Background: an optimization exercise with open tools, aiming at small area, a short achievable clock period and few clock cycles. Do not read the settings as production practice. Only simulation tests tie the RTL to the original design; equivalence was not proved. The series may have gaps, and a smaller design here may also do less where the tests do not look.

Fig. 1: run 1, met2 routing
Scale bar: 50 µm.
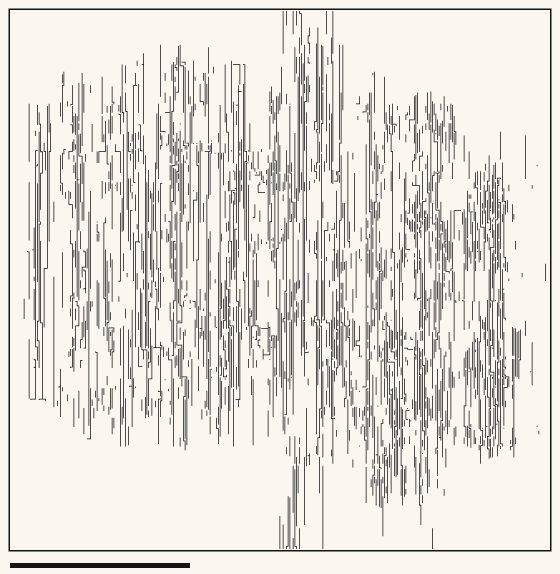
Fig. 2: run 1, the whole layout, all layers
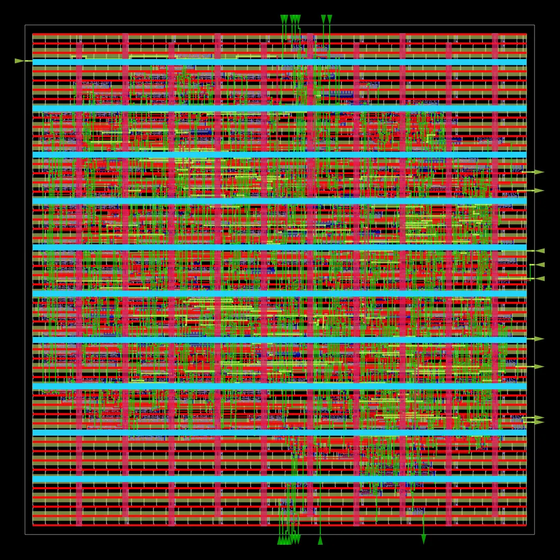
Fig. 3: run 1, where the registers sit
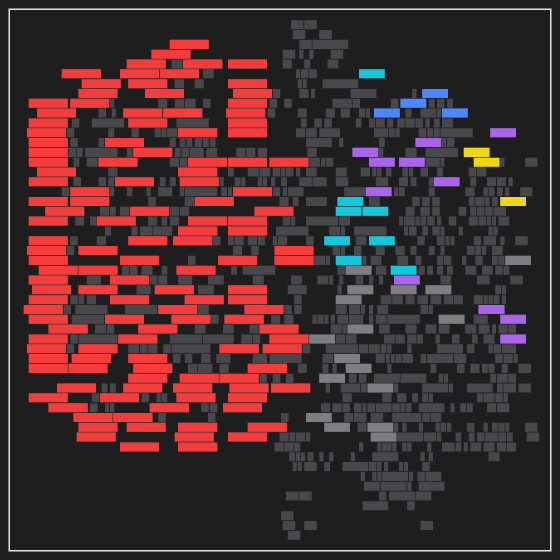
### design/flow/constraint.sdc
create_clock -name core_clock -period 5.0 [get_ports {clk}]
set_input_delay 1.0000 -clock core_clock [delete_from_list [all_inputs] [get_ports {clk}]]
set_output_delay 1.0000 -clock core_clock [all_outputs]
set_load 0.01 [all_outputs]
### design/flow/design.v
module fadder(
  input [WIDTH-1 : 0] a,
  input [WIDTH - 1 : 0] b,
  input sub_enable,
  input carry_in,
  output [WIDTH - 1 : 0] res,
  output carry_out);
  parameter WIDTH = 8;
  wire [WIDTH - 1 : 0] carry;
  wire [WIDTH - 1 : 0] b_in;
  assign carry_out = carry[WIDTH-1];
  assign b_in = sub_enable ? ~(b) : b;
  genvar i;
  generate
    for (i = 0; i < WIDTH; i = i + 1) begin
      if (i == 0) begin
        assign res[i] = (a[i] ^ b_in[i]) ^ carry_in;
        assign carry[i] = ((a[i] ^ b_in[i]) & carry_in) | (a[i] & b_in[i]);
      end else begin
        assign res[i] = (a[i] ^ b_in[i]) ^ carry[i-1];
        assign carry[i] = ((a[i] ^ b_in[i]) & carry[i-1]) | (a[i] & b_in[i]);
      end
    end
  endgenerate
endmodule
module shl8(
  input [7 : 0] a,
  input [2 : 0] shift,
  output [7 : 0] res,
  output carry);
  assign {carry, res} = (shift == 3'b000) ? {1'b0, a} :
                        (shift == 3'b001) ? {a[7 : 0], {1'b0}}:
                        (shift == 3'b010) ? {a[6 : 0], {2'b0}}:
                        (shift == 3'b011) ? {a[5 : 0], {3'b0}}:
                        (shift == 3'b100) ? {a[4 : 0], {4'b0}}:
                        (shift == 3'b101) ? {a[3 : 0], {5'b0}}:
                        (shift == 3'b110) ? {a[2 : 0], {6'b0}}:
                        {a[1 : 0], {7'b0}};
endmodule
module mul4x4(
  input [3 : 0] a,
  input [3 : 0] b,
  output [7 : 0] res);
  wire [2 : 0] shift_carry, sum_carry;
  wire [7 : 0] a0, a1, a2, a3, sum0, sum1;
  assign a0 = {4'b0, b[0] ? a : {3'b0}};
  shl8 shifta1(
    .a({4'b0, b[1] ? a : {3'b0}}),
    .shift(3'b001),
    .res(a1),
    .carry(shift_carry[0]));
  shl8 shifta2(
    .a({4'b0, b[2] ? a : {3'b0}}),
    .shift(3'b010),
    .res(a2),
    .carry(shift_carry[1]));
  shl8 shifta3(
    .a({4'b0, b[3] ? a : {3'b0}}),
    .shift(3'b011),
    .res(a3),
    .carry(shift_carry[2]));
  fadder #(.WIDTH(8)) adder1(
    .a(a0),
    .b(a1),
    .sub_enable(1'b0),
    .carry_in(1'b0),
    .res(sum0),
    .carry_out(sum_carry[0]));
  fadder #(.WIDTH(8)) adder2(
    .a(sum0),
    .b(a2),
    .sub_enable(1'b0),
    .carry_in(1'b0),
    .res(sum1),
    .carry_out(sum_carry[1]));
  fadder #(.WIDTH(8)) adder3(
    .a(sum1),
    .b(a3),
    .sub_enable(1'b0),
    .carry_in(1'b0),
    .res(res),
    .carry_out(sum_carry[2]));
endmodule
module alu(
  input [WIDTH-1 : 0] a,
  input [WIDTH-1 : 0] b,
  input mul_enable,
  input sub_enable,
  input shift_enable,
  input [2 : 0] shift_pos,
  output [WIDTH-1 : 0] result,
  output carry_out);
  parameter WIDTH = 8;
  wire [WIDTH-1 : 0] adder_res;
  wire adder_carry;
  wire [7 : 0] shift_res;
  wire shift_carry;
  wire [7: 0] mul_res;
  assign result = (mul_enable) ? mul_res :
                  (shift_enable) ? shift_res :
                  (adder_res);
  assign carry_out = (shift_enable) ? shift_carry :
                     adder_carry;
  fadder #(.WIDTH(WIDTH)) ripple_adder(
    .a(a),
    .b(b),
    .sub_enable(sub_enable),
    .carry_in(sub_enable),
    .res(adder_res),
    .carry_out(adder_carry));
  shl8 left_shift(
    .a(a),
    .shift(shift_pos),
    .res(shift_res),
    .carry(shift_carry));
  mul4x4 multiply(a[3:0], a[7:4], mul_res);
endmodule
module pcounter(
  input rst,
  input clk,
  input enable,
  input jump,
  input out_enable,
  input [ADDRESS_WIDTH-1 : 0] bus_in,
  output [ADDRESS_WIDTH-1 : 0] bus_out);
  parameter ADDRESS_WIDTH = 4;
  reg [ADDRESS_WIDTH-1 : 0] counter;
  assign bus_out = (out_enable) ? counter : 0;
  always @(posedge clk) begin
    if (rst) begin
      counter <= 0;
    end else begin
      if (enable) begin
        counter <= counter + 1;
      end else if (jump) begin
        counter <= bus_in;
      end
    end
  end
endmodule
module ram(
  input clk,
  input enable,
  input write_enable,
  input [WIDTH-1 : 0] addr,
  input [WIDTH-1 : 0] data_in,
  output [WIDTH-1 : 0] data_out);
  parameter ADDRESS_WIDTH = 4;
  parameter WIDTH = 8;
  parameter MEMORY_SIZE = 1 << ADDRESS_WIDTH;
  reg [WIDTH-1 : 0] mem [0 : MEMORY_SIZE-1];
  assign data_out = (enable) ? mem[addr] : {WIDTH{1'b0}};
  always @(posedge clk) begin
    if (write_enable) begin
      mem[addr] <= data_in;
    end
  end
endmodule
module cpu(
  input clk,
  input rst,                 
  input prog_we,             
  input [3 : 0] prog_addr,   
  input [7 : 0] prog_data,   
  input out_ready,           
  output out_valid,          
  output [7 : 0] out_data,   
  output halted);            
  localparam INSTR_SIZE = 4;
  localparam WIDTH = 8;
  localparam ADDRESS_WIDTH = WIDTH - INSTR_SIZE;
  localparam NOP = 4'b0000;  
  localparam LDA = 4'b0001;  
  localparam ADD = 4'b0010;  
  localparam SUB = 4'b0011;  
  localparam STA = 4'b0100;  
  localparam OUT = 4'b0101;  
  localparam JMP = 4'b0110;  
  localparam LDI = 4'b0111;  
  localparam JC  = 4'b1000;  
  localparam SHLA= 4'b1001;  
  localparam MULA= 4'b1010;  
  localparam HLT = 4'b1111;  
  localparam j   = 0;   
  localparam co  = 1;   
  localparam ce  = 2;   
  localparam oi  = 3;   
  localparam su  = 4;   
  localparam ao  = 5;   
  localparam io  = 6;   
  localparam ro  = 7;   
  localparam ri  = 8;   
  localparam mi  = 9;   
  localparam she = 10;  
  localparam mul = 11;  
  localparam SIG_COUNT = mul + 1;
  localparam STAGE_T0 = 0;
  localparam STAGE_T1 = 1;
  localparam STAGE_T2 = 2;
  localparam STAGE_T3 = 3;
  localparam STAGE_T4 = 4;
  localparam STAGE_COUNT = STAGE_T4 + 1;
  localparam STAGE_WIDTH = $clog2(STAGE_COUNT);
  wire rstn = !rst;
  reg [WIDTH-1 : 0] ir;                
  reg [SIG_COUNT-1 : 0] ctrl_reg;      
  reg [STAGE_WIDTH-1 : 0] stage_reg;   
  reg [WIDTH-1 : 0] reg_a;             
  reg [WIDTH-1 : 0] reg_b;             
  reg carry_status;
  wire [WIDTH-1 : 0] alu_out;          
  wire alu_carry;                     
  wire [ADDRESS_WIDTH-1 : 0] pc_in;    
  wire [ADDRESS_WIDTH-1 : 0] pc_out;  
  wire [WIDTH-1 : 0] mem_in;           
  wire [WIDTH-1 : 0] mem_out;         
  wire [WIDTH-1 : 0] mem_addr;        
  wire ram_we;                         
  wire [WIDTH-1 : 0] ram_addr;        
  wire [WIDTH-1 : 0] ram_data_in;     
  pcounter #(.ADDRESS_WIDTH(ADDRESS_WIDTH)) pc(
    .rst(!rstn),
    .clk(clk),
    .enable(ctrl_reg[ce]),
    .jump(ctrl_reg[j]),
    .out_enable(ctrl_reg[co]),
    .bus_in(pc_in),
    .bus_out(pc_out));
  alu #(.WIDTH(WIDTH)) alu(
    .a(reg_a),
    .b(reg_b),
    .mul_enable(ctrl_reg[mul]),
    .sub_enable(ctrl_reg[su]),
    .shift_enable(ctrl_reg[she]),
    .shift_pos(ir[2 : 0]),
    .result(alu_out),
    .carry_out(alu_carry));
  ram #(.WIDTH(WIDTH),.ADDRESS_WIDTH(ADDRESS_WIDTH)) memory(
    .clk(clk),
    .enable(ctrl_reg[ro]),
    .write_enable(ram_we),
    .addr(ram_addr),
    .data_in(ram_data_in),
    .data_out(mem_out));
  assign out_valid = ctrl_reg[oi];
  assign out_data = reg_a;
  assign halted = (stage_reg == STAGE_COUNT);
  assign ram_we = prog_we || ctrl_reg[ri];
  assign ram_addr = prog_we ? {{(WIDTH-ADDRESS_WIDTH){1'b0}}, prog_addr} : mem_addr;
  assign ram_data_in = prog_we ? prog_data : mem_in;
  assign pc_in = (ctrl_reg[j] && ctrl_reg[io]) ? ir[ADDRESS_WIDTH-1 : 0] : 0;
  assign mem_addr = (ctrl_reg[mi] && ctrl_reg[io]) ? ir[ADDRESS_WIDTH-1 : 0] :
                    (ctrl_reg[mi] && ctrl_reg[co]) ? pc_out : 0;
  assign mem_in = (ctrl_reg[ri] && ctrl_reg[ao]) ? reg_a : 0;
  always @(posedge clk) begin
    if (rstn) begin
      case (stage_reg)
        STAGE_T0: begin
          ctrl_reg <= (1 << ro) | (1 << mi) | (1 << co);
          stage_reg <= STAGE_T1;
        end
        STAGE_T1: begin
          ctrl_reg <= 1 << ce;
          ir <= mem_out;
          stage_reg <= STAGE_T2;
        end
        STAGE_T2: begin
          case (ir[WIDTH-1 : ADDRESS_WIDTH])
            MULA: begin
              ctrl_reg <= (1 << mul);
              stage_reg <= STAGE_T3;
            end
            SHLA: begin
              ctrl_reg <= (1 << she);
              stage_reg <= STAGE_T3;
            end
            LDA: begin
              ctrl_reg <= (1 << ro) | (1 << mi) | (1 << io);
              stage_reg <= STAGE_T3;
            end
            STA: begin
              ctrl_reg <= (1 << ri) | (1 << ao) | (1 << mi) | (1 << io);
              stage_reg <= STAGE_T0;
            end
            ADD: begin
              ctrl_reg <= (1 << ro) | (1 << mi) | (1 << io);
              stage_reg <= STAGE_T3;
            end
            SUB: begin
              ctrl_reg <= (1 << ro) | (1 << mi) | (1 << io);
              stage_reg <= STAGE_T3;
            end
            OUT: begin
              ctrl_reg <= 1 << oi;
              stage_reg <= STAGE_T3;
            end
            JMP: begin
              ctrl_reg <= (1 << j) | (1 << io);
              stage_reg <= STAGE_T0;
            end
            JC:  begin
              if (carry_status) begin
                ctrl_reg <= (1 << j) | (1 << io);
              end else begin
                ctrl_reg <= 0;
              end
              stage_reg <= STAGE_T0;
            end
            LDI: begin
              ctrl_reg <= 0;
              reg_a <= {4'b0, ir[3 : 0]};
              stage_reg <= STAGE_T0;
            end
            NOP: begin
              ctrl_reg <= 0;
              stage_reg <= STAGE_T0;
            end
            HLT: begin
              ctrl_reg <= 0;
              stage_reg <= STAGE_COUNT;
            end
            default: begin
              stage_reg <= STAGE_COUNT;
            end
          endcase
        end
        STAGE_T3: begin
          case (ir[WIDTH-1 : ADDRESS_WIDTH])
            MULA: begin
              reg_a <= alu_out;
              carry_status <= alu_carry;
              stage_reg <= STAGE_T0;
            end
            SHLA: begin
              reg_a <= alu_out;
              carry_status <= alu_carry;
              stage_reg <= STAGE_T0;
            end
            LDA: begin
              reg_a <= mem_out;
              stage_reg <= STAGE_T0;
            end
            ADD: begin
              ctrl_reg <= 0;
              reg_b <= mem_out;
              stage_reg <= STAGE_T4;
            end
            SUB: begin
              ctrl_reg <= 1 << su;
              reg_b <= mem_out;
              stage_reg <= STAGE_T4;
            end
            OUT: begin
              if (out_ready) begin
                ctrl_reg <= 0;
                stage_reg <= STAGE_T0;
              end else begin
                stage_reg <= STAGE_T3;
              end
            end
            default: begin
              stage_reg <= STAGE_COUNT;
            end
          endcase
        end
        STAGE_T4: begin
          case (ir[WIDTH-1 : ADDRESS_WIDTH])
            ADD: begin
              reg_a <= alu_out;
              carry_status <= alu_carry;
              stage_reg <= STAGE_T0;
            end
            SUB: begin
              reg_a <= alu_out;
              stage_reg <= STAGE_T0;
            end
            default: begin
              stage_reg <= STAGE_COUNT;
            end
          endcase
        end
        default: begin
          stage_reg <= STAGE_COUNT;
        end
      endcase
    end else begin
      ir <= 0;
      carry_status <= 0;
      ctrl_reg <= 0;
      reg_a <= 0;
      reg_b <= 0;
      stage_reg <= STAGE_T0;
    end
  end
endmodule
### design/flow/run.sh
#!/bin/bash
# synth_recipe.tcl (not shown) runs the flow's synth.tcl, then flattens the netlist and writes it again
# the make line also repeats each setting of config.mk as NAME=value (left out here)
make -C /OpenROAD-flow-scripts/flow DESIGN_CONFIG=/design/flow/config.mk WORK_HOME=/design/flow/orfs CLKGATE_MAP_FILE= SYNTH_SCRIPT=/design/flow/synth_recipe.tcl finish
### design/flow/config.mk
export PLATFORM = sky130hd
export DESIGN_NAME = cpu
export DESIGN_NICKNAME = cpu
export VERILOG_FILES = /design/flow/design.v
export SDC_FILE = /design/flow/constraint.sdc
export NUM_CORES = 4
export LEC_CHECK = 0
export CAP_MARGIN = 20
export CORE_MARGIN = 2
export CORE_UTILIZATION = 40
export SLEW_MARGIN = 20
==> impl_metrics.py, run 1 <==
metrics = {
    "floorplanning": {
        "core_area_um2": 20890,
        "num_rows": 53,
        "tapCellCount": 275,
        "die_area_um2": 22380,
        "die_x_um": 149.6,
    },
    "worst_setup_path": {
        "reg2reg_to": "reg_a[7]",
        "endpoint": "reg_a[7]",
        "path_depth": 14,
        "critical-path-top-cell-by-count": "fa_1",
        "crit_path_end_kind": "flop",
        "critPathBufInv": 3,
        "path_class": "flop to flop",
        "slowest_stage": "fa_1",
        "crit_fanout": 13,
        "critPathLaunch": "reg_a[1]",
        "r2r-start": "reg_a[1]",
        "r2r_slack_ns": 0.57,
        "r2r_cells": 14,
        "max_stage_delay_ns": 0.49,
        "worstPathCellList": "buf_4 > nand2_1 > fa_1 > fa_1 > inv_1 > fa_1 > fa_1 > inv_1 > fa_1 > fa_1 > fa_1 > a22oi_1 > a31oi_1 > a221oi_2",
        "worst_ep_required_time_ns": 5.34,
        "critPathArrivalTime_ns": 4.77,
    },
    "timing": {
        "finalClockSkew_ns": 0.01591,
        "finalHoldViolations": 0,
        "fmax_mhz": 225.5,
        "rsz0062_at_grt": "false",
        "finalCritPeriodShare": 0.8867,
        "fin_ws_ns": 0.5664,
        "tightest_slew_ns": 0.9406,
        "finalSetupViolCount": 0,
        "final_max_slew_viol_count": 0,
        "whs_ns": 0.4950,
        "finalSetupTns_ns": 0,
    },
    "finish": {
        "nets": 812,
        "nNonClkBuffers": 60,
        "final_common_cell": "edfxtp_1",
        "fin_area_um2": 9712,
        "multi_input_area_um2": 3406,
        "clock_buffers": 17,
        "multi_input_area_share": 0.3507,
        "dominant-cell-class": "flip-flops and latches",
        "drive_above_1_share": 0.1267,
        "layout_common_cells": "128 x edfxtp_1, 66 x nand2_1, 47 x o22ai_1",
        "nFlopsAndLatches": 171,
        "buf_share": 0.05437,
        "inverters": 29,
    },
    "drt": {
        "routedWlPerCell_um": 20.99,
        "ant_nets": 0,
        "met2_wirelength_um": 10880,
        "met3_length_um": 1316,
        "drt_iter0_markers": 581,
        "drc_errors": 0,
        "route.layer.met1.wl_um": 9809,
        "top_layer_used": "met4",
        "via_per_inst": 5.902,
    },
    "cts": {
        "cts_buffers": 17,
        "post-cts-setup-buffer-count": 0,
        "cts_max_level": 4,
        "cts_tree": "built",
        "cts-resized-gates": 0,
        "clkLatencyLatePin_ns": 0.43,
        "clock-root-buffer": "clkbuf_16",
        "hold_buffers": 0,
        "path_clk_slew_ns": 0.07,
    },
    "place": {
        "dp.cells": 1031,
        "hpwl_um": 15380,
        "port_buffers": 25,
        "placed_cell_area_um2": 9064,
        "gp_congestion": 0.8489,
    },
    "synthesis": {
        "synth_fa_ha_area_frac": 0.04279,
        "synthFlopType": "edfxtp_1",
        "synth_compound_area_frac": 0.1903,
        "synthMuxAreaShare": 0.01357,
        "yosysTopAreaCell": "edfxtp_1",
        "synth_most_common_cell": "edfxtp_1",
        "synth.distinct_cells": 84,
        "synth_area_um2": 8481,
        "synth-simple-area-share": 0.1421,
        "synthTopCellsByCount": "128 x edfxtp_1, 66 x nand2_1, 47 x o22ai_1",
        "synthArstFlopShare": 0,
        "yosys_warnings": 3,
        "synth_area_leaders": "edfxtp_1 45%, dfxtp_1 10%, fa_1 3.5%",
        "synthCells": 753,
        "ys_seq_area_frac": 0.5547,
        "synth_edf_count": 128,
        "syn_area_per_cell_um2": 11.26,
        "synth_top_area_frac": 0.4532,
    },
    "flow_run": {
        "maxCapViolCount": 0,
    },
    "global_routing": {
        "gr-total-overflow": 0,
        "grt_pass1_wl_um": 33970,
        "use_met2": 0.3278,
        "grt.total_usage": 0.2024,
        "grt_pass1_vias": 5902,
        "met3_usage": 0.04695,
        "grt_util_met1": 0.2767,
    },
    "hold_path": {
        "hp-class": "flop to flop",
        "hold_path_depth": 2,
        "whs_endpoint": "carry_status",
        "hold_start": "carry_status",
    },
    "run_status": {
        "outcome": "complete, no violations",
    },
}
Testbench counts for the RTL of run 1, summed over its fixed seeds: cycles 27,501.
Notes on Fig. 1 above:
main direction: vertical
wire length on this layer: 10900 µm
share of all routed wire: 49%
nets with wire on the layer: 668
longest straight run: 70.0 µm
final wirelength: 22340 µm
via total after detailed routing: 6280

Notes on Fig. 2 above:
non-filler cells, final: 1064
I/O pins: 26
die height: 149.6 µm

Notes on Fig. 3 above:
| color | name in the netlist | placed flops |
|---|---|---|
| blue | pc.counter | 4 |
| red | memory.mem | 128 |
| cyan | ir | 8 |
| purple | ctrl_reg | 11 |
| yellow | stage_reg | 3 |
not colored: 17
fraction of area in registers: 0.4844
Sequential Area: 4705 µm²
Final Util: 0.4649

==> run 2: a larger rewrite; changed files in full <==
==> design/flow/design.v <==
module fadder(
  input [WIDTH-1 : 0] a,
  input [WIDTH - 1 : 0] b,
  input sub_enable,
  input carry_in,
  output [WIDTH - 1 : 0] res,
  output carry_out);
  parameter WIDTH = 8;
  wire [WIDTH - 1 : 0] carry;
  wire [WIDTH - 1 : 0] b_in;
  assign carry_out = carry[WIDTH-1];
  assign b_in = sub_enable ? ~(b) : b;
  genvar i;
  generate
    for (i = 0; i < WIDTH; i = i + 1) begin
      if (i == 0) begin
        assign res[i] = (a[i] ^ b_in[i]) ^ carry_in;
        assign carry[i] = ((a[i] ^ b_in[i]) & carry_in) | (a[i] & b_in[i]);
      end else begin
        assign res[i] = (a[i] ^ b_in[i]) ^ carry[i-1];
        assign carry[i] = ((a[i] ^ b_in[i]) & carry[i-1]) | (a[i] & b_in[i]);
      end
    end
  endgenerate
endmodule
module shl8(
  input [7 : 0] a,
  input [2 : 0] shift,
  output [7 : 0] res,
  output carry);
  assign {carry, res} = (shift == 3'b000) ? {1'b0, a} :
                        (shift == 3'b001) ? {a[7 : 0], {1'b0}}:
                        (shift == 3'b010) ? {a[6 : 0], {2'b0}}:
                        (shift == 3'b011) ? {a[5 : 0], {3'b0}}:
                        (shift == 3'b100) ? {a[4 : 0], {4'b0}}:
                        (shift == 3'b101) ? {a[3 : 0], {5'b0}}:
                        (shift == 3'b110) ? {a[2 : 0], {6'b0}}:
                        {a[1 : 0], {7'b0}};
endmodule
module mul4x4(
  input [3 : 0] a,
  input [3 : 0] b,
  output [7 : 0] res);
  wire [2 : 0] shift_carry, sum_carry;
  wire [7 : 0] a0, a1, a2, a3, sum0, sum1;
  assign a0 = {4'b0, b[0] ? a : {3'b0}};
  shl8 shifta1(
    .a({4'b0, b[1] ? a : {3'b0}}),
    .shift(3'b001),
    .res(a1),
    .carry(shift_carry[0]));
  shl8 shifta2(
    .a({4'b0, b[2] ? a : {3'b0}}),
    .shift(3'b010),
    .res(a2),
    .carry(shift_carry[1]));
  shl8 shifta3(
    .a({4'b0, b[3] ? a : {3'b0}}),
    .shift(3'b011),
    .res(a3),
    .carry(shift_carry[2]));
  fadder #(.WIDTH(8)) adder1(
    .a(a0),
    .b(a1),
    .sub_enable(1'b0),
    .carry_in(1'b0),
    .res(sum0),
    .carry_out(sum_carry[0]));
  fadder #(.WIDTH(8)) adder2(
    .a(sum0),
    .b(a2),
    .sub_enable(1'b0),
    .carry_in(1'b0),
    .res(sum1),
    .carry_out(sum_carry[1]));
  fadder #(.WIDTH(8)) adder3(
    .a(sum1),
    .b(a3),
    .sub_enable(1'b0),
    .carry_in(1'b0),
    .res(res),
    .carry_out(sum_carry[2]));
endmodule
module alu(
  input [WIDTH-1 : 0] a,
  input [WIDTH-1 : 0] b,
  input mul_enable,
  input sub_enable,
  input shift_enable,
  input [2 : 0] shift_pos,
  output [WIDTH-1 : 0] result,
  output carry_out);
  parameter WIDTH = 8;
  wire [WIDTH-1 : 0] adder_res;
  wire adder_carry;
  wire [7 : 0] shift_res;
  wire shift_carry;
  wire [7: 0] mul_res;
  assign result = (mul_enable) ? mul_res :
                  (shift_enable) ? shift_res :
                  (adder_res);
  assign carry_out = (shift_enable) ? shift_carry :
                     adder_carry;
  fadder #(.WIDTH(WIDTH)) ripple_adder(
    .a(a),
    .b(b),
    .sub_enable(sub_enable),
    .carry_in(sub_enable),
    .res(adder_res),
    .carry_out(adder_carry));
  shl8 left_shift(
    .a(a),
    .shift(shift_pos),
    .res(shift_res),
    .carry(shift_carry));
  mul4x4 multiply(a[3:0], a[7:4], mul_res);
endmodule
module pcounter(
  input rst,
  input clk,
  input enable,
  input jump,
  input out_enable,
  input [ADDRESS_WIDTH-1 : 0] bus_in,
  output [ADDRESS_WIDTH-1 : 0] bus_out);
  parameter ADDRESS_WIDTH = 4;
  reg [ADDRESS_WIDTH-1 : 0] counter;
  assign bus_out = (out_enable) ? counter : 0;
  always @(posedge clk) begin
    if (rst) begin
      counter <= 0;
    end else begin
      if (enable) begin
        counter <= counter + 1;
      end else if (jump) begin
        counter <= bus_in;
      end
    end
  end
endmodule
module ram(
  input clk,
  input enable,
  input write_enable,
  input [WIDTH-1 : 0] addr,
  input [WIDTH-1 : 0] data_in,
  output [WIDTH-1 : 0] data_out);
  parameter ADDRESS_WIDTH = 4;
  parameter WIDTH = 8;
  parameter MEMORY_SIZE = 1 << ADDRESS_WIDTH;
  reg [WIDTH-1 : 0] mem [0 : MEMORY_SIZE-1];
  assign data_out = (enable) ? mem[addr] : {WIDTH{1'b0}};
  always @(posedge clk) begin
    if (write_enable) begin
      mem[addr] <= data_in;
    end
  end
endmodule
module cpu(
  input clk,
  input rst,                 
  input prog_we,             
  input [3 : 0] prog_addr,   
  input [7 : 0] prog_data,   
  input out_ready,           
  output out_valid,          
  output [7 : 0] out_data,   
  output halted);            
  localparam NOP = 4'h0, LDA = 4'h1, ADD = 4'h2, SUB = 4'h3, STA = 4'h4,
             OUT = 4'h5, JMP = 4'h6, LDI = 4'h7, JC = 4'h8, SHLA = 4'h9,
             MULA = 4'ha;
  reg [7 : 0] mem [0 : 15];
  reg [7 : 0] ir;
  reg [3 : 0] pcn;
  reg [7 : 0] reg_a;
  reg [7 : 0] reg_b;
  reg carry;
  wire [3 : 0] op = ir[7 : 4];
  wire [3 : 0] x = ir[3 : 0];
  wire is_lda = (op == LDA);
  wire is_add = (op == ADD);
  wire is_sub = (op == SUB);
  wire is_sta = (op == STA);
  wire is_out = (op == OUT);
  wire is_jmp = (op == JMP);
  wire is_ldi = (op == LDI);
  wire is_jc = (op == JC);
  wire is_shl = (op == SHLA);
  wire is_mul = (op == MULA);
  wire is_hlt = (op > MULA);
  assign halted = is_hlt;
  assign out_valid = is_out;
  assign out_data = reg_a;
  wire [7 : 0] rd_x = mem[x];
  wire [7 : 0] rd_p = mem[pcn];
  wire cpu_we = is_sta & ~rst;
  wire [3 : 0] wa = prog_we ? prog_addr : x;
  wire [7 : 0] wd = prog_we ? prog_data : reg_a;
  always @(posedge clk) begin
    if (prog_we | cpu_we)
      mem[wa] <= wd;
  end
  wire [8 : 0] sum = {1'b0, reg_a} + {1'b0, rd_x};
  wire [7 : 0] diff = reg_a - rd_x;
  wire [8 : 0] shl = {1'b0, reg_a} << x[2 : 0];
  wire [7 : 0] prod = reg_a[3 : 0] * reg_a[7 : 4];
  wire [8 : 0] ab = {1'b0, reg_a} + {1'b0, reg_b};
  wire taken = is_jmp | (is_jc & carry);
  wire stall = is_hlt | (is_out & ~out_ready);
  wire fwd = is_sta & (x == pcn);
  wire [7 : 0] ir_seq = fwd ? reg_a : rd_p;
  wire [7 : 0] ir0 = (prog_we && prog_addr == 4'd0) ? prog_data : mem[0];
  always @(posedge clk) begin
    if (rst) begin
      ir <= ir0;
      pcn <= 4'd1;
    end else if (!stall) begin
      ir <= taken ? rd_x : ir_seq;
      pcn <= taken ? x + 4'd1 : pcn + 4'd1;
    end
  end
  always @(posedge clk) begin
    if (rst) begin
      reg_a <= 8'd0;
      reg_b <= 8'd0;
      carry <= 1'b0;
    end else begin
      case (op)
        LDA: reg_a <= rd_x;
        ADD: begin
          reg_a <= sum[7 : 0];
          reg_b <= rd_x;
          carry <= sum[8];
        end
        SUB: begin
          reg_a <= diff;
          reg_b <= rd_x;
        end
        LDI: reg_a <= {4'd0, x};
        SHLA: begin
          reg_a <= shl[7 : 0];
          carry <= shl[8];
        end
        MULA: begin
          reg_a <= prod;
          carry <= ab[8];
        end
        default: ;
      endcase
    end
  end
endmodule
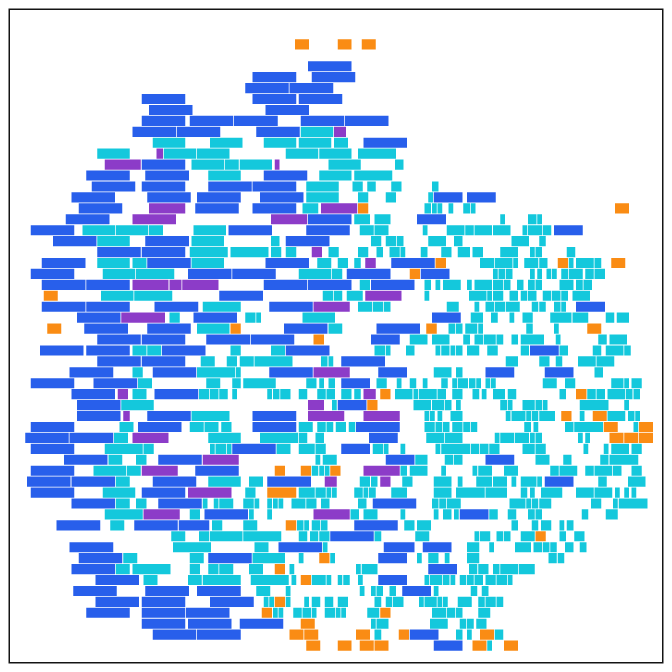
Fig. 4. Cells colored by class (run 2).
| color | class | cells |
|---|---|---|
| purple | clock drivers and dummy loads | 32 |
| orange | other buffers and delay cells | 49 |
| blue | flops | 165 |
| cyan | combinational and other logic | 595 |
area of the core: 24460 µm²
fraction of area in registers: 0.4179

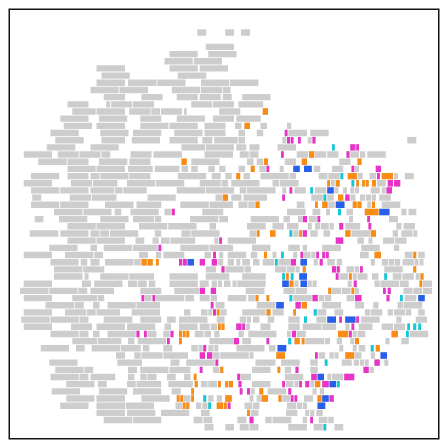
Fig. 5. Selected gate families (run 2).
| color | family | cells |
|---|---|---|
| magenta | NAND gates | 97 |
| blue | AND-OR and OR-AND gates | 20 |
| cyan | inverters | 27 |
| orange | NOR gates | 88 |
most common cell after layout, fill and taps aside: edfxtp_1
non-filler cells, final: 1165
multi-input combinational area share: 0.4428

==> impl_metrics.py, run 2 <==
metrics = {
    "run_status": {
        "outcome": "complete, no violations",
    },
    "cts": {
        "cts_buffers": 17,
        "post-cts-setup-buffer-count": 0,
        "clockBufferDepth": 2,
        "hold_buffers": 0,
        "clock-root-buffer": "clkbuf_16",
        "cts_sinks": 165,
        "cts-resized-gates": 0,
        "path_clk_slew_ns": 0.08,
        "cts_max_level": 4,
        "clkLatencyLatePin_ns": 0.44,
        "cts_tree": "built",
    },
    "worst_setup_path": {
        "crit_path_end_kind": "flop",
        "max_stage_delay_ns": 0.65,
        "worst_ep_required_time_ns": 5.35,
        "slowest_stage": "dfxtp_2",
        "r2r_slack_ns": 1.25,
        "startpoint_type": "flop",
        "crit_fanout": 34,
        "path_class": "flop to flop",
        "critPathBufInv": 3,
        "critPathArrivalTime_ns": 4.10,
        "reg2reg_to": "reg_a[5]",
        "r2r_cells": 10,
        "path_depth": 10,
        "worstPathCellList": "buf_12 > mux4_2 > mux4_2 > inv_1 > ha_1 > inv_1 > or3_1 > o31ai_1 > nor4_1 > o41ai_2",
        "endpoint": "reg_a[5]",
    },
    "place": {
        "gp_congestion": 0.8934,
        "dp.cells": 1133,
        "placed_cell_area_um2": 10560,
        "port_buffers": 25,
        "hpwl_um": 18810,
    },
    "finish": {
        "clock_buffers": 18,
        "buf_share": 0.03966,
        "nFlopsAndLatches": 165,
        "nets": 885,
        "dominant-cell-class": "multi-input gates",
        "postLayoutCoreUtil": 0.4565,
        "drive_above_1_share": 0.1367,
        "inverters": 27,
        "regArea_um2": 4667,
        "multi_input_gates": 568,
        "layout_common_cells": "136 x edfxtp_1, 64 x nand2_1, 55 x mux2i_1",
        "multi_input_area_um2": 4945,
        "fin_area_um2": 11170,
        "nNonClkBuffers": 49,
        "largest_reg_flops": 128,
    },
    "drt": {
        "num_vias": 7047,
        "totalWireLength_um": 26380,
        "met3_length_um": 1599,
        "ant_nets": 0,
        "via_per_inst": 6.049,
        "drc_errors": 0,
        "routedWlPerCell_um": 22.64,
        "route.layer.met1.wl_um": 11740,
        "top_layer_used": "met4",
        "met2_wirelength_um": 12400,
        "drt_iter0_markers": 563,
    },
    "synthesis": {
        "synthCells": 815,
        "yosys_warnings": 1,
        "synth_compound_area_frac": 0.1206,
        "synthFlopType": "edfxtp_1",
        "synth_most_common_cell": "edfxtp_1",
        "synth_area_leaders": "edfxtp_1 41%, mux4_2 8.3%, dfxtp_1 5.8%",
        "synth.distinct_cells": 75,
        "synthMuxAreaShare": 0.1982,
        "synth-simple-area-share": 0.1132,
        "synth_top_family_by_area": "multiplexers",
        "yosysTopAreaCell": "edfxtp_1",
        "syn_area_per_cell_um2": 12.29,
        "synthArstFlopShare": 0,
        "synth_top_area_frac": 0.4078,
        "synth_area_um2": 10010,
        "synth_fa_ha_area_frac": 0.05572,
        "synthTopCellsByCount": "136 x edfxtp_1, 64 x nand2_1, 55 x mux2i_1",
        "synth_edf_count": 136,
        "ys_seq_area_frac": 0.4658,
    },
    "timing": {
        "fin_ws_ns": 1.249,
        "final_max_slew_viol_count": 0,
        "fmax_mhz": 266.6,
        "finalHoldViolations": 0,
        "slew_headroom": 0.2823,
        "rsz0062_at_grt": "false",
        "finalSetupTns_ns": 0,
        "finalSetupViolCount": 0,
        "finalClockSkew_ns": 0.01531,
        "tightest_slew_ns": 1.073,
        "whs_ns": 0.4613,
        "finalCritPeriodShare": 0.7502,
    },
    "global_routing": {
        "grt_pass1_vias": 6842,
        "gr-total-overflow": 0,
        "antenna_found_initial": 0,
        "grt.total_usage": 0.2056,
        "met3_usage": 0.03626,
        "grt_pass1_wl_um": 40760,
        "grt_util_met1": 0.2862,
        "grt_max_degree": 44,
        "use_met2": 0.3267,
    },
    "hold_path": {
        "hold_path_depth": 2,
        "hp-class": "flop to flop",
        "whs_endpoint": "reg_b[7]",
        "hold_start": "reg_b[7]",
    },
    "floorplanning": {
        "die_x_um": 162.2,
        "die_area_um2": 26320,
        "ioPinCount": 26,
        "die_y_um": 162.2,
        "tapCellCount": 324,
        "num_rows": 57,
    },
    "flow_run": {
        "maxCapViolCount": 0,
    },
}
Testbench counts for the RTL of run 2, summed over its fixed seeds: cycles 7,409.
Fig. 6: run 2, the whole layout, all layers
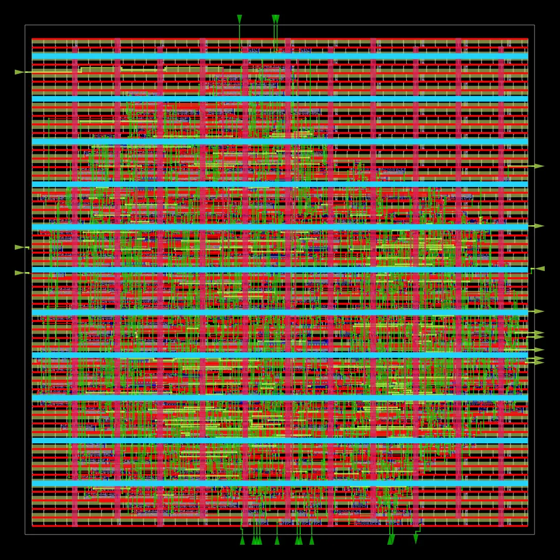

--- run 3 (diff from run 2) ---
--- a/design/flow/design.v
+++ b/design/flow/design.v
@@ -173,3 +173,6 @@
   reg [7 : 0] ir;
+  reg [7 : 0] ir2;
+  reg [7 : 0] m;
   reg [3 : 0] pcn;
+  reg minv;
   reg [7 : 0] reg_a;
@@ -177,20 +180,23 @@
   reg carry;
+  reg valid_q;
+  reg halted_q;
   wire [3 : 0] op = ir[7 : 4];
   wire [3 : 0] x = ir[3 : 0];
-  wire is_lda = (op == LDA);
-  wire is_add = (op == ADD);
-  wire is_sub = (op == SUB);
   wire is_sta = (op == STA);
   wire is_out = (op == OUT);
-  wire is_jmp = (op == JMP);
-  wire is_ldi = (op == LDI);
-  wire is_jc = (op == JC);
-  wire is_shl = (op == SHLA);
-  wire is_mul = (op == MULA);
   wire is_hlt = (op > MULA);
-  assign halted = is_hlt;
-  assign out_valid = is_out;
+  wire taken = (op == JMP) | ((op == JC) & carry);
+  wire needs_m = (op == LDA) | (op == ADD) | (op == SUB) | taken;
+  assign halted = halted_q;
+  assign out_valid = valid_q;
   assign out_data = reg_a;
-  wire [7 : 0] rd_x = mem[x];
-  wire [7 : 0] rd_p = mem[pcn];
+  wire stall = is_hlt | (is_out & ~out_ready);
+  wire bub = minv & needs_m;
+  wire fwd = is_sta & (x == pcn);
+  wire [3 : 0] pcn1 = pcn + 4'd1;
+  wire [3 : 0] x1 = x + 4'd1;
+  wire [3 : 0] ma = bub ? x : taken ? m[3 : 0] : ir2[3 : 0];
+  wire [3 : 0] na = taken ? x1 : pcn1;
+  wire [7 : 0] rd_m = mem[ma];
+  wire [7 : 0] rd_n = mem[na];
   wire cpu_we = is_sta & ~rst;
@@ -202,4 +208,31 @@
   end
-  wire [8 : 0] sum = {1'b0, reg_a} + {1'b0, rd_x};
-  wire [7 : 0] diff = reg_a - rd_x;
+  wire [7 : 0] ir_n = taken ? m : fwd ? reg_a : ir2;
+  wire [7 : 0] ir2_n = (is_sta & (x == pcn1)) ? reg_a : rd_n;
+  wire [7 : 0] m_n = (is_sta & (x == ir2[3 : 0])) ? reg_a : rd_m;
+  wire [7 : 0] ir_r = (prog_we && prog_addr == 4'd0) ? prog_data : mem[0];
+  wire [7 : 0] ir2_r = (prog_we && prog_addr == 4'd1) ? prog_data : mem[1];
+  always @(posedge clk) begin
+    if (rst) begin
+      ir <= ir_r;
+      ir2 <= ir2_r;
+      pcn <= 4'd1;
+      minv <= 1'b1;
+      valid_q <= (ir_r[7 : 4] == OUT);
+      halted_q <= (ir_r[7 : 4] > MULA);
+    end else if (!stall) begin
+      m <= m_n;
+      if (bub) begin
+        minv <= 1'b0;
+      end else begin
+        ir <= ir_n;
+        ir2 <= ir2_n;
+        pcn <= na;
+        minv <= fwd & ~taken;
+        valid_q <= (ir_n[7 : 4] == OUT);
+        halted_q <= (ir_n[7 : 4] > MULA);
+      end
+    end
+  end
+  wire [8 : 0] sum = {1'b0, reg_a} + {1'b0, m};
+  wire [7 : 0] diff = reg_a - m;
   wire [8 : 0] shl = {1'b0, reg_a} << x[2 : 0];
@@ -207,16 +240,2 @@
   wire [8 : 0] ab = {1'b0, reg_a} + {1'b0, reg_b};
-  wire taken = is_jmp | (is_jc & carry);
-  wire stall = is_hlt | (is_out & ~out_ready);
-  wire fwd = is_sta & (x == pcn);
-  wire [7 : 0] ir_seq = fwd ? reg_a : rd_p;
-  wire [7 : 0] ir0 = (prog_we && prog_addr == 4'd0) ? prog_data : mem[0];
-  always @(posedge clk) begin
-    if (rst) begin
-      ir <= ir0;
-      pcn <= 4'd1;
-    end else if (!stall) begin
-      ir <= taken ? rd_x : ir_seq;
-      pcn <= taken ? x + 4'd1 : pcn + 4'd1;
-    end
-  end
   always @(posedge clk) begin
@@ -226,8 +245,8 @@
       carry <= 1'b0;
-    end else begin
+    end else if (!bub) begin
       case (op)
-        LDA: reg_a <= rd_x;
+        LDA: reg_a <= m;
         ADD: begin
           reg_a <= sum[7 : 0];
-          reg_b <= rd_x;
+          reg_b <= m;
           carry <= sum[8];
@@ -236,3 +255,3 @@
           reg_a <= diff;
-          reg_b <= rd_x;
+          reg_b <= m;
         end
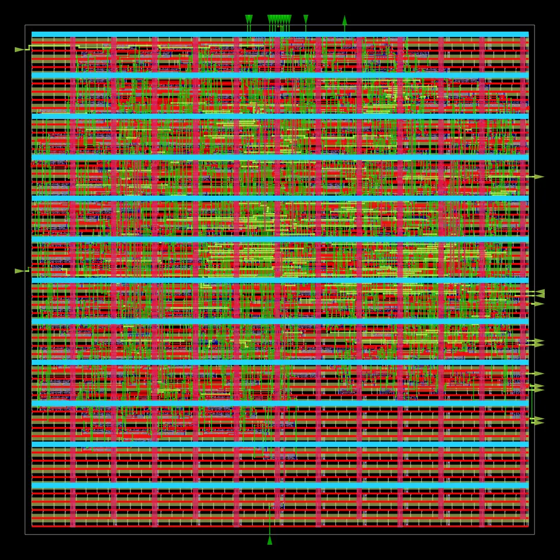
Fig. 7. The whole layout, all layers (run 3).
die area: 28560 µm²
die height: 169.0 µm
width of the die: 169.0 µm

==> impl_metrics.py, run 3 <==
metrics = {
    "synthesis": {
        "yosysTopAreaCell": "edfxtp_1",
        "synth_top_family_by_area": "multiplexers",
        "synth_most_common_cell": "mux2i_1",
        "synth_fa_ha_area_frac": 0.05239,
        "ys_seq_area_frac": 0.4651,
        "synthMuxAreaShare": 0.1966,
        "synth-simple-area-share": 0.09593,
        "synth_area_um2": 10890,
        "synth.distinct_cells": 71,
        "synth_top_area_frac": 0.4246,
        "syn_area_per_cell_um2": 11.23,
        "synthFlopType": "edfxtp_1",
        "synth_area_leaders": "edfxtp_1 42%, mux2i_1 17%, ha_1 4.1%",
        "synthCells": 970,
        "synthTopCellsByCount": "188 x mux2i_1, 154 x edfxtp_1, 73 x nor2_1",
    },
    "finish": {
        "clock_buffers": 17,
        "multi_input_area_um2": 5391,
        "seq_share": 0.4194,
        "nets": 1039,
        "layout_common_cells": "186 x mux2i_1, 154 x edfxtp_1, 73 x nor2_1",
        "postLayoutCoreUtil": 0.4494,
        "multi_input_gates": 705,
        "buf_share": 0.03854,
        "regArea_um2": 5065,
        "inverters": 30,
        "nFlopsAndLatches": 176,
        "drive_above_1_share": 0.09859,
        "dominant-cell-class": "multi-input gates",
        "fin_area_um2": 12080,
        "regMostFlops": "mem",
        "largest_reg_flops": 128,
    },
    "timing": {
        "final_max_slew_viol_count": 0,
        "finalSetupViolCount": 0,
        "rsz0062_at_grt": "false",
        "finalSetupTns_ns": 0,
        "fin_ws_ns": 1.272,
        "finalCritPeriodShare": 0.7457,
        "finalHoldViolations": 0,
        "whs_ns": 0.4636,
        "fmax_mhz": 268.2,
        "tightest_slew_ns": 1.037,
        "slew_headroom": 0.3060,
    },
    "hold_path": {
        "hold_path_depth": 2,
        "hold_start": "reg_b[0]",
        "whs_endpoint": "reg_b[0]",
        "hp-class": "flop to flop",
    },
    "floorplanning": {
        "tapCellCount": 341,
        "ioPinCount": 26,
        "core_area_um2": 26880,
    },
    "drt": {
        "ant_nets": 0,
        "totalWireLength_um": 32220,
        "via_per_inst": 6.005,
        "drc_errors": 0,
        "met3_length_um": 2170,
        "top_layer_used": "met4",
        "num_vias": 8017,
        "drt_iter0_markers": 813,
        "routedWlPerCell_um": 24.14,
    },
    "cts": {
        "cts_tree": "built",
        "clkLatencyLatePin_ns": 0.45,
        "path_clk_slew_ns": 0.08,
        "cts_max_level": 4,
        "clock-root-buffer": "clkbuf_16",
        "cts_sinks": 176,
        "post-cts-setup-buffer-count": 0,
    },
    "worst_setup_path": {
        "r2r_slack_ns": 1.27,
        "r2r_cells": 14,
        "critPathLaunch": "reg_a[5]",
        "path_depth": 14,
        "startpoint_type": "flop",
        "worstPathCellList": "nand2_1 > fa_1 > inv_1 > fa_1 > inv_1 > fa_1 > inv_1 > a21o_1 > a21oi_1 > xnor2_1 > a211oi_1 > o21ai_0 > a221oi_1 > nor4_1",
        "crit_fanout": 16,
        "r2r-start": "reg_a[5]",
        "path_class": "flop to flop",
        "worst_ep_required_time_ns": 5.30,
        "crit_path_end_kind": "flop",
        "critPathBufInv": 3,
        "reg2reg_to": "reg_a[6]",
    },
    "global_routing": {
        "met3_usage": 0.03928,
        "grt_util_met1": 0.3152,
        "antenna_found_initial": 0,
        "grt_pass1_wl_um": 48660,
        "gr-total-overflow": 0,
        "use_met2": 0.3648,
        "grt_pass1_vias": 7851,
        "grt_max_degree": 66,
    },
    "run_status": {
        "outcome": "complete, no violations",
    },
    "place": {
        "port_buffers": 25,
        "gp_congestion": 0.9162,
        "hpwl_um": 22120,
        "dp.cells": 1303,
    },
    "flow_run": {
        "maxCapViolCount": 0,
    },
}
Testbench counts for the RTL of run 3, summed over its fixed seeds: cycles 7,489.
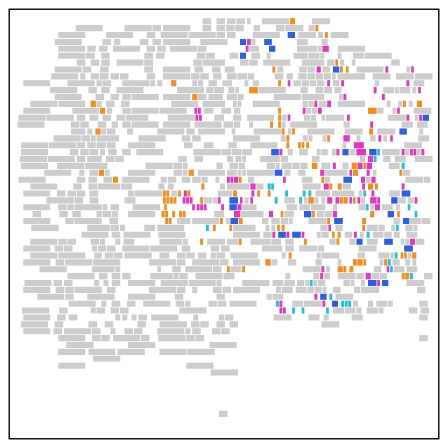
Fig. 8. Selected gate families (run 3).
| color | family | cells |
|---|---|---|
| blue | AND-OR and OR-AND gates | 31 |
| orange | NOR gates | 104 |
| cyan | inverters | 30 |
| magenta | NAND gates | 98 |
multi-input combinational area share: 0.4464
non-filler cells, final: 1335
most common cell after layout, fill and taps aside: mux2i_1

Fig. 9: run 3, where the registers sit
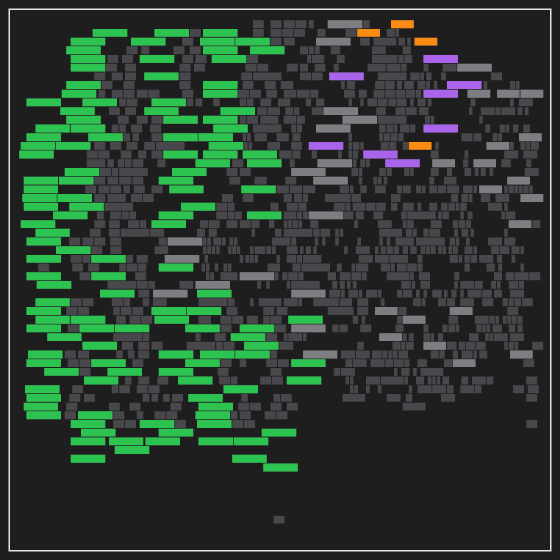

--- run 4 (diff from run 3) ---
--- a/design/flow/design.v
+++ b/design/flow/design.v
@@ -182,9 +182,11 @@
   reg halted_q;
+  reg f_jmp, f_jc, f_mem, f_sub, f_mul, f_sta;
+  reg g_jmp;
   wire [3 : 0] op = ir[7 : 4];
   wire [3 : 0] x = ir[3 : 0];
-  wire is_sta = (op == STA);
+  wire is_sta = f_sta;
   wire is_out = (op == OUT);
   wire is_hlt = (op > MULA);
-  wire taken = (op == JMP) | ((op == JC) & carry);
-  wire needs_m = (op == LDA) | (op == ADD) | (op == SUB) | taken;
+  wire taken = f_jmp | (f_jc & carry);
+  wire needs_m = f_mem | taken;
   assign halted = halted_q;
@@ -192,11 +194,18 @@
   assign out_data = reg_a;
-  wire stall = is_hlt | (is_out & ~out_ready);
+  wire stall = halted_q | (valid_q & ~out_ready);
   wire bub = minv & needs_m;
   wire fwd = is_sta & (x == pcn);
-  wire [3 : 0] pcn1 = pcn + 4'd1;
-  wire [3 : 0] x1 = x + 4'd1;
-  wire [3 : 0] ma = bub ? x : taken ? m[3 : 0] : ir2[3 : 0];
-  wire [3 : 0] na = taken ? x1 : pcn1;
+  wire fold = g_jmp & ~taken & ~is_sta;
+  wire [3 : 0] ma = bub ? x : ir2[3 : 0];
+  wire [3 : 0] nb = taken ? x : fold ? ir2[3 : 0] : pcn;
+  wire [3 : 0] na = nb + 4'd1;
   wire [7 : 0] rd_m = mem[ma];
-  wire [7 : 0] rd_n = mem[na];
+  wire [7 : 0] memr [0 : 15];
+  genvar gi;
+  generate
+    for (gi = 0; gi < 16; gi = gi + 1) begin : rot
+      assign memr[gi] = mem[(gi + 1) % 16];
+    end
+  endgenerate
+  wire [7 : 0] rd_n = memr[nb];
   wire cpu_we = is_sta & ~rst;
@@ -208,7 +217,10 @@
   end
-  wire [7 : 0] ir_n = taken ? m : fwd ? reg_a : ir2;
-  wire [7 : 0] ir2_n = (is_sta & (x == pcn1)) ? reg_a : rd_n;
+  wire [3 : 0] xm1 = x - 4'd1;
+  wire [7 : 0] ir2_n = (is_sta & (xm1 == pcn)) ? reg_a : rd_n;
   wire [7 : 0] m_n = (is_sta & (x == ir2[3 : 0])) ? reg_a : rd_m;
+  wire [7 : 0] ir_n = taken ? m : fwd ? reg_a : fold ? m_n : ir2;
   wire [7 : 0] ir_r = (prog_we && prog_addr == 4'd0) ? prog_data : mem[0];
   wire [7 : 0] ir2_r = (prog_we && prog_addr == 4'd1) ? prog_data : mem[1];
+  always @(posedge clk)
+    m <= m_n;
   always @(posedge clk) begin
@@ -221,4 +233,10 @@
       halted_q <= (ir_r[7 : 4] > MULA);
+      f_jmp <= (ir_r[7 : 4] == JMP);
+      f_jc <= (ir_r[7 : 4] == JC);
+      f_mem <= (ir_r[7 : 4] == LDA) | (ir_r[7 : 4] == ADD) | (ir_r[7 : 4] == SUB);
+      f_sub <= (ir_r[7 : 4] == SUB);
+      f_mul <= (ir_r[7 : 4] == MULA);
+      f_sta <= (ir_r[7 : 4] == STA);
+      g_jmp <= (ir2_r[7 : 4] == JMP);
     end else if (!stall) begin
-      m <= m_n;
       if (bub) begin
@@ -229,5 +247,12 @@
         pcn <= na;
-        minv <= fwd & ~taken;
+        minv <= fwd | fold | taken;
         valid_q <= (ir_n[7 : 4] == OUT);
         halted_q <= (ir_n[7 : 4] > MULA);
+        f_jmp <= (ir_n[7 : 4] == JMP);
+        f_jc <= (ir_n[7 : 4] == JC);
+        f_mem <= (ir_n[7 : 4] == LDA) | (ir_n[7 : 4] == ADD) | (ir_n[7 : 4] == SUB);
+        f_sub <= (ir_n[7 : 4] == SUB);
+        f_mul <= (ir_n[7 : 4] == MULA);
+        f_sta <= (ir_n[7 : 4] == STA);
+        g_jmp <= (ir2_n[7 : 4] == JMP);
       end
@@ -235,7 +260,24 @@
   end
-  wire [8 : 0] sum = {1'b0, reg_a} + {1'b0, m};
-  wire [7 : 0] diff = reg_a - m;
+  wire [7 : 0] opnd = (f_mul ? reg_b : m) ^ {8{f_sub}};
+  wire [8 : 0] sum = {1'b0, reg_a} + {1'b0, opnd} + {8'd0, f_sub};
   wire [8 : 0] shl = {1'b0, reg_a} << x[2 : 0];
-  wire [7 : 0] prod = reg_a[3 : 0] * reg_a[7 : 4];
-  wire [8 : 0] ab = {1'b0, reg_a} + {1'b0, reg_b};
+  wire [3 : 0] lo = reg_a[3 : 0];
+  wire [3 : 0] hi = reg_a[7 : 4];
+  wire [5 : 0] lo3 = {2'b0, lo} + {1'b0, lo, 1'b0};
+  reg [5 : 0] pp0, pp1;
+  always @(*) begin
+    case (hi[1 : 0])
+      2'd0: pp0 = 6'd0;
+      2'd1: pp0 = {2'b0, lo};
+      2'd2: pp0 = {1'b0, lo, 1'b0};
+      default: pp0 = lo3;
+    endcase
+    case (hi[3 : 2])
+      2'd0: pp1 = 6'd0;
+      2'd1: pp1 = {2'b0, lo};
+      2'd2: pp1 = {1'b0, lo, 1'b0};
+      default: pp1 = lo3;
+    endcase
+  end
+  wire [7 : 0] prod = {2'b0, pp0} + {pp1, 2'b0};
   always @(posedge clk) begin
@@ -254,3 +296,3 @@
         SUB: begin
-          reg_a <= diff;
+          reg_a <= sum[7 : 0];
           reg_b <= m;
@@ -264,3 +306,3 @@
           reg_a <= prod;
-          carry <= ab[8];
+          carry <= sum[8];
         end
--- a/design/flow/config.mk
+++ b/design/flow/config.mk
@@ -10,2 +10,4 @@
 export CORE_UTILIZATION = 40
+export SETUP_SLACK_MARGIN = 2.5
 export SLEW_MARGIN = 20
+export TNS_END_PERCENT = 5
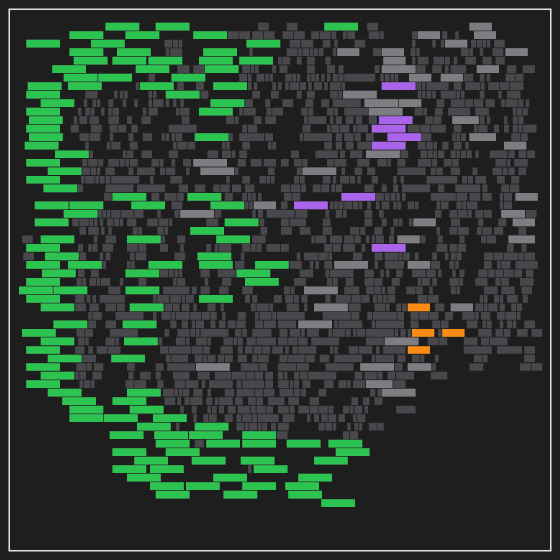
Fig. 10. Where the registers sit (run 4).
| color | name in the netlist | placed flops |
|---|---|---|
| green | mem | 128 |
| purple | ir | 8 |
| orange | pcn | 4 |
not colored: 43
Sequential Area: 5213 µm²
Final Util: 0.4981
fraction of area in registers: 0.3756

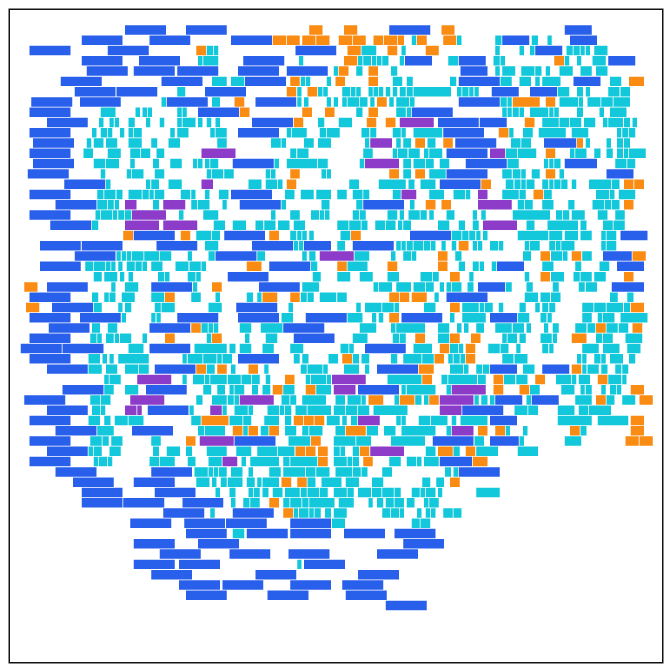
Fig. 11. Cells colored by class (run 4).
row cnt: 61
fin area: 13880 µm²
area of the core: 27860 µm²

==> impl_metrics.py, run 4 <==
metrics = {
    "synthesis": {
        "synth.distinct_cells": 91,
        "yosys_warnings": 1,
        "synth_most_common_cell": "nand2_1",
        "synth-simple-area-share": 0.1749,
        "synth_area_leaders": "edfxtp_1 40%, nand2_1 6.2%, dfxtp_1 5.3%",
        "synth_top_family_by_area": "compound AO/OA/AOI/OAI gates",
        "synth_edf_count": 153,
        "synthTopCellsByCount": "187 x nand2_1, 153 x edfxtp_1, 91 x nor2_1",
        "synthCells": 1179,
        "synth_area_um2": 11370,
        "synthMuxAreaShare": 0.06703,
        "synth_fa_ha_area_frac": 0.02730,
        "synth_compound_area_frac": 0.2108,
    },
    "finish": {
        "nNonClkBuffers": 150,
        "inverters": 26,
        "largest_reg_flops": 128,
        "clock_buffers": 18,
        "nFlopsAndLatches": 183,
        "final_cells": 1655,
        "buf_share": 0.09016,
        "multi_input_gates": 886,
        "nets": 1303,
        "multi_input_area_um2": 6236,
    },
    "worst_setup_path": {
        "worst_ep_required_time_ns": 5.19,
        "path_class": "flop to flop",
        "slowest_stage": "edfxtp_1",
        "r2r-start": "f_jc",
        "startpoint_type": "flop",
        "worstPathCellList": "a211o_4 > buf_4 > nand3_4 > buf_4 > and3_4 > a2111oi_2 > a311oi_2 > o22ai_2 > o31ai_4 > a31oi_4 > and4bb_2",
        "crit_fanout": 6,
        "endpoint": "f_jc",
        "critPathLaunch": "f_jc",
    },
    "global_routing": {
        "met3_usage": 0.05475,
        "grt.total_usage": 0.2892,
        "antenna_found_initial": 0,
        "grt_pass1_wl_um": 64230,
        "gr-total-overflow": 0,
        "use_met2": 0.4665,
        "grt_max_degree": 42,
        "grt_pass1_vias": 10090,
        "grt_util_met1": 0.3621,
    },
    "timing": {
        "whs_ns": 0.4592,
        "finalHoldViolations": 0,
        "finalClockSkew_ns": 0.01353,
        "finalSetupViolCount": 0,
        "final_max_slew_viol_count": 0,
        "tightest_slew_ns": 1.146,
        "finalSetupTns_ns": 0,
        "rsz0062_at_grt": "true",
    },
    "flow_run": {
        "maxCapViolCount": 0,
    },
    "cts": {
        "clkLatencyLatePin_ns": 0.45,
        "cts_sinks": 183,
        "cts_tree": "built",
        "clock-root-buffer": "clkbuf_16",
        "cts-resized-gates": 67,
        "post-cts-setup-buffer-count": 57,
    },
    "drt": {
        "route.layer.met1.wl_um": 17100,
        "top_layer_used": "met4",
        "totalWireLength_um": 44750,
        "drt_iter0_markers": 1421,
        "met3_length_um": 4234,
        "ant_nets": 0,
        "met2_wirelength_um": 20420,
        "via_per_inst": 6.467,
    },
    "place": {
        "hpwl_um": 29440,
        "dp.cells": 1538,
        "placed_cell_area_um2": 12140,
    },
    "hold_path": {
        "whs_endpoint": "reg_b[6]",
        "hp-class": "flop to flop",
    },
    "run_status": {
        "outcome": "complete, no violations",
    },
    "floorplanning": {
        "die_y_um": 172.6,
    },
}
Testbench counts for the RTL of run 4, summed over its fixed seeds: cycles 7,055.
--- run 5 (changed files replaced; the others as in run 4) ---
removed: design/flow/run.sh
==> design/flow/design.v <==
module fadder(
  input [WIDTH-1 : 0] a,
  input [WIDTH - 1 : 0] b,
  input sub_enable,
  input carry_in,
  output [WIDTH - 1 : 0] res,
  output carry_out);
  parameter WIDTH = 8;
  wire [WIDTH - 1 : 0] carry;
  wire [WIDTH - 1 : 0] b_in;
  assign carry_out = carry[WIDTH-1];
  assign b_in = sub_enable ? ~(b) : b;
  genvar i;
  generate
    for (i = 0; i < WIDTH; i = i + 1) begin
      if (i == 0) begin
        assign res[i] = (a[i] ^ b_in[i]) ^ carry_in;
        assign carry[i] = ((a[i] ^ b_in[i]) & carry_in) | (a[i] & b_in[i]);
      end else begin
        assign res[i] = (a[i] ^ b_in[i]) ^ carry[i-1];
        assign carry[i] = ((a[i] ^ b_in[i]) & carry[i-1]) | (a[i] & b_in[i]);
      end
    end
  endgenerate
endmodule
module shl8(
  input [7 : 0] a,
  input [2 : 0] shift,
  output [7 : 0] res,
  output carry);
  assign {carry, res} = (shift == 3'b000) ? {1'b0, a} :
                        (shift == 3'b001) ? {a[7 : 0], {1'b0}}:
                        (shift == 3'b010) ? {a[6 : 0], {2'b0}}:
                        (shift == 3'b011) ? {a[5 : 0], {3'b0}}:
                        (shift == 3'b100) ? {a[4 : 0], {4'b0}}:
                        (shift == 3'b101) ? {a[3 : 0], {5'b0}}:
                        (shift == 3'b110) ? {a[2 : 0], {6'b0}}:
                        {a[1 : 0], {7'b0}};
endmodule
module mul4x4(
  input [3 : 0] a,
  input [3 : 0] b,
  output [7 : 0] res);
  wire [2 : 0] shift_carry, sum_carry;
  wire [7 : 0] a0, a1, a2, a3, sum0, sum1;
  assign a0 = {4'b0, b[0] ? a : {3'b0}};
  shl8 shifta1(
    .a({4'b0, b[1] ? a : {3'b0}}),
    .shift(3'b001),
    .res(a1),
    .carry(shift_carry[0]));
  shl8 shifta2(
    .a({4'b0, b[2] ? a : {3'b0}}),
    .shift(3'b010),
    .res(a2),
    .carry(shift_carry[1]));
  shl8 shifta3(
    .a({4'b0, b[3] ? a : {3'b0}}),
    .shift(3'b011),
    .res(a3),
    .carry(shift_carry[2]));
  fadder #(.WIDTH(8)) adder1(
    .a(a0),
    .b(a1),
    .sub_enable(1'b0),
    .carry_in(1'b0),
    .res(sum0),
    .carry_out(sum_carry[0]));
  fadder #(.WIDTH(8)) adder2(
    .a(sum0),
    .b(a2),
    .sub_enable(1'b0),
    .carry_in(1'b0),
    .res(sum1),
    .carry_out(sum_carry[1]));
  fadder #(.WIDTH(8)) adder3(
    .a(sum1),
    .b(a3),
    .sub_enable(1'b0),
    .carry_in(1'b0),
    .res(res),
    .carry_out(sum_carry[2]));
endmodule
module alu(
  input [WIDTH-1 : 0] a,
  input [WIDTH-1 : 0] b,
  input mul_enable,
  input sub_enable,
  input shift_enable,
  input [2 : 0] shift_pos,
  output [WIDTH-1 : 0] result,
  output carry_out);
  parameter WIDTH = 8;
  wire [WIDTH-1 : 0] adder_res;
  wire adder_carry;
  wire [7 : 0] shift_res;
  wire shift_carry;
  wire [7: 0] mul_res;
  assign result = (mul_enable) ? mul_res :
                  (shift_enable) ? shift_res :
                  (adder_res);
  assign carry_out = (shift_enable) ? shift_carry :
                     adder_carry;
  fadder #(.WIDTH(WIDTH)) ripple_adder(
    .a(a),
    .b(b),
    .sub_enable(sub_enable),
    .carry_in(sub_enable),
    .res(adder_res),
    .carry_out(adder_carry));
  shl8 left_shift(
    .a(a),
    .shift(shift_pos),
    .res(shift_res),
    .carry(shift_carry));
  mul4x4 multiply(a[3:0], a[7:4], mul_res);
endmodule
module pcounter(
  input rst,
  input clk,
  input enable,
  input jump,
  input out_enable,
  input [ADDRESS_WIDTH-1 : 0] bus_in,
  output [ADDRESS_WIDTH-1 : 0] bus_out);
  parameter ADDRESS_WIDTH = 4;
  reg [ADDRESS_WIDTH-1 : 0] counter;
  assign bus_out = (out_enable) ? counter : 0;
  always @(posedge clk) begin
    if (rst) begin
      counter <= 0;
    end else begin
      if (enable) begin
        counter <= counter + 1;
      end else if (jump) begin
        counter <= bus_in;
      end
    end
  end
endmodule
module ram(
  input clk,
  input enable,
  input write_enable,
  input [WIDTH-1 : 0] addr,
  input [WIDTH-1 : 0] data_in,
  output [WIDTH-1 : 0] data_out);
  parameter ADDRESS_WIDTH = 4;
  parameter WIDTH = 8;
  parameter MEMORY_SIZE = 1 << ADDRESS_WIDTH;
  reg [WIDTH-1 : 0] mem [0 : MEMORY_SIZE-1];
  assign data_out = (enable) ? mem[addr] : {WIDTH{1'b0}};
  always @(posedge clk) begin
    if (write_enable) begin
      mem[addr] <= data_in;
    end
  end
endmodule
module cpu(
  input clk,
  input rst,                 
  input prog_we,             
  input [3 : 0] prog_addr,   
  input [7 : 0] prog_data,   
  input out_ready,           
  output out_valid,          
  output [7 : 0] out_data,   
  output halted);            
  localparam NOP = 4'h0, LDA = 4'h1, ADD = 4'h2, SUB = 4'h3, STA = 4'h4,
             OUT = 4'h5, JMP = 4'h6, LDI = 4'h7, JC = 4'h8, SHLA = 4'h9,
             MULA = 4'ha;
  reg [7 : 0] mem [0 : 15];
  reg [7 : 0] ir;
  reg [15 : 0] xs;
  reg [15 : 0] ps;
  reg [7 : 0] reg_a;
  reg [7 : 0] reg_b;
  reg carry;
  wire [3 : 0] op = ir[7 : 4];
  wire [3 : 0] x = ir[3 : 0];
  wire is_sta = (op == STA);
  wire is_out = (op == OUT);
  wire is_jmp = (op == JMP);
  wire is_jc = (op == JC);
  wire is_hlt = (op > MULA);
  assign halted = is_hlt;
  assign out_valid = is_out;
  assign out_data = reg_a;
  reg [7 : 0] rd_x;
  reg [7 : 0] rd_p;
  integer i;
  always @(*) begin
    rd_x = 8'd0;
    rd_p = 8'd0;
    for (i = 0; i < 16; i = i + 1) begin
      rd_x = rd_x | ({8{xs[i]}} & mem[i]);
      rd_p = rd_p | ({8{ps[i]}} & mem[i]);
    end
  end
  wire cpu_we = is_sta & ~rst;
  wire [15 : 0] pa = 16'd1 << prog_addr;
  wire [7 : 0] wd = prog_we ? prog_data : reg_a;
  always @(posedge clk) begin
    for (i = 0; i < 16; i = i + 1)
      if (prog_we ? pa[i] : (cpu_we & xs[i]))
        mem[i] <= wd;
  end
  wire [8 : 0] sum = {1'b0, reg_a} + {1'b0, rd_x};
  wire [7 : 0] diff = reg_a - rd_x;
  wire [8 : 0] shl = {1'b0, reg_a} << x[2 : 0];
  wire [7 : 0] prod = reg_a[3 : 0] * reg_a[7 : 4];
  wire [8 : 0] ab = {1'b0, reg_a} + {1'b0, reg_b};
  wire taken = is_jmp | (is_jc & carry);
  wire stall = is_hlt | (is_out & ~out_ready);
  wire fwd = is_sta & (|(xs & ps));
  wire [7 : 0] ir0 = (prog_we && prog_addr == 4'd0) ? prog_data : mem[0];
  wire [15 : 0] xs_rot = {xs[14 : 0], xs[15]};
  wire [15 : 0] ps_rot = {ps[14 : 0], ps[15]};
  wire [7 : 0] ir_n = rst ? ir0 : fwd ? reg_a : taken ? rd_x : rd_p;
  wire [7 : 0] ir_d = (rst || !stall) ? ir_n : ir;
  always @(posedge clk) begin
    ir <= ir_d;
    xs <= 16'd1 << ir_d[3 : 0];
    if (rst)
      ps <= 16'd2;
    else if (!stall)
      ps <= taken ? xs_rot : ps_rot;
  end
  always @(posedge clk) begin
    if (rst) begin
      reg_a <= 8'd0;
      reg_b <= 8'd0;
      carry <= 1'b0;
    end else begin
      case (op)
        LDA: reg_a <= rd_x;
        ADD: begin
          reg_a <= sum[7 : 0];
          reg_b <= rd_x;
          carry <= sum[8];
        end
        SUB: begin
          reg_a <= diff;
          reg_b <= rd_x;
        end
        LDI: reg_a <= {4'd0, x};
        SHLA: begin
          reg_a <= shl[7 : 0];
          carry <= shl[8];
        end
        MULA: begin
          reg_a <= prod;
          carry <= ab[8];
        end
        default: ;
      endcase
    end
  end
endmodule
==> design/flow/flow/run.sh <==
#!/bin/bash
# Layout flow: the standard flow (standard.sh) unchanged, except that
# ORFS's adder extraction is switched off (ADDER_MAP_FILE empty), so Yosys
# and ABC map the adders as plain logic instead of chains of fa/ha cells.
# The synthesis script, and so the registers and their names, are the
# standard ones.  make's full output goes to flow_make.log in the work
# folder; each ORFS step keeps its own log under orfs/logs.
set -euo pipefail
bash standard.sh ADDER_MAP_FILE= finish > flow_make.log 2>&1
==> design/flow/standard.sh <==
#!/bin/bash
# synth_recipe.tcl (not shown) runs the flow's synth.tcl, then flattens the netlist and writes it again
# the make line also repeats each setting of config.mk as NAME=value (left out here)
make -C /OpenROAD-flow-scripts/flow DESIGN_CONFIG=/design/flow/config.mk WORK_HOME=/design/flow/orfs CLKGATE_MAP_FILE= SYNTH_SCRIPT=/design/flow/synth_recipe.tcl "${@:-finish}"
==> design/flow/config.mk <==
export PLATFORM = sky130hd
export DESIGN_NAME = cpu
export DESIGN_NICKNAME = cpu
export VERILOG_FILES = /design/flow/design.v
export SDC_FILE = /design/flow/constraint.sdc
export NUM_CORES = 4
export LEC_CHECK = 0
export CAP_MARGIN = 20
export CORE_MARGIN = 2
export CORE_UTILIZATION = 40
export SETUP_SLACK_MARGIN = 2.0
export SLEW_MARGIN = 20
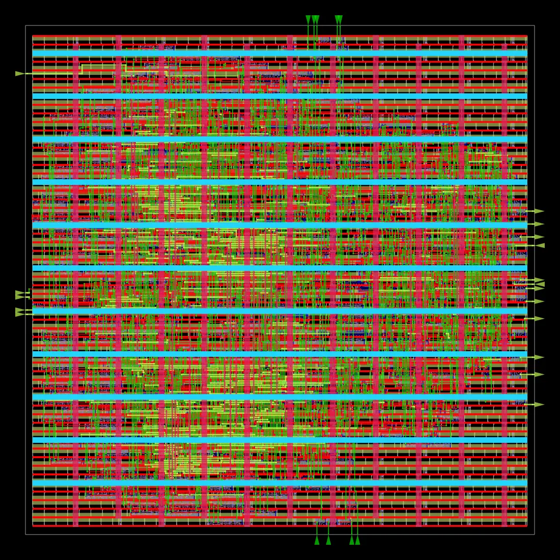
Fig. 12. The whole layout, all layers (run 5).
die height: 161.1 µm
width of the die: 161.1 µm
final wirelength: 34120 µm
Final Util: 0.4738
non-filler cells, final: 1312

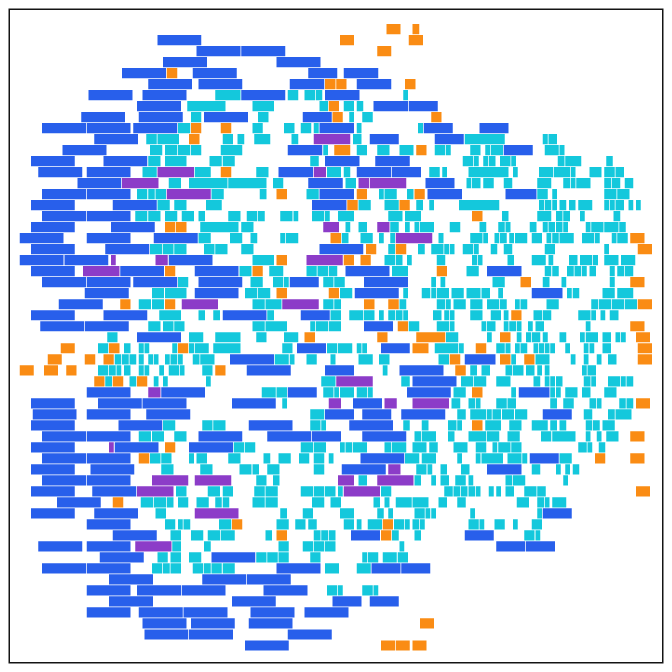
Fig. 13. Cells colored by class (run 5).
| color | class | cells |
|---|---|---|
| orange | other buffers and delay cells | 93 |
| blue | flops | 185 |
| cyan | combinational and other logic | 679 |
| purple | clock drivers and dummy loads | 31 |
fraction of area in registers: 0.4434
area of the core: 24250 µm²
row cnt: 57
fin area: 11490 µm²

==> impl_metrics.py, run 5 <==
metrics = {
    "worst_setup_path": {
        "startpoint_type": "flop",
        "reg2reg_to": "reg_a[7]",
        "worstPathCellList": "nand2b_1 > nor2_1 > nand2_1 > inv_1 > clkdlybuf4s50_1",
        "critPathBufInv": 2,
        "endpoint": "out_valid",
        "slowest_stage": "clkdlybuf4s50_1",
        "critPathLaunch": "ir[7]",
        "worst_ep_required_time_ns": 4.00,
        "path_class": "flop to output port",
        "path_depth": 5,
        "r2r-start": "mem[4][1]",
        "crit_path_end_kind": "output port",
        "r2r_cells": 10,
        "max_stage_delay_ns": 0.52,
    },
    "drt": {
        "drc_errors": 0,
        "routedWlPerCell_um": 26.01,
        "num_vias": 8470,
        "met2_wirelength_um": 15570,
        "via_per_inst": 6.456,
        "route.layer.met1.wl_um": 14210,
        "ant_nets": 0,
        "drt_iter0_markers": 1133,
        "top_layer_used": "met4",
    },
    "hold_path": {
        "hold_start": "reg_b[0]",
        "whs_endpoint": "reg_b[0]",
        "hp-class": "flop to flop",
    },
    "synthesis": {
        "synth_edf_count": 132,
        "synth_compound_area_frac": 0.2440,
        "synthCells": 946,
        "synth_area_um2": 9872,
        "synth.distinct_cells": 72,
        "synth_top_family_by_area": "compound AO/OA/AOI/OAI gates",
        "ys_seq_area_frac": 0.5090,
        "synth_most_common_cell": "edfxtp_1",
        "synth_top_area_frac": 0.4015,
        "syn_area_per_cell_um2": 10.44,
        "synthTopCellsByCount": "132 x edfxtp_1, 87 x nand2_1, 74 x nor2_1",
        "synth-simple-area-share": 0.1319,
        "synth_fa_ha_area_frac": 0.006464,
        "synthMuxAreaShare": 0.03942,
    },
    "finish": {
        "multi_input_area_um2": 4543,
        "final_common_cell": "edfxtp_1",
        "multi_input_area_share": 0.3954,
        "buf_share": 0.06752,
        "nFlopsAndLatches": 185,
        "nets": 992,
        "multi_input_gates": 656,
        "regArea_um2": 5094,
        "regMostFlops": "mem",
        "clock_area_frac": 0.05086,
        "dominant-cell-class": "flip-flops and latches",
        "layout_common_cells": "132 x edfxtp_1, 87 x nand2_1, 72 x nor2_1",
        "largest_reg_flops": 128,
        "nNonClkBuffers": 93,
        "drive_above_1_share": 0.1751,
        "clock_buffers": 19,
        "inverters": 23,
    },
    "place": {
        "hpwl_um": 22870,
        "port_buffers": 25,
        "placed_cell_area_um2": 10360,
        "gp_congestion": 0.9521,
    },
    "timing": {
        "slew_headroom": 0.4170,
        "fin_ws_ns": 2.083,
        "final_max_slew_viol_count": 0,
        "finalHoldViolations": 0,
        "rsz0062_at_grt": "true",
        "finalCritPeriodShare": 0.5834,
        "tightest_slew_ns": 0.8653,
        "finalSetupTns_ns": 0,
        "finalClockSkew_ns": 0.009250,
        "finalSetupViolCount": 0,
        "fmax_mhz": 342.8,
    },
    "cts": {
        "post-cts-setup-buffer-count": 9,
        "cts_sinks": 185,
        "path_clk_slew_ns": 0.07,
        "cts_tree": "built",
        "clkLatencyLatePin_ns": 0.44,
        "cts_max_level": 4,
        "hold_buffers": 0,
        "cts_buffers": 17,
        "clockBufferDepth": 2,
        "cts-resized-gates": 36,
    },
    "global_routing": {
        "antenna_found_initial": 0,
        "gr-total-overflow": 0,
        "grt_util_met1": 0.3437,
        "met3_usage": 0.04956,
        "grt_max_degree": 52,
        "use_met2": 0.4013,
        "grt_pass1_vias": 7949,
    },
    "floorplanning": {
        "ioPinCount": 26,
        "tapCellCount": 324,
        "die_area_um2": 25950,
    },
    "flow_run": {
        "maxCapViolCount": 0,
    },
    "run_status": {
        "outcome": "complete, no violations",
    },
}
Testbench counts for the RTL of run 5, summed over its fixed seeds: cycles 7,409.
Fig. 14: run 5, where the registers sit
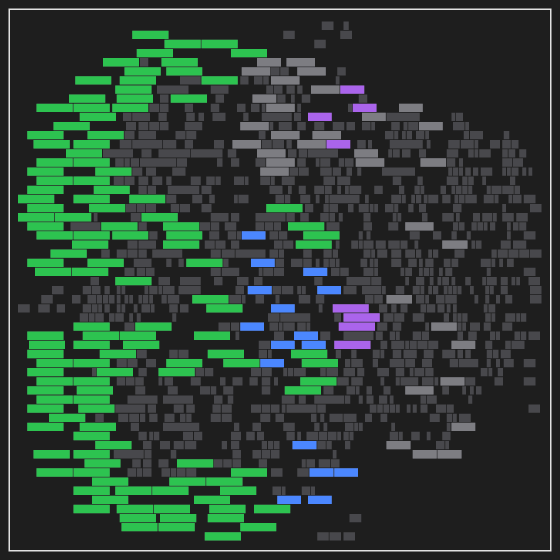

--- run 6 (diff from run 5) ---
==> design/flow/flow/run.sh (replaced) <==
#!/bin/bash
# Layout flow: the standard flow (standard.sh), with two changes:
#  - ORFS's adder extraction is off (ADDER_MAP_FILE empty), so Yosys and ABC
#    map the adders as plain logic instead of chains of fa/ha cells.  The
#    synthesis script, and so the registers and their names, are the
#    standard ones.
#  - the port buffers that placement inserts on every input and output are
#    buf_4 cells instead of the default clkdlybuf4s50_1 delay cells.
# make's full output goes to flow_make.log in the work folder; each ORFS
# step keeps its own log under orfs/logs.
set -euo pipefail
bash standard.sh ADDER_MAP_FILE= \
  "BUFFER_PORTS_ARGS=-buffer_cell sky130_fd_sc_hd__buf_4" \
  finish > flow_make.log 2>&1
--- a/design/flow/config.mk
+++ b/design/flow/config.mk
@@ -10,2 +10,3 @@
 export CORE_UTILIZATION = 40
+export CTS_BUF_LIST = sky130_fd_sc_hd__clkbuf_4 sky130_fd_sc_hd__clkbuf_8
 export SETUP_SLACK_MARGIN = 2.0
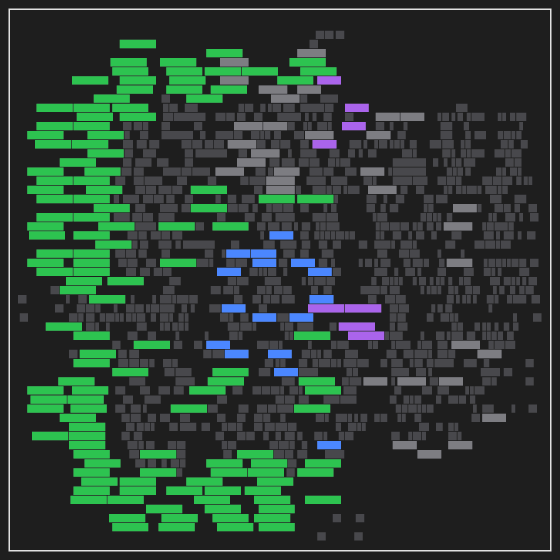
Fig. 15. Where the registers sit (run 6).
Final Util: 0.4617
fraction of area in registers: 0.4549
Sequential Area: 5092 µm²

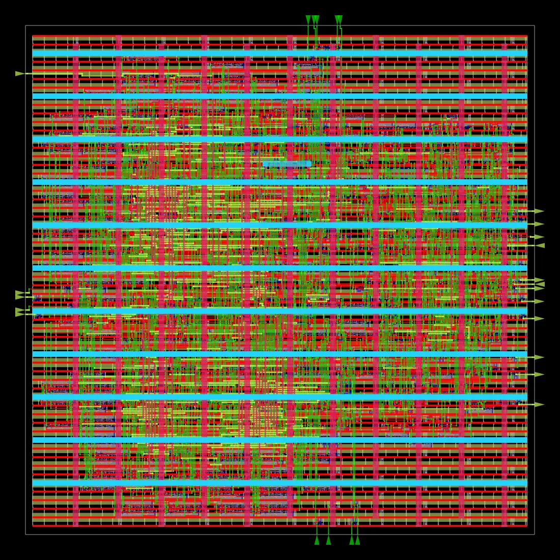
Fig. 16. The whole layout, all layers (run 6).
final wirelength: 34180 µm
fin area: 11200 µm²
die area: 25950 µm²
non-filler cells, final: 1305

==> impl_metrics.py, run 6 <==
metrics = {
    "synthesis": {
        "synthFlopType": "edfxtp_1",
        "yosys_warnings": 2,
        "syn_area_per_cell_um2": 10.44,
        "synth_top_area_frac": 0.4015,
        "synthCells": 946,
        "synthMuxAreaShare": 0.03942,
        "synth_edf_count": 132,
        "yosysTopAreaCell": "edfxtp_1",
        "synth.distinct_cells": 72,
        "synthTopCellsByCount": "132 x edfxtp_1, 87 x nand2_1, 74 x nor2_1",
        "ys_seq_area_frac": 0.5090,
        "synthArstFlopShare": 0,
        "synth_most_common_cell": "edfxtp_1",
        "synth_fa_ha_area_frac": 0.006464,
        "synth_area_leaders": "edfxtp_1 40%, dfxtp_1 11%, a22oi_1 4.6%",
        "synth_compound_area_frac": 0.2440,
        "synth-simple-area-share": 0.1319,
        "ys_ff_latch": 185,
        "synth_top_family_by_area": "compound AO/OA/AOI/OAI gates",
        "synth_area_um2": 9872,
    },
    "timing": {
        "rsz0062_at_grt": "true",
        "final_max_slew_viol_count": 0,
        "finalClockSkew_ns": 0.01944,
        "finalSetupTns_ns": 0,
        "finalCritPeriodShare": 0.5871,
        "finalHoldViolations": 0,
        "finalSetupViolCount": 0,
        "slew_headroom": 0.3054,
        "whs_ns": 0.5094,
        "fin_ws_ns": 2.064,
        "period_needed_ns": 2.936,
        "tightest_slew_ns": 1.031,
        "fmax_mhz": 340.6,
    },
    "finish": {
        "nFlopsAndLatches": 185,
        "nets": 985,
        "buf_share": 0.06124,
        "largest_reg_flops": 128,
        "drive_above_1_share": 0.1967,
        "nNonClkBuffers": 86,
        "final_common_cell": "edfxtp_1",
        "clock_area_frac": 0.03498,
        "clock_buffers": 17,
        "regMostFlops": "mem",
        "multi_input_area_share": 0.4050,
        "inverters": 23,
        "multi_input_gates": 656,
        "multi_input_area_um2": 4534,
        "layout_common_cells": "132 x edfxtp_1, 87 x nand2_1, 81 x buf_4",
        "area_growth_pct": 13.41,
        "dominant-cell-class": "flip-flops and latches",
    },
    "cts": {
        "path_clk_slew_ns": 0.11,
        "cts-resized-gates": 34,
        "clockBufferDepth": 2,
        "post-cts-setup-buffer-count": 7,
        "cts_max_level": 4,
        "cts_buffers": 17,
        "clock-root-buffer": "clkbuf_8",
        "hold_buffers": 0,
        "clkLatencyLatePin_ns": 0.47,
        "cts_sinks": 185,
        "cts_tree": "built",
    },
    "run_status": {
        "outcome": "complete, no violations",
    },
    "global_routing": {
        "grt_pass1_wl_um": 49500,
        "use_met2": 0.4046,
        "gr-total-overflow": 0,
        "grt_pass1_vias": 7713,
        "top_usage_layer": "met2",
        "grt.total_usage": 0.2548,
        "antenna_found_initial": 1,
        "grt_max_degree": 53,
        "grt_util_met1": 0.3403,
        "met3_usage": 0.05008,
    },
    "drt": {
        "drc_errors": 0,
        "num_vias": 8438,
        "route.layer.met1.wl_um": 13980,
        "met3_length_um": 3159,
        "drt_iter0_markers": 1216,
        "ant_nets": 0,
        "routedWlPerCell_um": 26.19,
        "top_layer_used": "met5",
        "met2_wirelength_um": 15530,
        "via_per_inst": 6.466,
    },
    "worst_setup_path": {
        "critPathArrivalTime_ns": 3.30,
        "path_class": "flop to flop",
        "path_depth": 10,
        "worst_ep_required_time_ns": 5.37,
        "r2r_slack_ns": 2.06,
        "critPathBufInv": 0,
        "r2r_cells": 10,
        "critPathLaunch": "mem[0][1]",
        "startpoint_type": "flop",
        "r2r-start": "mem[0][1]",
        "slowest_stage": "or4_1",
        "endpoint": "reg_a[7]",
        "crit_fanout": 8,
        "crit_path_end_kind": "flop",
        "max_stage_delay_ns": 0.53,
        "worstPathCellList": "a22o_1 > a221oi_2 > and4_4 > a211o_1 > a31o_1 > o31a_1 > a21oi_2 > or4_1 > nand4_1 > a21oi_2",
        "reg2reg_to": "reg_a[7]",
        "critical-path-top-cell-by-count": "a21oi_2",
    },
    "floorplanning": {
        "ioPinCount": 26,
        "core_area_um2": 24250,
        "start_util": 0.4071,
        "die_y_um": 161.1,
        "die_x_um": 161.1,
        "tapCellCount": 324,
        "num_rows": 57,
    },
    "place": {
        "hpwl_um": 22970,
        "dp.cells": 1239,
        "port_buffers": 25,
        "placed_cell_area_um2": 10280,
        "pre_cts_slack_ns": 1.356,
        "gp_congestion": 0.9803,
    },
    "hold_path": {
        "hold_path_depth": 2,
        "whs_endpoint": "reg_b[0]",
        "hp-class": "flop to flop",
        "hold_start": "reg_b[0]",
    },
    "flow_run": {
        "maxCapViolCount": 0,
    },
}
--- run 7 (diff from run 6) ---
--- a/design/flow/design.v
+++ b/design/flow/design.v
@@ -210,3 +210,6 @@
   wire [8 : 0] shl = {1'b0, reg_a} << x[2 : 0];
-  wire [7 : 0] prod = reg_a[3 : 0] * reg_a[7 : 4];
+  wire [3 : 0] lo = reg_a[3 : 0];
+  wire [3 : 0] hi = reg_a[7 : 4];
+  wire [7 : 0] prod = {4'd0, hi[0] ? lo : 4'd0} + {3'd0, hi[1] ? lo : 4'd0, 1'b0} +
+                      {2'd0, hi[2] ? lo : 4'd0, 2'b0} + {1'd0, hi[3] ? lo : 4'd0, 3'b0};
   wire [8 : 0] ab = {1'b0, reg_a} + {1'b0, reg_b};
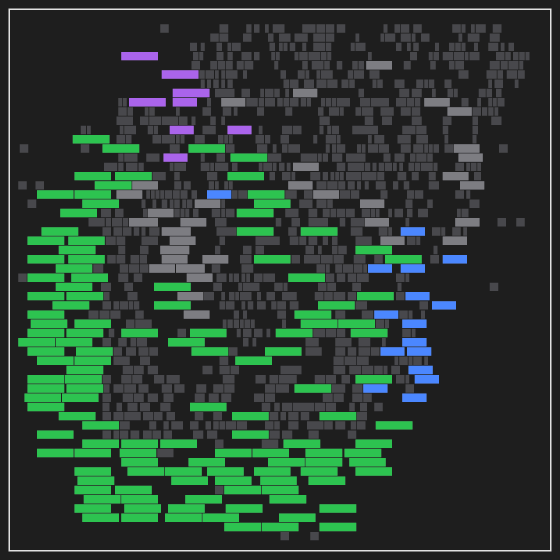
Fig. 17. Where the registers sit (run 7).
| color | name in the netlist | placed flops |
|---|---|---|
| purple | ir | 8 |
| blue | ps | 16 |
| green | mem | 128 |
Final Util: 0.4515
Sequential Area: 5062 µm²

==> impl_metrics.py, run 7 <==
metrics = {
    "run_status": {
        "outcome": "complete, no violations",
    },
    "synthesis": {
        "synth_edf_count": 132,
        "synth.distinct_cells": 63,
        "syn_area_per_cell_um2": 10.43,
        "synth_compound_area_frac": 0.2360,
        "synth_area_um2": 9623,
        "ys_ff_latch": 185,
        "ys_seq_area_frac": 0.5222,
        "synth_top_family_by_area": "compound AO/OA/AOI/OAI gates",
        "synthTopCellsByCount": "132 x edfxtp_1, 77 x nor2_1, 67 x nand2_1",
        "yosysTopAreaCell": "edfxtp_1",
        "yosys_warnings": 2,
        "synthCells": 923,
        "synth_fa_ha_area_frac": 0.005591,
        "synth-simple-area-share": 0.1218,
        "synth_top_area_frac": 0.4119,
        "synthMuxAreaShare": 0.04278,
    },
    "finish": {
        "final_cells": 1251,
        "area_growth_pct": 10.47,
        "clock_area_frac": 0.03649,
        "buf_share": 0.04284,
        "drive_above_1_share": 0.1631,
        "multi_input_gates": 635,
        "nets": 935,
        "seq_share": 0.4762,
        "nNonClkBuffers": 59,
        "nFlopsAndLatches": 185,
        "multi_input_area_um2": 4247,
        "dominant-cell-class": "flip-flops and latches",
    },
    "timing": {
        "finalSetupTns_ns": 0,
        "fmax_mhz": 327.9,
        "slew_headroom": 0.2184,
        "finalCritPeriodShare": 0.6099,
        "whs_ns": 0.5104,
        "finalHoldViolations": 0,
        "tightest_slew_ns": 1.160,
        "rsz0062_at_grt": "true",
        "period_needed_ns": 3.050,
        "fin_ws_ns": 1.950,
        "finalSetupViolCount": 0,
    },
    "drt": {
        "top_layer_used": "met4",
        "met3_length_um": 4042,
        "drc_errors": 0,
        "totalWireLength_um": 33780,
        "via_per_inst": 6.624,
        "ant_nets": 0,
        "route.layer.met1.wl_um": 13940,
    },
    "worst_setup_path": {
        "worstPathCellList": "a22o_1 > a221oi_1 > and4_4 > a211o_1 > a22oi_2 > o31ai_4 > maj3_2 > maj3_2 > a2111o_1 > a311oi_2",
        "r2r_cells": 10,
        "path_class": "flop to flop",
        "critPathLaunch": "xs[6]",
        "critPathBufInv": 0,
        "r2r-start": "xs[6]",
        "crit_path_end_kind": "flop",
        "r2r_slack_ns": 1.95,
        "critPathArrivalTime_ns": 3.45,
        "max_stage_delay_ns": 0.59,
        "crit_fanout": 11,
        "startpoint_type": "flop",
        "endpoint": "reg_a[7]",
        "worst_ep_required_time_ns": 5.40,
    },
    "hold_path": {
        "hold_start": "reg_b[7]",
        "whs_endpoint": "reg_b[7]",
        "hold_path_depth": 2,
    },
    "cts": {
        "clockBufferDepth": 2,
        "cts_sinks": 185,
        "path_clk_slew_ns": 0.10,
        "cts_tree": "built",
        "cts_max_level": 4,
        "cts_buffers": 17,
    },
    "place": {
        "dp.cells": 1211,
        "hpwl_um": 22570,
        "gp_congestion": 0.9731,
        "pre_cts_slack_ns": 1.635,
        "port_buffers": 25,
    },
    "global_routing": {
        "grt_pass1_wl_um": 49820,
        "met3_usage": 0.06304,
        "grt_max_degree": 50,
        "grt.total_usage": 0.2636,
    },
    "floorplanning": {
        "tapCellCount": 319,
        "core_area_um2": 23540,
        "start_util": 0.4087,
        "die_x_um": 159.1,
        "ioPinCount": 26,
    },
    "flow_run": {
        "maxCapViolCount": 0,
    },
}
Testbench counts for the RTL of run 7, summed over its fixed seeds: cycles 7,409.
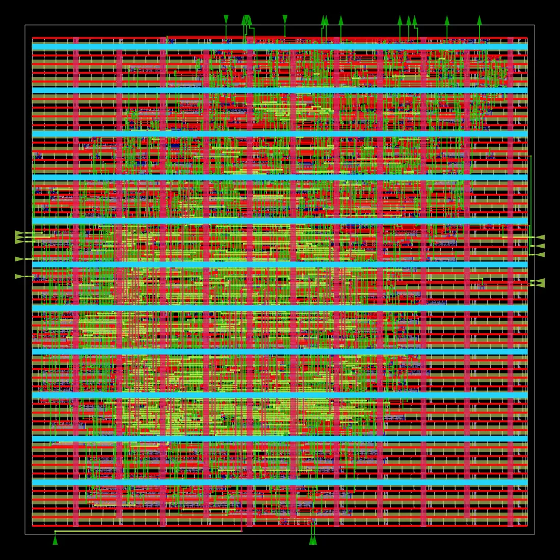
Fig. 18. The whole layout, all layers (run 7).
fin area: 10630 µm²
row cnt: 56

--- run 8 (diff from run 7) ---
--- a/design/flow/config.mk
+++ b/design/flow/config.mk
@@ -9,3 +9,3 @@
 export CORE_MARGIN = 2
-export CORE_UTILIZATION = 40
+export CORE_UTILIZATION = 60
 export CTS_BUF_LIST = sky130_fd_sc_hd__clkbuf_4 sky130_fd_sc_hd__clkbuf_8
==> impl_metrics.py, run 8 <==
metrics = {
    "run_status": {
        "outcome": "complete, no violations",
    },
    "floorplanning": {
        "start_util": 0.6102,
        "die_x_um": 130.6,
        "die_area_um2": 17070,
        "tapCellCount": 216,
        "ioPinCount": 26,
        "die_y_um": 130.6,
        "core_area_um2": 15770,
    },
    "worst_setup_path": {
        "endpoint": "reg_a[6]",
        "crit_fanout": 11,
        "reg2reg_to": "reg_a[6]",
        "r2r_slack_ns": 2.02,
        "startpoint_type": "flop",
        "r2r-start": "xs[8]",
        "critPathArrivalTime_ns": 3.32,
        "r2r_cells": 9,
        "crit_family": "compound AO/OA/AOI/OAI gates",
        "worst_ep_required_time_ns": 5.34,
        "max_stage_delay_ns": 0.55,
        "worstPathCellList": "a22o_1 > a221oi_1 > and4_1 > nand2b_1 > o21ai_0 > a211o_1 > xor2_1 > a221oi_1 > a311oi_1",
        "path_class": "flop to flop",
        "path_depth": 9,
        "slowest_stage": "and4_1",
        "critical-path-top-cell-by-count": "a221oi_1",
        "critPathLaunch": "xs[8]",
        "critPathBufInv": 0,
        "crit_path_end_kind": "flop",
    },
    "timing": {
        "slew_headroom": 0.2075,
        "final_max_slew_viol_count": 0,
        "fin_ws_ns": 2.020,
        "finalSetupViolCount": 0,
        "finalClockSkew_ns": 0.01393,
        "tightest_slew_ns": 1.181,
        "fmax_mhz": 335.5,
        "period_needed_ns": 2.980,
        "whs_ns": 0.5214,
        "finalCritPeriodShare": 0.5961,
        "finalHoldViolations": 0,
        "finalSetupTns_ns": 0,
        "rsz0062_at_grt": "true",
    },
    "drt": {
        "ant_nets": 0,
        "met2_wirelength_um": 13840,
        "drt_iter0_markers": 1420,
        "via_per_inst": 7.433,
        "route.layer.met1.wl_um": 12500,
        "routedWlPerCell_um": 28.87,
        "met3_length_um": 4988,
        "top_layer_used": "met4",
        "drc_errors": 0,
    },
    "place": {
        "hpwl_um": 21940,
        "dp.cells": 1110,
        "port_buffers": 25,
        "gp_congestion": 1.123,
        "pre_cts_slack_ns": 1.433,
        "placed_cell_area_um2": 9962,
    },
    "finish": {
        "largest_reg_flops": 128,
        "regMostFlops": "mem",
        "dominant-cell-class": "flip-flops and latches",
        "multi_input_area_share": 0.4030,
        "nNonClkBuffers": 69,
        "multi_input_area_um2": 4285,
        "inverters": 21,
        "clock_buffers": 17,
        "buf_share": 0.04989,
        "area_growth_pct": 10.49,
        "final_common_cell": "edfxtp_1",
        "multi_input_gates": 636,
        "nFlopsAndLatches": 185,
        "final_cells": 1159,
        "nets": 946,
        "regArea_um2": 5081,
        "clock_area_frac": 0.03636,
        "drive_above_1_share": 0.1750,
        "layout_common_cells": "132 x edfxtp_1, 75 x nor2_1, 68 x buf_4",
    },
    "synthesis": {
        "yosysTopAreaCell": "edfxtp_1",
        "synthCells": 923,
        "synthArstFlopShare": 0,
        "synth_area_um2": 9623,
        "synth_edf_count": 132,
        "yosys_warnings": 2,
        "synth_area_leaders": "edfxtp_1 41%, dfxtp_1 11%, a22oi_1 5.1%",
        "synth_fa_ha_area_frac": 0.005591,
        "synth_top_area_frac": 0.4119,
        "synthMuxAreaShare": 0.04278,
        "synth_top_family_by_area": "compound AO/OA/AOI/OAI gates",
        "synth-simple-area-share": 0.1218,
        "syn_area_per_cell_um2": 10.43,
        "ys_ff_latch": 185,
        "synthTopCellsByCount": "132 x edfxtp_1, 77 x nor2_1, 67 x nand2_1",
        "synth_compound_area_frac": 0.2360,
        "synth_most_common_cell": "edfxtp_1",
        "synth.distinct_cells": 63,
        "synthFlopType": "edfxtp_1",
        "ys_seq_area_frac": 0.5222,
    },
    "hold_path": {
        "hp-class": "flop to flop",
        "hold_start": "reg_b[7]",
        "hold_path_depth": 2,
    },
    "global_routing": {
        "grt_pass1_wl_um": 48140,
        "grt.total_usage": 0.3942,
        "grt_util_met1": 0.5390,
        "antenna_found_initial": 0,
        "met3_usage": 0.1388,
        "grt_max_degree": 50,
        "top_usage_layer": "met2",
        "grt_pass1_vias": 7814,
    },
    "flow_run": {
        "maxCapViolCount": 0,
    },
    "cts": {
        "cts_tree": "built",
        "cts_sinks": 185,
        "cts_max_level": 4,
        "cts_buffers": 17,
        "cts-resized-gates": 35,
        "path_clk_slew_ns": 0.11,
        "post-cts-setup-buffer-count": 4,
        "clkLatencyLatePin_ns": 0.47,
        "hold_buffers": 0,
        "clockBufferDepth": 2,
        "clock-root-buffer": "clkbuf_8",
    },
}
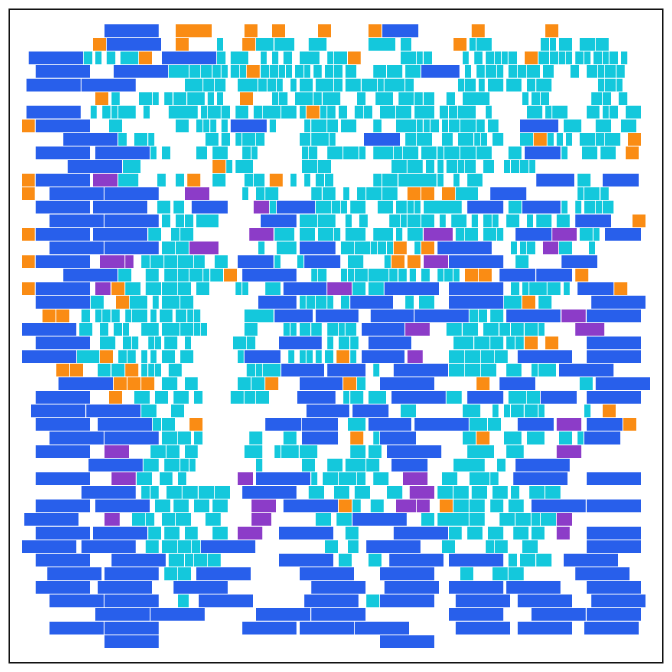
Fig. 19. Cells colored by class (run 8).
| color | class | cells |
|---|---|---|
| blue | flops | 185 |
| cyan | combinational and other logic | 657 |
| orange | other buffers and delay cells | 69 |
| purple | clock drivers and dummy loads | 32 |
fraction of area in registers: 0.4779
Final Util: 0.6742
fin area: 10630 µm²
row cnt: 46

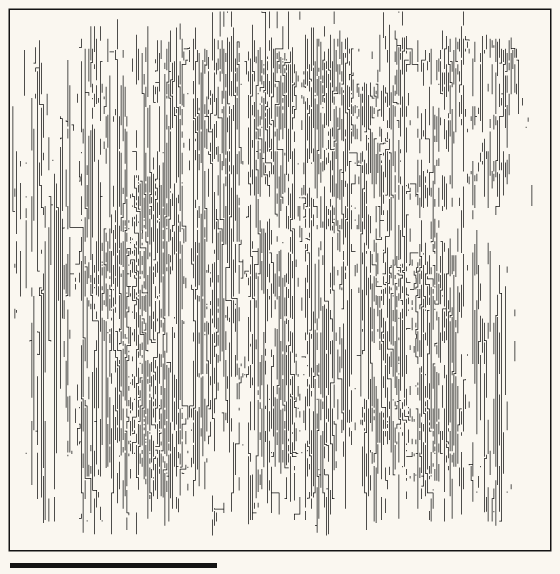
Fig. 20. Met2 routing (run 8).
Scale bar: 50 µm.
share of all routed wire: 41%
longest straight run: 76.2 µm
GRT met2 Usage: 0.5570
final wirelength: 33470 µm
via total after detailed routing: 8615

--- run 9 (diff from run 8) ---
--- a/design/flow/config.mk
+++ b/design/flow/config.mk
@@ -9,3 +9,3 @@
 export CORE_MARGIN = 2
-export CORE_UTILIZATION = 60
+export CORE_UTILIZATION = 70
 export CTS_BUF_LIST = sky130_fd_sc_hd__clkbuf_4 sky130_fd_sc_hd__clkbuf_8
==> impl_metrics.py, run 9 <==
metrics = {
    "timing": {
        "period_needed_ns": 2.992,
        "rsz0062_at_grt": "true",
        "finalCritPeriodShare": 0.5984,
        "fmax_mhz": 334.2,
        "fin_ws_ns": 2.008,
        "finalSetupTns_ns": 0,
        "slew_headroom": 0.2254,
        "finalSetupViolCount": 0,
        "tightest_slew_ns": 1.154,
        "finalClockSkew_ns": 0.01471,
        "whs_ns": 0.5155,
        "finalHoldViolations": 0,
        "final_max_slew_viol_count": 0,
    },
    "worst_setup_path": {
        "endpoint": "reg_a[6]",
        "r2r_slack_ns": 2.01,
        "slowest_stage": "edfxtp_1",
        "critical-path-top-cell-by-count": "a221oi_1",
        "reg2reg_to": "reg_a[6]",
        "max_stage_delay_ns": 0.48,
        "worstPathCellList": "a22o_1 > a221oi_1 > and4_4 > a211oi_2 > o31ai_2 > nand3_1 > a211o_1 > xor2_1 > a221oi_1 > a311oi_1",
        "crit_family": "compound AO/OA/AOI/OAI gates",
        "path_depth": 10,
        "critPathBufInv": 0,
        "critPathLaunch": "mem[0][0]",
        "crit_path_end_kind": "flop",
        "r2r_cells": 10,
        "crit_fanout": 5,
        "worst_ep_required_time_ns": 5.35,
        "critPathArrivalTime_ns": 3.34,
        "path_class": "flop to flop",
        "r2r-start": "mem[0][0]",
        "startpoint_type": "flop",
    },
    "synthesis": {
        "synth_area_leaders": "edfxtp_1 41%, dfxtp_1 11%, a22oi_1 5.1%",
        "synth_compound_area_frac": 0.2360,
        "ys_seq_area_frac": 0.5222,
        "synth_area_um2": 9623,
        "synth_edf_count": 132,
        "synth.distinct_cells": 63,
        "yosysTopAreaCell": "edfxtp_1",
        "synth-simple-area-share": 0.1218,
        "syn_area_per_cell_um2": 10.43,
        "synthMuxAreaShare": 0.04278,
        "synth_top_area_frac": 0.4119,
        "synth-xor-area-share": 0.02639,
        "ys_ff_latch": 185,
        "synth_most_common_cell": "edfxtp_1",
        "synthArstFlopShare": 0,
        "synthTopCellsByCount": "132 x edfxtp_1, 77 x nor2_1, 67 x nand2_1",
        "synthCells": 923,
        "yosys_warnings": 2,
        "synthFlopType": "edfxtp_1",
        "synth_fa_ha_area_frac": 0.005591,
        "synth_top_family_by_area": "compound AO/OA/AOI/OAI gates",
        "mappedNetlistNets": 939,
    },
    "global_routing": {
        "use_met2": 0.6292,
        "met3_usage": 0.1673,
        "top_usage_layer": "met2",
        "grt.total_usage": 0.4487,
        "grt_max_degree": 50,
        "grt_util_met1": 0.6031,
        "grt_pass1_wl_um": 47590,
        "antenna_found_initial": 0,
        "grt_pass1_vias": 8046,
        "gr-total-overflow": 0,
    },
    "place": {
        "port_buffers": 25,
        "dp.cells": 1062,
        "pre_cts_slack_ns": 1.618,
        "gp_congestion": 1.057,
        "placed_cell_area_um2": 9872,
        "hpwl_um": 21400,
    },
    "finish": {
        "layout_common_cells": "132 x edfxtp_1, 76 x nor2_1, 67 x nand2_1",
        "clock_buffers": 17,
        "drive_above_1_share": 0.1692,
        "fin_area_um2": 10450,
        "buf_share": 0.04214,
        "multi_input_area_um2": 4288,
        "nFlopsAndLatches": 185,
        "regArea_um2": 5076,
        "multi_input_area_share": 0.4103,
        "largest_reg_flops": 128,
        "n_antenna_cell": 0,
        "area_growth_pct": 8.608,
        "final_common_cell": "edfxtp_1",
        "dominant-cell-class": "flip-flops and latches",
        "fillers": 847,
        "inverters": 21,
        "postLayoutCoreUtil": 0.7830,
        "nNonClkBuffers": 56,
        "regMostFlops": "mem",
        "nets": 932,
        "final_cells": 1104,
        "clock_area_frac": 0.03328,
        "multi_input_gates": 635,
    },
    "drt": {
        "firstDrtPassIters": 7,
        "drt_iter0_markers": 1918,
        "ant_nets": 0,
        "top_layer_used": "met4",
        "route.layer.met1.wl_um": 11080,
        "met2_wirelength_um": 13610,
        "drc_errors": 0,
        "met3_length_um": 5531,
        "via_per_inst": 7.830,
        "routedWlPerCell_um": 29.44,
    },
    "hold_path": {
        "hold_start": "reg_b[7]",
        "hold_path_depth": 2,
        "whs_endpoint": "reg_b[7]",
        "hp-class": "flop to flop",
    },
    "cts": {
        "path_clk_slew_ns": 0.10,
        "cts_buffers": 17,
        "clock-root-buffer": "clkbuf_8",
        "cts_max_level": 4,
        "cts_sinks": 185,
        "post-cts-setup-buffer-count": 4,
        "cts-resized-gates": 29,
        "clkLatencyLatePin_ns": 0.48,
        "clockBufferDepth": 2,
        "cts_tree": "built",
        "hold_buffers": 0,
    },
    "floorplanning": {
        "tapCellCount": 176,
        "die_area_um2": 14700,
        "start_util": 0.7209,
        "die_x_um": 121.3,
        "ioPinCount": 26,
        "die_y_um": 121.3,
        "num_rows": 42,
    },
    "flow_run": {
        "maxCapViolCount": 0,
    },
    "run_status": {
        "outcome": "complete, no violations",
    },
}
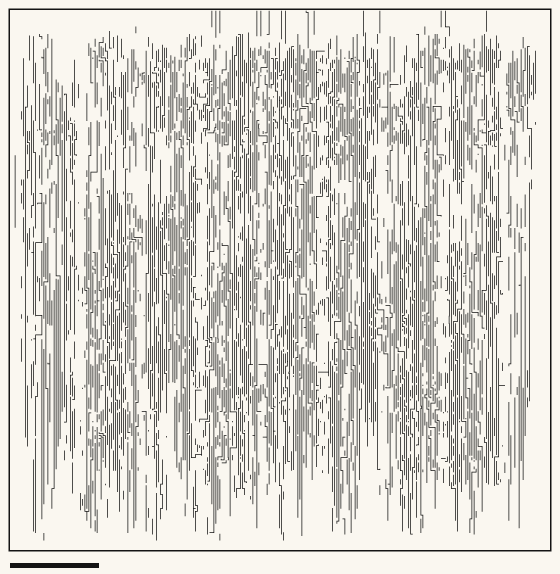
Fig. 21. Met2 routing (run 9).
Scale bar: 20 µm.
longest straight run: 74.1 µm
main direction: vertical
share of all routed wire: 42%
nets with wire on the layer: 817
wire length on this layer: 13600 µm
final wirelength: 32500 µm
via total after detailed routing: 8644

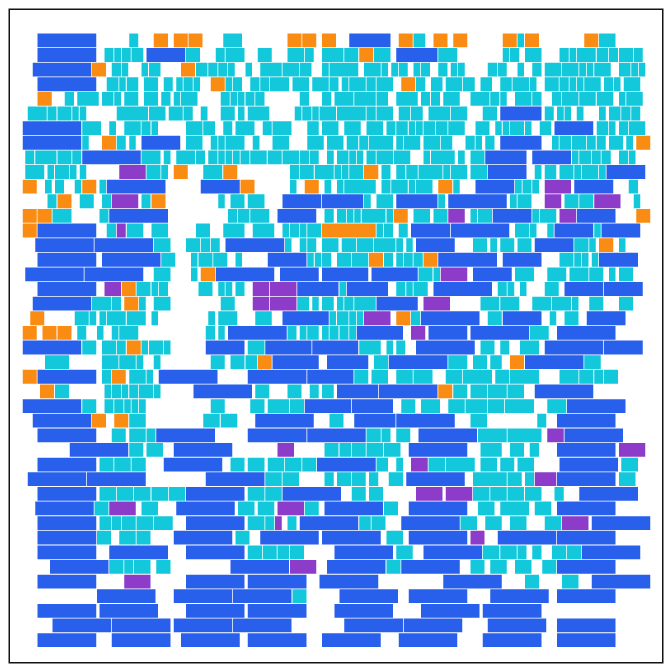
Fig. 22. Cells colored by class (run 9).
| color | class | cells |
|---|---|---|
| blue | flops | 185 |
| orange | other buffers and delay cells | 56 |
| cyan | combinational and other logic | 656 |
| purple | clock drivers and dummy loads | 31 |
area of the core: 13350 µm²
fraction of area in registers: 0.4857

Fig. 23: run 9, the whole layout, all layers
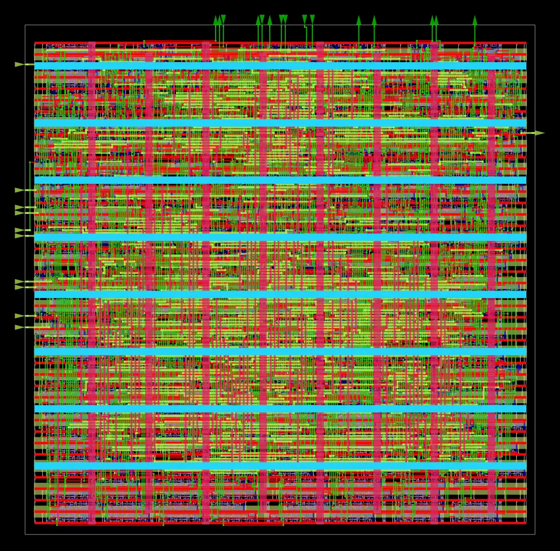

--- run 10 (diff from run 9) ---
--- a/design/flow/config.mk
+++ b/design/flow/config.mk
@@ -9,3 +9,3 @@
 export CORE_MARGIN = 2
-export CORE_UTILIZATION = 70
+export CORE_UTILIZATION = 80
 export CTS_BUF_LIST = sky130_fd_sc_hd__clkbuf_4 sky130_fd_sc_hd__clkbuf_8
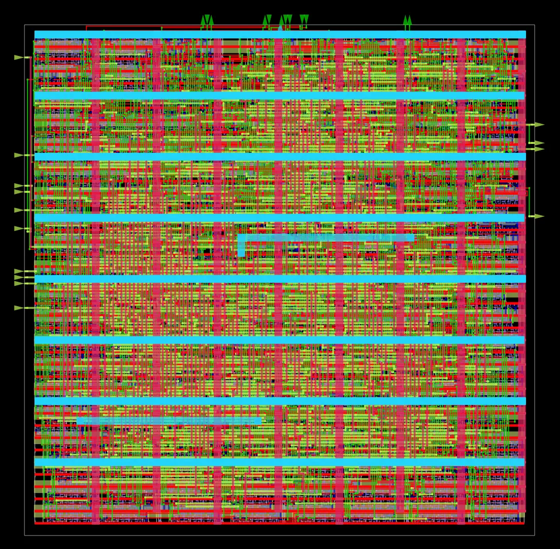
Fig. 24. The whole layout, all layers (run 10).
fin area: 10510 µm²
width of the die: 113.7 µm
final wirelength: 33900 µm
Final Util: 0.8863
non-filler cells, final: 1085

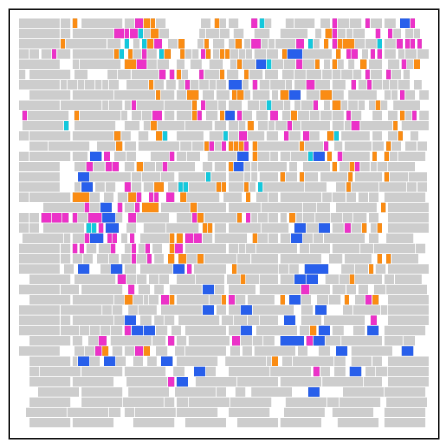
Fig. 25. Selected gate families (run 10).
most common cell after layout, fill and taps aside: edfxtp_1
multi-input combinational area share: 0.4093

==> impl_metrics.py, run 10 <==
metrics = {
    "drt": {
        "firstDrtPassIters": 17,
        "num_vias": 9212,
        "ant_nets": 0,
        "drt_iter0_markers": 2495,
        "routedWlPerCell_um": 31.24,
        "route.layer.met1.wl_um": 10530,
        "met3_length_um": 6455,
        "via_per_inst": 8.490,
    },
    "synthesis": {
        "mappedNetlistNets": 939,
        "synthCells": 923,
        "ys_ff_latch": 185,
        "synthTopCellsByCount": "132 x edfxtp_1, 77 x nor2_1, 67 x nand2_1",
        "synth_fa_ha_area_frac": 0.005591,
        "synth_top_area_frac": 0.4119,
        "synth_area_leaders": "edfxtp_1 41%, dfxtp_1 11%, a22oi_1 5.1%",
        "synth_edf_count": 132,
        "synthMuxAreaShare": 0.04278,
        "synth_compound_area_frac": 0.2360,
        "synth-simple-area-share": 0.1218,
        "yosys_warnings": 2,
        "synth_area_um2": 9623,
    },
    "global_routing": {
        "grt_pass1_vias": 8317,
        "gr-total-overflow": 0,
        "top_usage_layer": "met2",
        "use_met2": 0.7265,
        "antenna_found_initial": 0,
    },
    "timing": {
        "finalSetupViolCount": 0,
        "whs_ns": 0.5077,
        "finalCritPeriodShare": 0.6191,
        "finalHoldViolations": 0,
        "fin_ws_ns": 1.904,
        "finalSetupTns_ns": 0,
        "period_needed_ns": 3.096,
        "rsz0062_at_grt": "false",
        "tightest_slew_ns": 1.333,
    },
    "finish": {
        "regArea_um2": 5085,
        "nFlopsAndLatches": 185,
        "n_antenna_cell": 0,
        "regMostFlops": "mem",
        "multi_input_area_um2": 4303,
        "largest_reg_flops": 128,
        "nets": 941,
        "multi_input_gates": 636,
        "seq_share": 0.4837,
        "nNonClkBuffers": 64,
        "inverters": 21,
        "drive_above_1_share": 0.1759,
        "dominant-cell-class": "flip-flops and latches",
    },
    "floorplanning": {
        "num_rows": 40,
        "tapCellCount": 147,
        "start_util": 0.8113,
        "die_area_um2": 12920,
    },
    "cts": {
        "cts_max_level": 4,
        "clock-root-buffer": "clkbuf_8",
        "cts_sinks": 185,
        "cts_tree": "built",
        "cts-resized-gates": 29,
        "cts_buffers": 17,
        "hold_buffers": 0,
    },
    "place": {
        "placed_cell_area_um2": 9816,
        "pre_cts_slack_ns": 1.458,
        "port_buffers": 25,
        "hpwl_um": 21030,
    },
    "worst_setup_path": {
        "startpoint_type": "flop",
        "endpoint": "reg_a[6]",
        "r2r_cells": 11,
        "critPathArrivalTime_ns": 3.43,
        "max_stage_delay_ns": 0.45,
        "worst_ep_required_time_ns": 5.34,
        "reg2reg_to": "reg_a[6]",
        "crit_path_end_kind": "flop",
        "crit_family": "compound AO/OA/AOI/OAI gates",
        "slowest_stage": "edfxtp_1",
        "critPathBufInv": 1,
    },
    "flow_run": {
        "maxCapViolCount": 0,
    },
    "hold_path": {
        "hp-class": "flop to flop",
        "hold_start": "reg_b[0]",
    },
    "run_status": {
        "outcome": "complete, no violations",
    },
}
--- run 11 (diff from run 10) ---
--- a/design/flow/config.mk
+++ b/design/flow/config.mk
@@ -9,5 +9,5 @@
 export CORE_MARGIN = 2
-export CORE_UTILIZATION = 80
+export CORE_UTILIZATION = 70
 export CTS_BUF_LIST = sky130_fd_sc_hd__clkbuf_4 sky130_fd_sc_hd__clkbuf_8
-export SETUP_SLACK_MARGIN = 2.0
+export SETUP_SLACK_MARGIN = 2.1
 export SLEW_MARGIN = 20
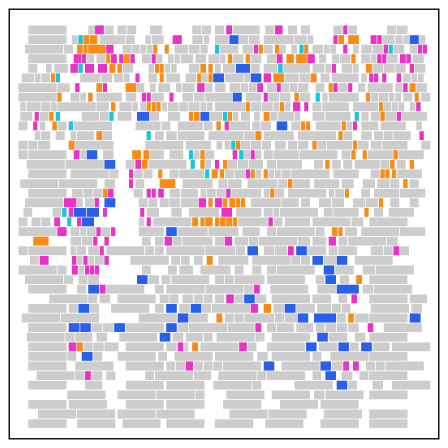
Fig. 26. Selected gate families (run 11).
| color | family | cells |
|---|---|---|
| blue | AND-OR and OR-AND gates | 48 |
| orange | NOR gates | 116 |
| magenta | NAND gates | 116 |
| cyan | inverters | 21 |
multi-input combinational area share: 0.4027
non-filler cells, final: 1138

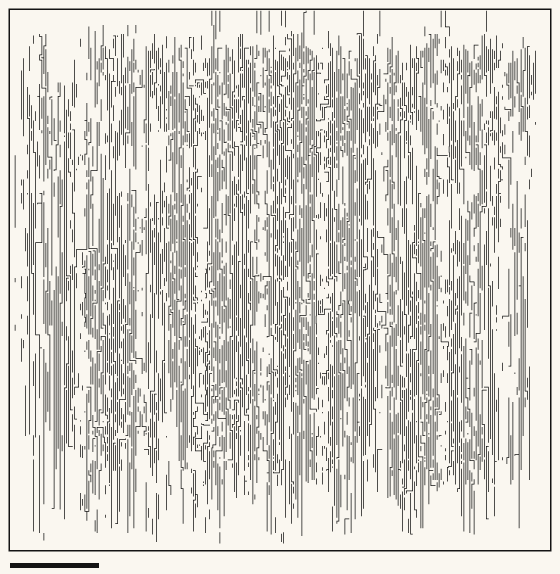
Fig. 27. Met2 routing (run 11).
Scale bar: 20 µm.
share of all routed wire: 41%
nets with wire on the layer: 858
final wirelength: 34530 µm
GRT met2 Usage: 0.6359
via total after detailed routing: 9051

==> impl_metrics.py, run 11 <==
metrics = {
    "timing": {
        "period_needed_ns": 3.031,
        "final_max_slew_viol_count": 0,
        "whs_ns": 0.5267,
        "finalSetupTns_ns": 0,
        "fmax_mhz": 329.9,
        "finalHoldViolations": 0,
        "rsz0062_at_grt": "true",
        "fin_ws_ns": 1.969,
    },
    "finish": {
        "multi_input_area_um2": 4344,
        "final_common_cell": "edfxtp_1",
        "nNonClkBuffers": 90,
        "nFlopsAndLatches": 185,
        "clock_area_frac": 0.03224,
        "n_antenna_cell": 0,
        "dominant-cell-class": "flip-flops and latches",
        "inverters": 21,
        "drive_above_1_share": 0.2069,
        "buf_share": 0.06460,
    },
    "global_routing": {
        "grt_max_degree": 50,
        "grt_pass1_vias": 8069,
        "gr-total-overflow": 0,
        "top_usage_layer": "met2",
    },
    "worst_setup_path": {
        "critPathBufInv": 0,
        "path_class": "flop to flop",
        "endpoint": "xs[14]",
        "r2r_slack_ns": 1.97,
        "crit_family": "compound AO/OA/AOI/OAI gates",
        "path_depth": 10,
        "critPathArrivalTime_ns": 3.41,
    },
    "drt": {
        "ant_nets": 0,
        "route.layer.met1.wl_um": 11570,
        "routedWlPerCell_um": 30.34,
        "via_per_inst": 7.953,
        "top_layer_used": "met4",
        "firstDrtPassIters": 12,
    },
    "synthesis": {
        "ys_ff_latch": 185,
        "synth_area_um2": 9623,
        "synthArstFlopShare": 0,
        "synth-xor-area-share": 0.02639,
        "yosysTopAreaCell": "edfxtp_1",
        "synth_edf_count": 132,
        "synth_top_family_by_area": "compound AO/OA/AOI/OAI gates",
        "yosys_warnings": 2,
        "synth.distinct_cells": 63,
        "synthTopCellsByCount": "132 x edfxtp_1, 77 x nor2_1, 67 x nand2_1",
        "syn_area_per_cell_um2": 10.43,
    },
    "cts": {
        "clkLatencyLatePin_ns": 0.49,
        "clock-root-buffer": "clkbuf_8",
        "path_clk_slew_ns": 0.10,
        "cts_max_level": 4,
        "clockBufferDepth": 2,
    },
    "place": {
        "pre_cts_slack_ns": 1.618,
        "hpwl_um": 21400,
        "gp_congestion": 1.057,
        "dp.cells": 1062,
    },
    "hold_path": {
        "hold_path_depth": 2,
    },
    "floorplanning": {
        "core_area_um2": 13350,
        "die_area_um2": 14700,
        "num_rows": 42,
    },
    "run_status": {
        "outcome": "complete, no violations",
    },
}
Fig. 28: run 11, cells colored by class
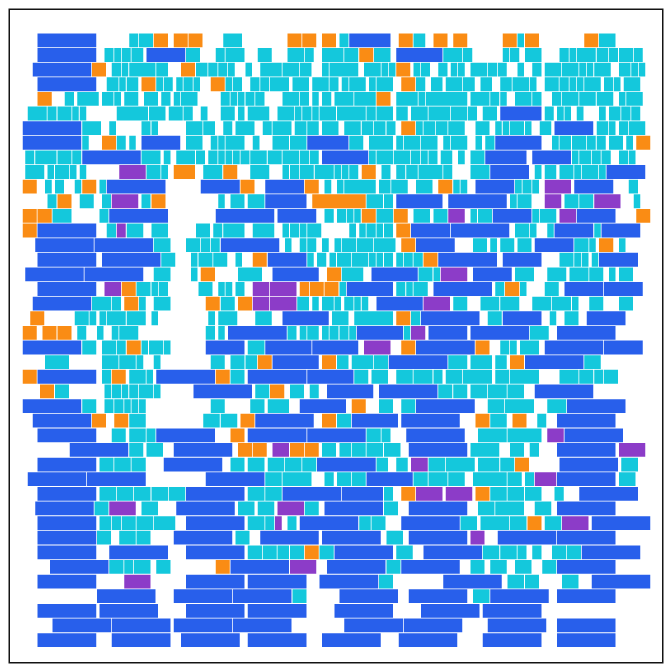

--- run 12 (diff from run 11) ---
--- a/design/flow/design.v
+++ b/design/flow/design.v
@@ -178,2 +178,6 @@
   reg carry;
+  reg rs;
+  reg w0;
+  reg valid_q;
+  reg halted_q;
   wire [3 : 0] op = ir[7 : 4];
@@ -185,4 +189,4 @@
   wire is_hlt = (op > MULA);
-  assign halted = is_hlt;
-  assign out_valid = is_out;
+  assign halted = halted_q;
+  assign out_valid = valid_q;
   assign out_data = reg_a;
@@ -199,3 +203,3 @@
   end
-  wire cpu_we = is_sta & ~rst;
+  wire cpu_we = is_sta & ~rs;
   wire [15 : 0] pa = 16'd1 << prog_addr;
@@ -204,3 +208,3 @@
     for (i = 0; i < 16; i = i + 1)
-      if (prog_we ? pa[i] : (cpu_we & xs[i]))
+      if ((prog_we & pa[i]) | (cpu_we & xs[i]))
         mem[i] <= wd;
@@ -210,18 +214,19 @@
   wire [8 : 0] shl = {1'b0, reg_a} << x[2 : 0];
-  wire [3 : 0] lo = reg_a[3 : 0];
-  wire [3 : 0] hi = reg_a[7 : 4];
-  wire [7 : 0] prod = {4'd0, hi[0] ? lo : 4'd0} + {3'd0, hi[1] ? lo : 4'd0, 1'b0} +
-                      {2'd0, hi[2] ? lo : 4'd0, 2'b0} + {1'd0, hi[3] ? lo : 4'd0, 3'b0};
+  wire [7 : 0] prod = reg_a[3 : 0] * reg_a[7 : 4];
   wire [8 : 0] ab = {1'b0, reg_a} + {1'b0, reg_b};
   wire taken = is_jmp | (is_jc & carry);
-  wire stall = is_hlt | (is_out & ~out_ready);
+  wire stall = halted_q | (valid_q & ~out_ready) | (rs & is_sta) | w0;
   wire fwd = is_sta & (|(xs & ps));
-  wire [7 : 0] ir0 = (prog_we && prog_addr == 4'd0) ? prog_data : mem[0];
   wire [15 : 0] xs_rot = {xs[14 : 0], xs[15]};
   wire [15 : 0] ps_rot = {ps[14 : 0], ps[15]};
-  wire [7 : 0] ir_n = rst ? ir0 : fwd ? reg_a : taken ? rd_x : rd_p;
-  wire [7 : 0] ir_d = (rst || !stall) ? ir_n : ir;
-  always @(posedge clk) begin
+  wire [7 : 0] ir_n = fwd ? reg_a : taken ? rd_x : rd_p;
+  wire [7 : 0] ir_d = (rst || w0) ? mem[0] : stall ? ir : ir_n;
+  always @(posedge clk) begin
+    rs <= rst;
+    w0 <= rst & prog_we & (prog_addr == 4'd0);
+    valid_q <= (ir_d[7 : 4] == OUT) & ~(rst & prog_we & (prog_addr == 4'd0));
+    halted_q <= (ir_d[7 : 4] > MULA) & ~(rst & prog_we & (prog_addr == 4'd0));
     ir <= ir_d;
-    xs <= 16'd1 << ir_d[3 : 0];
+    xs <= (rst || w0) ? (16'd1 << mem[0][3 : 0]) :
+          stall ? (16'd1 << ir[3 : 0]) : (16'd1 << ir_n[3 : 0]);
     if (rst)
@@ -236,3 +241,3 @@
       carry <= 1'b0;
-    end else begin
+    end else if (!w0) begin
       case (op)
--- a/design/flow/config.mk
+++ b/design/flow/config.mk
@@ -9,5 +9,5 @@
 export CORE_MARGIN = 2
-export CORE_UTILIZATION = 70
+export CORE_UTILIZATION = 40
 export CTS_BUF_LIST = sky130_fd_sc_hd__clkbuf_4 sky130_fd_sc_hd__clkbuf_8
-export SETUP_SLACK_MARGIN = 2.1
+export SETUP_SLACK_MARGIN = 2.0
 export SLEW_MARGIN = 20
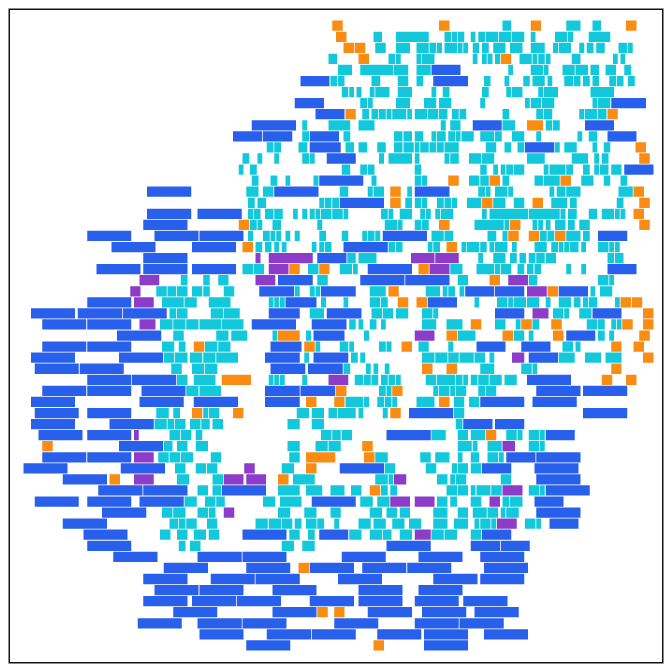
Fig. 29. Cells colored by class (run 12).
| color | class | cells |
|---|---|---|
| orange | other buffers and delay cells | 87 |
| blue | flops | 189 |
| cyan | combinational and other logic | 682 |
| purple | clock drivers and dummy loads | 32 |
Final Util: 0.4606
row cnt: 57
fraction of area in registers: 0.4640

==> impl_metrics.py, run 12 <==
metrics = {
    "global_routing": {
        "grt_max_degree": 45,
        "use_met2": 0.3987,
        "top_usage_layer": "met2",
        "grt_util_met1": 0.3772,
        "met3_usage": 0.06961,
        "antenna_found_initial": 0,
        "grt_pass1_wl_um": 51780,
        "grt_pass1_vias": 7936,
        "gr-total-overflow": 0,
        "grt.total_usage": 0.2723,
    },
    "place": {
        "hpwl_um": 23640,
        "pre_cts_slack_ns": 1.393,
        "dp.cells": 1253,
        "gp_congestion": 0.9882,
        "port_buffers": 25,
        "placed_cell_area_um2": 10320,
    },
    "finish": {
        "inverters": 13,
        "dominant-cell-class": "flip-flops and latches",
        "nets": 993,
        "layout_common_cells": "132 x edfxtp_1, 99 x nand2_1, 83 x buf_4",
        "clock_buffers": 17,
        "buf_share": 0.06191,
        "multi_input_gates": 669,
        "final_common_cell": "edfxtp_1",
        "drive_above_1_share": 0.1889,
        "clock_area_frac": 0.03539,
        "fillers": 2242,
        "nNonClkBuffers": 87,
        "multi_input_area_share": 0.3979,
        "regMostFlops": "mem",
        "fin_area_um2": 11140,
        "largest_reg_flops": 128,
        "area_growth_pct": 14.02,
        "multi_input_area_um2": 4431,
        "nFlopsAndLatches": 189,
        "final_cells": 1314,
        "n_antenna_cell": 0,
    },
    "timing": {
        "rsz0062_at_grt": "true",
        "fmax_mhz": 314.2,
        "fin_ws_ns": 1.817,
        "finalHoldViolations": 0,
        "period_needed_ns": 3.183,
        "finalSetupTns_ns": 0,
        "finalClockSkew_ns": 0.02017,
        "slew_headroom": 0.3266,
        "tightest_slew_ns": 1.006,
        "finalSetupViolCount": 0,
        "whs_ns": 0.5192,
        "finalCritPeriodShare": 0.6366,
        "final_max_slew_viol_count": 0,
    },
    "hold_path": {
        "hp-class": "flop to flop",
        "hold_start": "reg_b[0]",
        "whs_endpoint": "reg_b[0]",
        "hold_path_depth": 2,
    },
    "worst_setup_path": {
        "r2r_cells": 11,
        "critPathBufInv": 0,
        "critPathLaunch": "mem[5][0]",
        "endpoint": "carry",
        "crit_family": "compound AO/OA/AOI/OAI gates",
        "crit_path_end_kind": "flop",
        "crit_fanout": 4,
        "worst_ep_required_time_ns": 5.37,
        "path_class": "flop to flop",
        "reg2reg_to": "carry",
        "path_depth": 11,
        "critPathArrivalTime_ns": 3.55,
        "r2r_slack_ns": 1.82,
        "startpoint_type": "flop",
        "r2r-start": "mem[5][0]",
        "max_stage_delay_ns": 0.44,
        "critical-path-top-cell-by-count": "maj3_2",
        "slowest_stage": "edfxtp_1",
        "worstPathCellList": "a22o_1 > a221oi_1 > and4_4 > a211oi_4 > o311ai_4 > a31oi_4 > maj3_2 > maj3_2 > maj3_2 > o31ai_2 > a21oi_1",
    },
    "drt": {
        "num_vias": 8638,
        "firstDrtPassIters": 6,
        "drc_errors": 0,
        "totalWireLength_um": 35400,
        "via_per_inst": 6.574,
        "met2_wirelength_um": 15060,
        "top_layer_used": "met4",
        "ant_nets": 0,
        "routedWlPerCell_um": 26.94,
        "drt_iter0_markers": 1262,
        "met3_length_um": 4048,
        "route.layer.met1.wl_um": 14530,
    },
    "flow_run": {
        "maxCapViolCount": 0,
    },
    "floorplanning": {
        "die_area_um2": 25680,
        "die_y_um": 160.3,
        "start_util": 0.4040,
        "core_area_um2": 24180,
        "die_x_um": 160.3,
        "ioPinCount": 26,
        "tapCellCount": 324,
    },
    "cts": {
        "clock-root-buffer": "clkbuf_8",
        "cts_sinks": 189,
        "clockBufferDepth": 2,
        "cts_max_level": 4,
        "cts_buffers": 17,
        "path_clk_slew_ns": 0.11,
        "clkLatencyLatePin_ns": 0.48,
        "post-cts-setup-buffer-count": 8,
        "cts_tree": "built",
        "cts-resized-gates": 39,
        "hold_buffers": 0,
    },
    "synthesis": {
        "synth_area_leaders": "edfxtp_1 41%, dfxtp_1 12%, a22oi_1 5.1%",
        "synthArstFlopShare": 0,
        "synth_top_area_frac": 0.4058,
        "ys_ff_latch": 189,
        "synth_fa_ha_area_frac": 0.006533,
        "mappedNetlistNets": 965,
        "synth-xor-area-share": 0.02063,
        "synth-simple-area-share": 0.1236,
        "syn_area_per_cell_um2": 10.29,
        "ys_seq_area_frac": 0.5227,
        "synthCells": 949,
        "synthTopCellsByCount": "132 x edfxtp_1, 100 x nand2_1, 78 x nor2_1",
        "yosysTopAreaCell": "edfxtp_1",
        "synth_compound_area_frac": 0.2519,
        "synthFlopType": "edfxtp_1",
        "synth_area_um2": 9767,
        "synthMuxAreaShare": 0.03715,
        "synth.distinct_cells": 63,
        "yosys_warnings": 2,
        "synth_most_common_cell": "edfxtp_1",
        "synth_edf_count": 132,
        "synth_top_family_by_area": "compound AO/OA/AOI/OAI gates",
    },
    "run_status": {
        "outcome": "complete, no violations",
    },
}
Testbench counts for the RTL of run 12, summed over its fixed seeds: cycles 7,420.
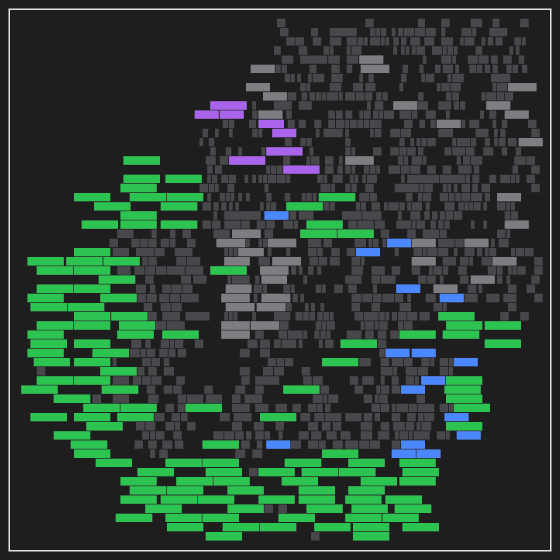
Fig. 30. Where the registers sit (run 12).
| color | name in the netlist | placed flops |
|---|---|---|
| purple | ir | 8 |
| blue | ps | 16 |
| green | mem | 128 |
Sequential Area: 5167 µm²

[static timing again, ports no longer ideal]
The flow's constraints put no driver on any port. The routed layouts listed below were extracted and timed again, unchanged, in two steps.
Step 1 sets driving cells, clkbuf_16 on the clock port and buf_2 on the other inputs (assumed; they add their load-dependent delay and slew).
Step 2, shift: input delay + t, output delay - t, t = (earliest + latest rising clock arrival at the registers) / 2. This alone moves slack from input paths to output paths.
a / b / c = no drivers / after step 1 / after step 2; a / b = the first two.
| run | shift t [ns] | setup WS [ns] | worst hold slack (ns) | latest minus earliest clock arrival (ns) | worst register clock-pin slew, ns |
|---|---|---|---|---|---|
| run 1 | 0.467 | 0.566 / 0.566 / 0.566 | 0.495 / 0.495 / 0.495 | 0.016 / 0.016 | 0.07 / 0.07 |
| run 2 | 0.475 | 1.249 / 1.249 / 1.249 | 0.461 / 0.461 / 0.461 | 0.015 / 0.016 | 0.08 / 0.08 |
| run 3 | 0.487 | 1.271 / 1.271 / 1.261 | 0.464 / 0.464 / 0.464 | 0.022 / 0.022 | 0.08 / 0.09 |
| run 4 | 0.496 | 1.689 / 1.689 / 1.405 | 0.459 / 0.459 / 0.459 | 0.014 / 0.013 | 0.08 / 0.08 |
| run 5 | 0.476 | 2.083 / 2.040 / 1.629 | 0.506 / 0.506 / 0.506 | 0.010 / 0.010 | 0.07 / 0.07 |
| run 6 | 0.507 | 2.064 / 2.064 / 1.714 | 0.509 / 0.509 / 0.509 | 0.020 / 0.020 | 0.12 / 0.12 |
| run 7 | 0.518 | 1.950 / 1.950 / 1.813 | 0.510 / 0.510 / 0.510 | 0.012 / 0.012 | 0.11 / 0.11 |
| run 8 | 0.506 | 2.020 / 2.020 / 1.788 | 0.521 / 0.521 / 0.521 | 0.014 / 0.014 | 0.11 / 0.11 |
| run 9 | 0.512 | 2.008 / 2.008 / 1.778 | 0.515 / 0.515 / 0.515 | 0.014 / 0.015 | 0.10 / 0.10 |
| run 10 | 0.512 | 1.904 / 1.904 / 1.759 | 0.508 / 0.508 / 0.508 | 0.018 / 0.018 | 0.10 / 0.10 |
| run 11 | 0.524 | 1.969 / 1.969 / 1.664 | 0.527 / 0.527 / 0.527 | 0.015 / 0.016 | 0.10 / 0.10 |
| run 12 | 0.510 | 1.817 / 1.817 / 1.817 | 0.519 / 0.519 / 0.519 | 0.021 / 0.021 | 0.11 / 0.11 |
After both steps every run listed still meets setup and hold. The setup slack of run 5, which loses most, moves by -0.043 ns with the drivers and by -0.454 ns with both steps.
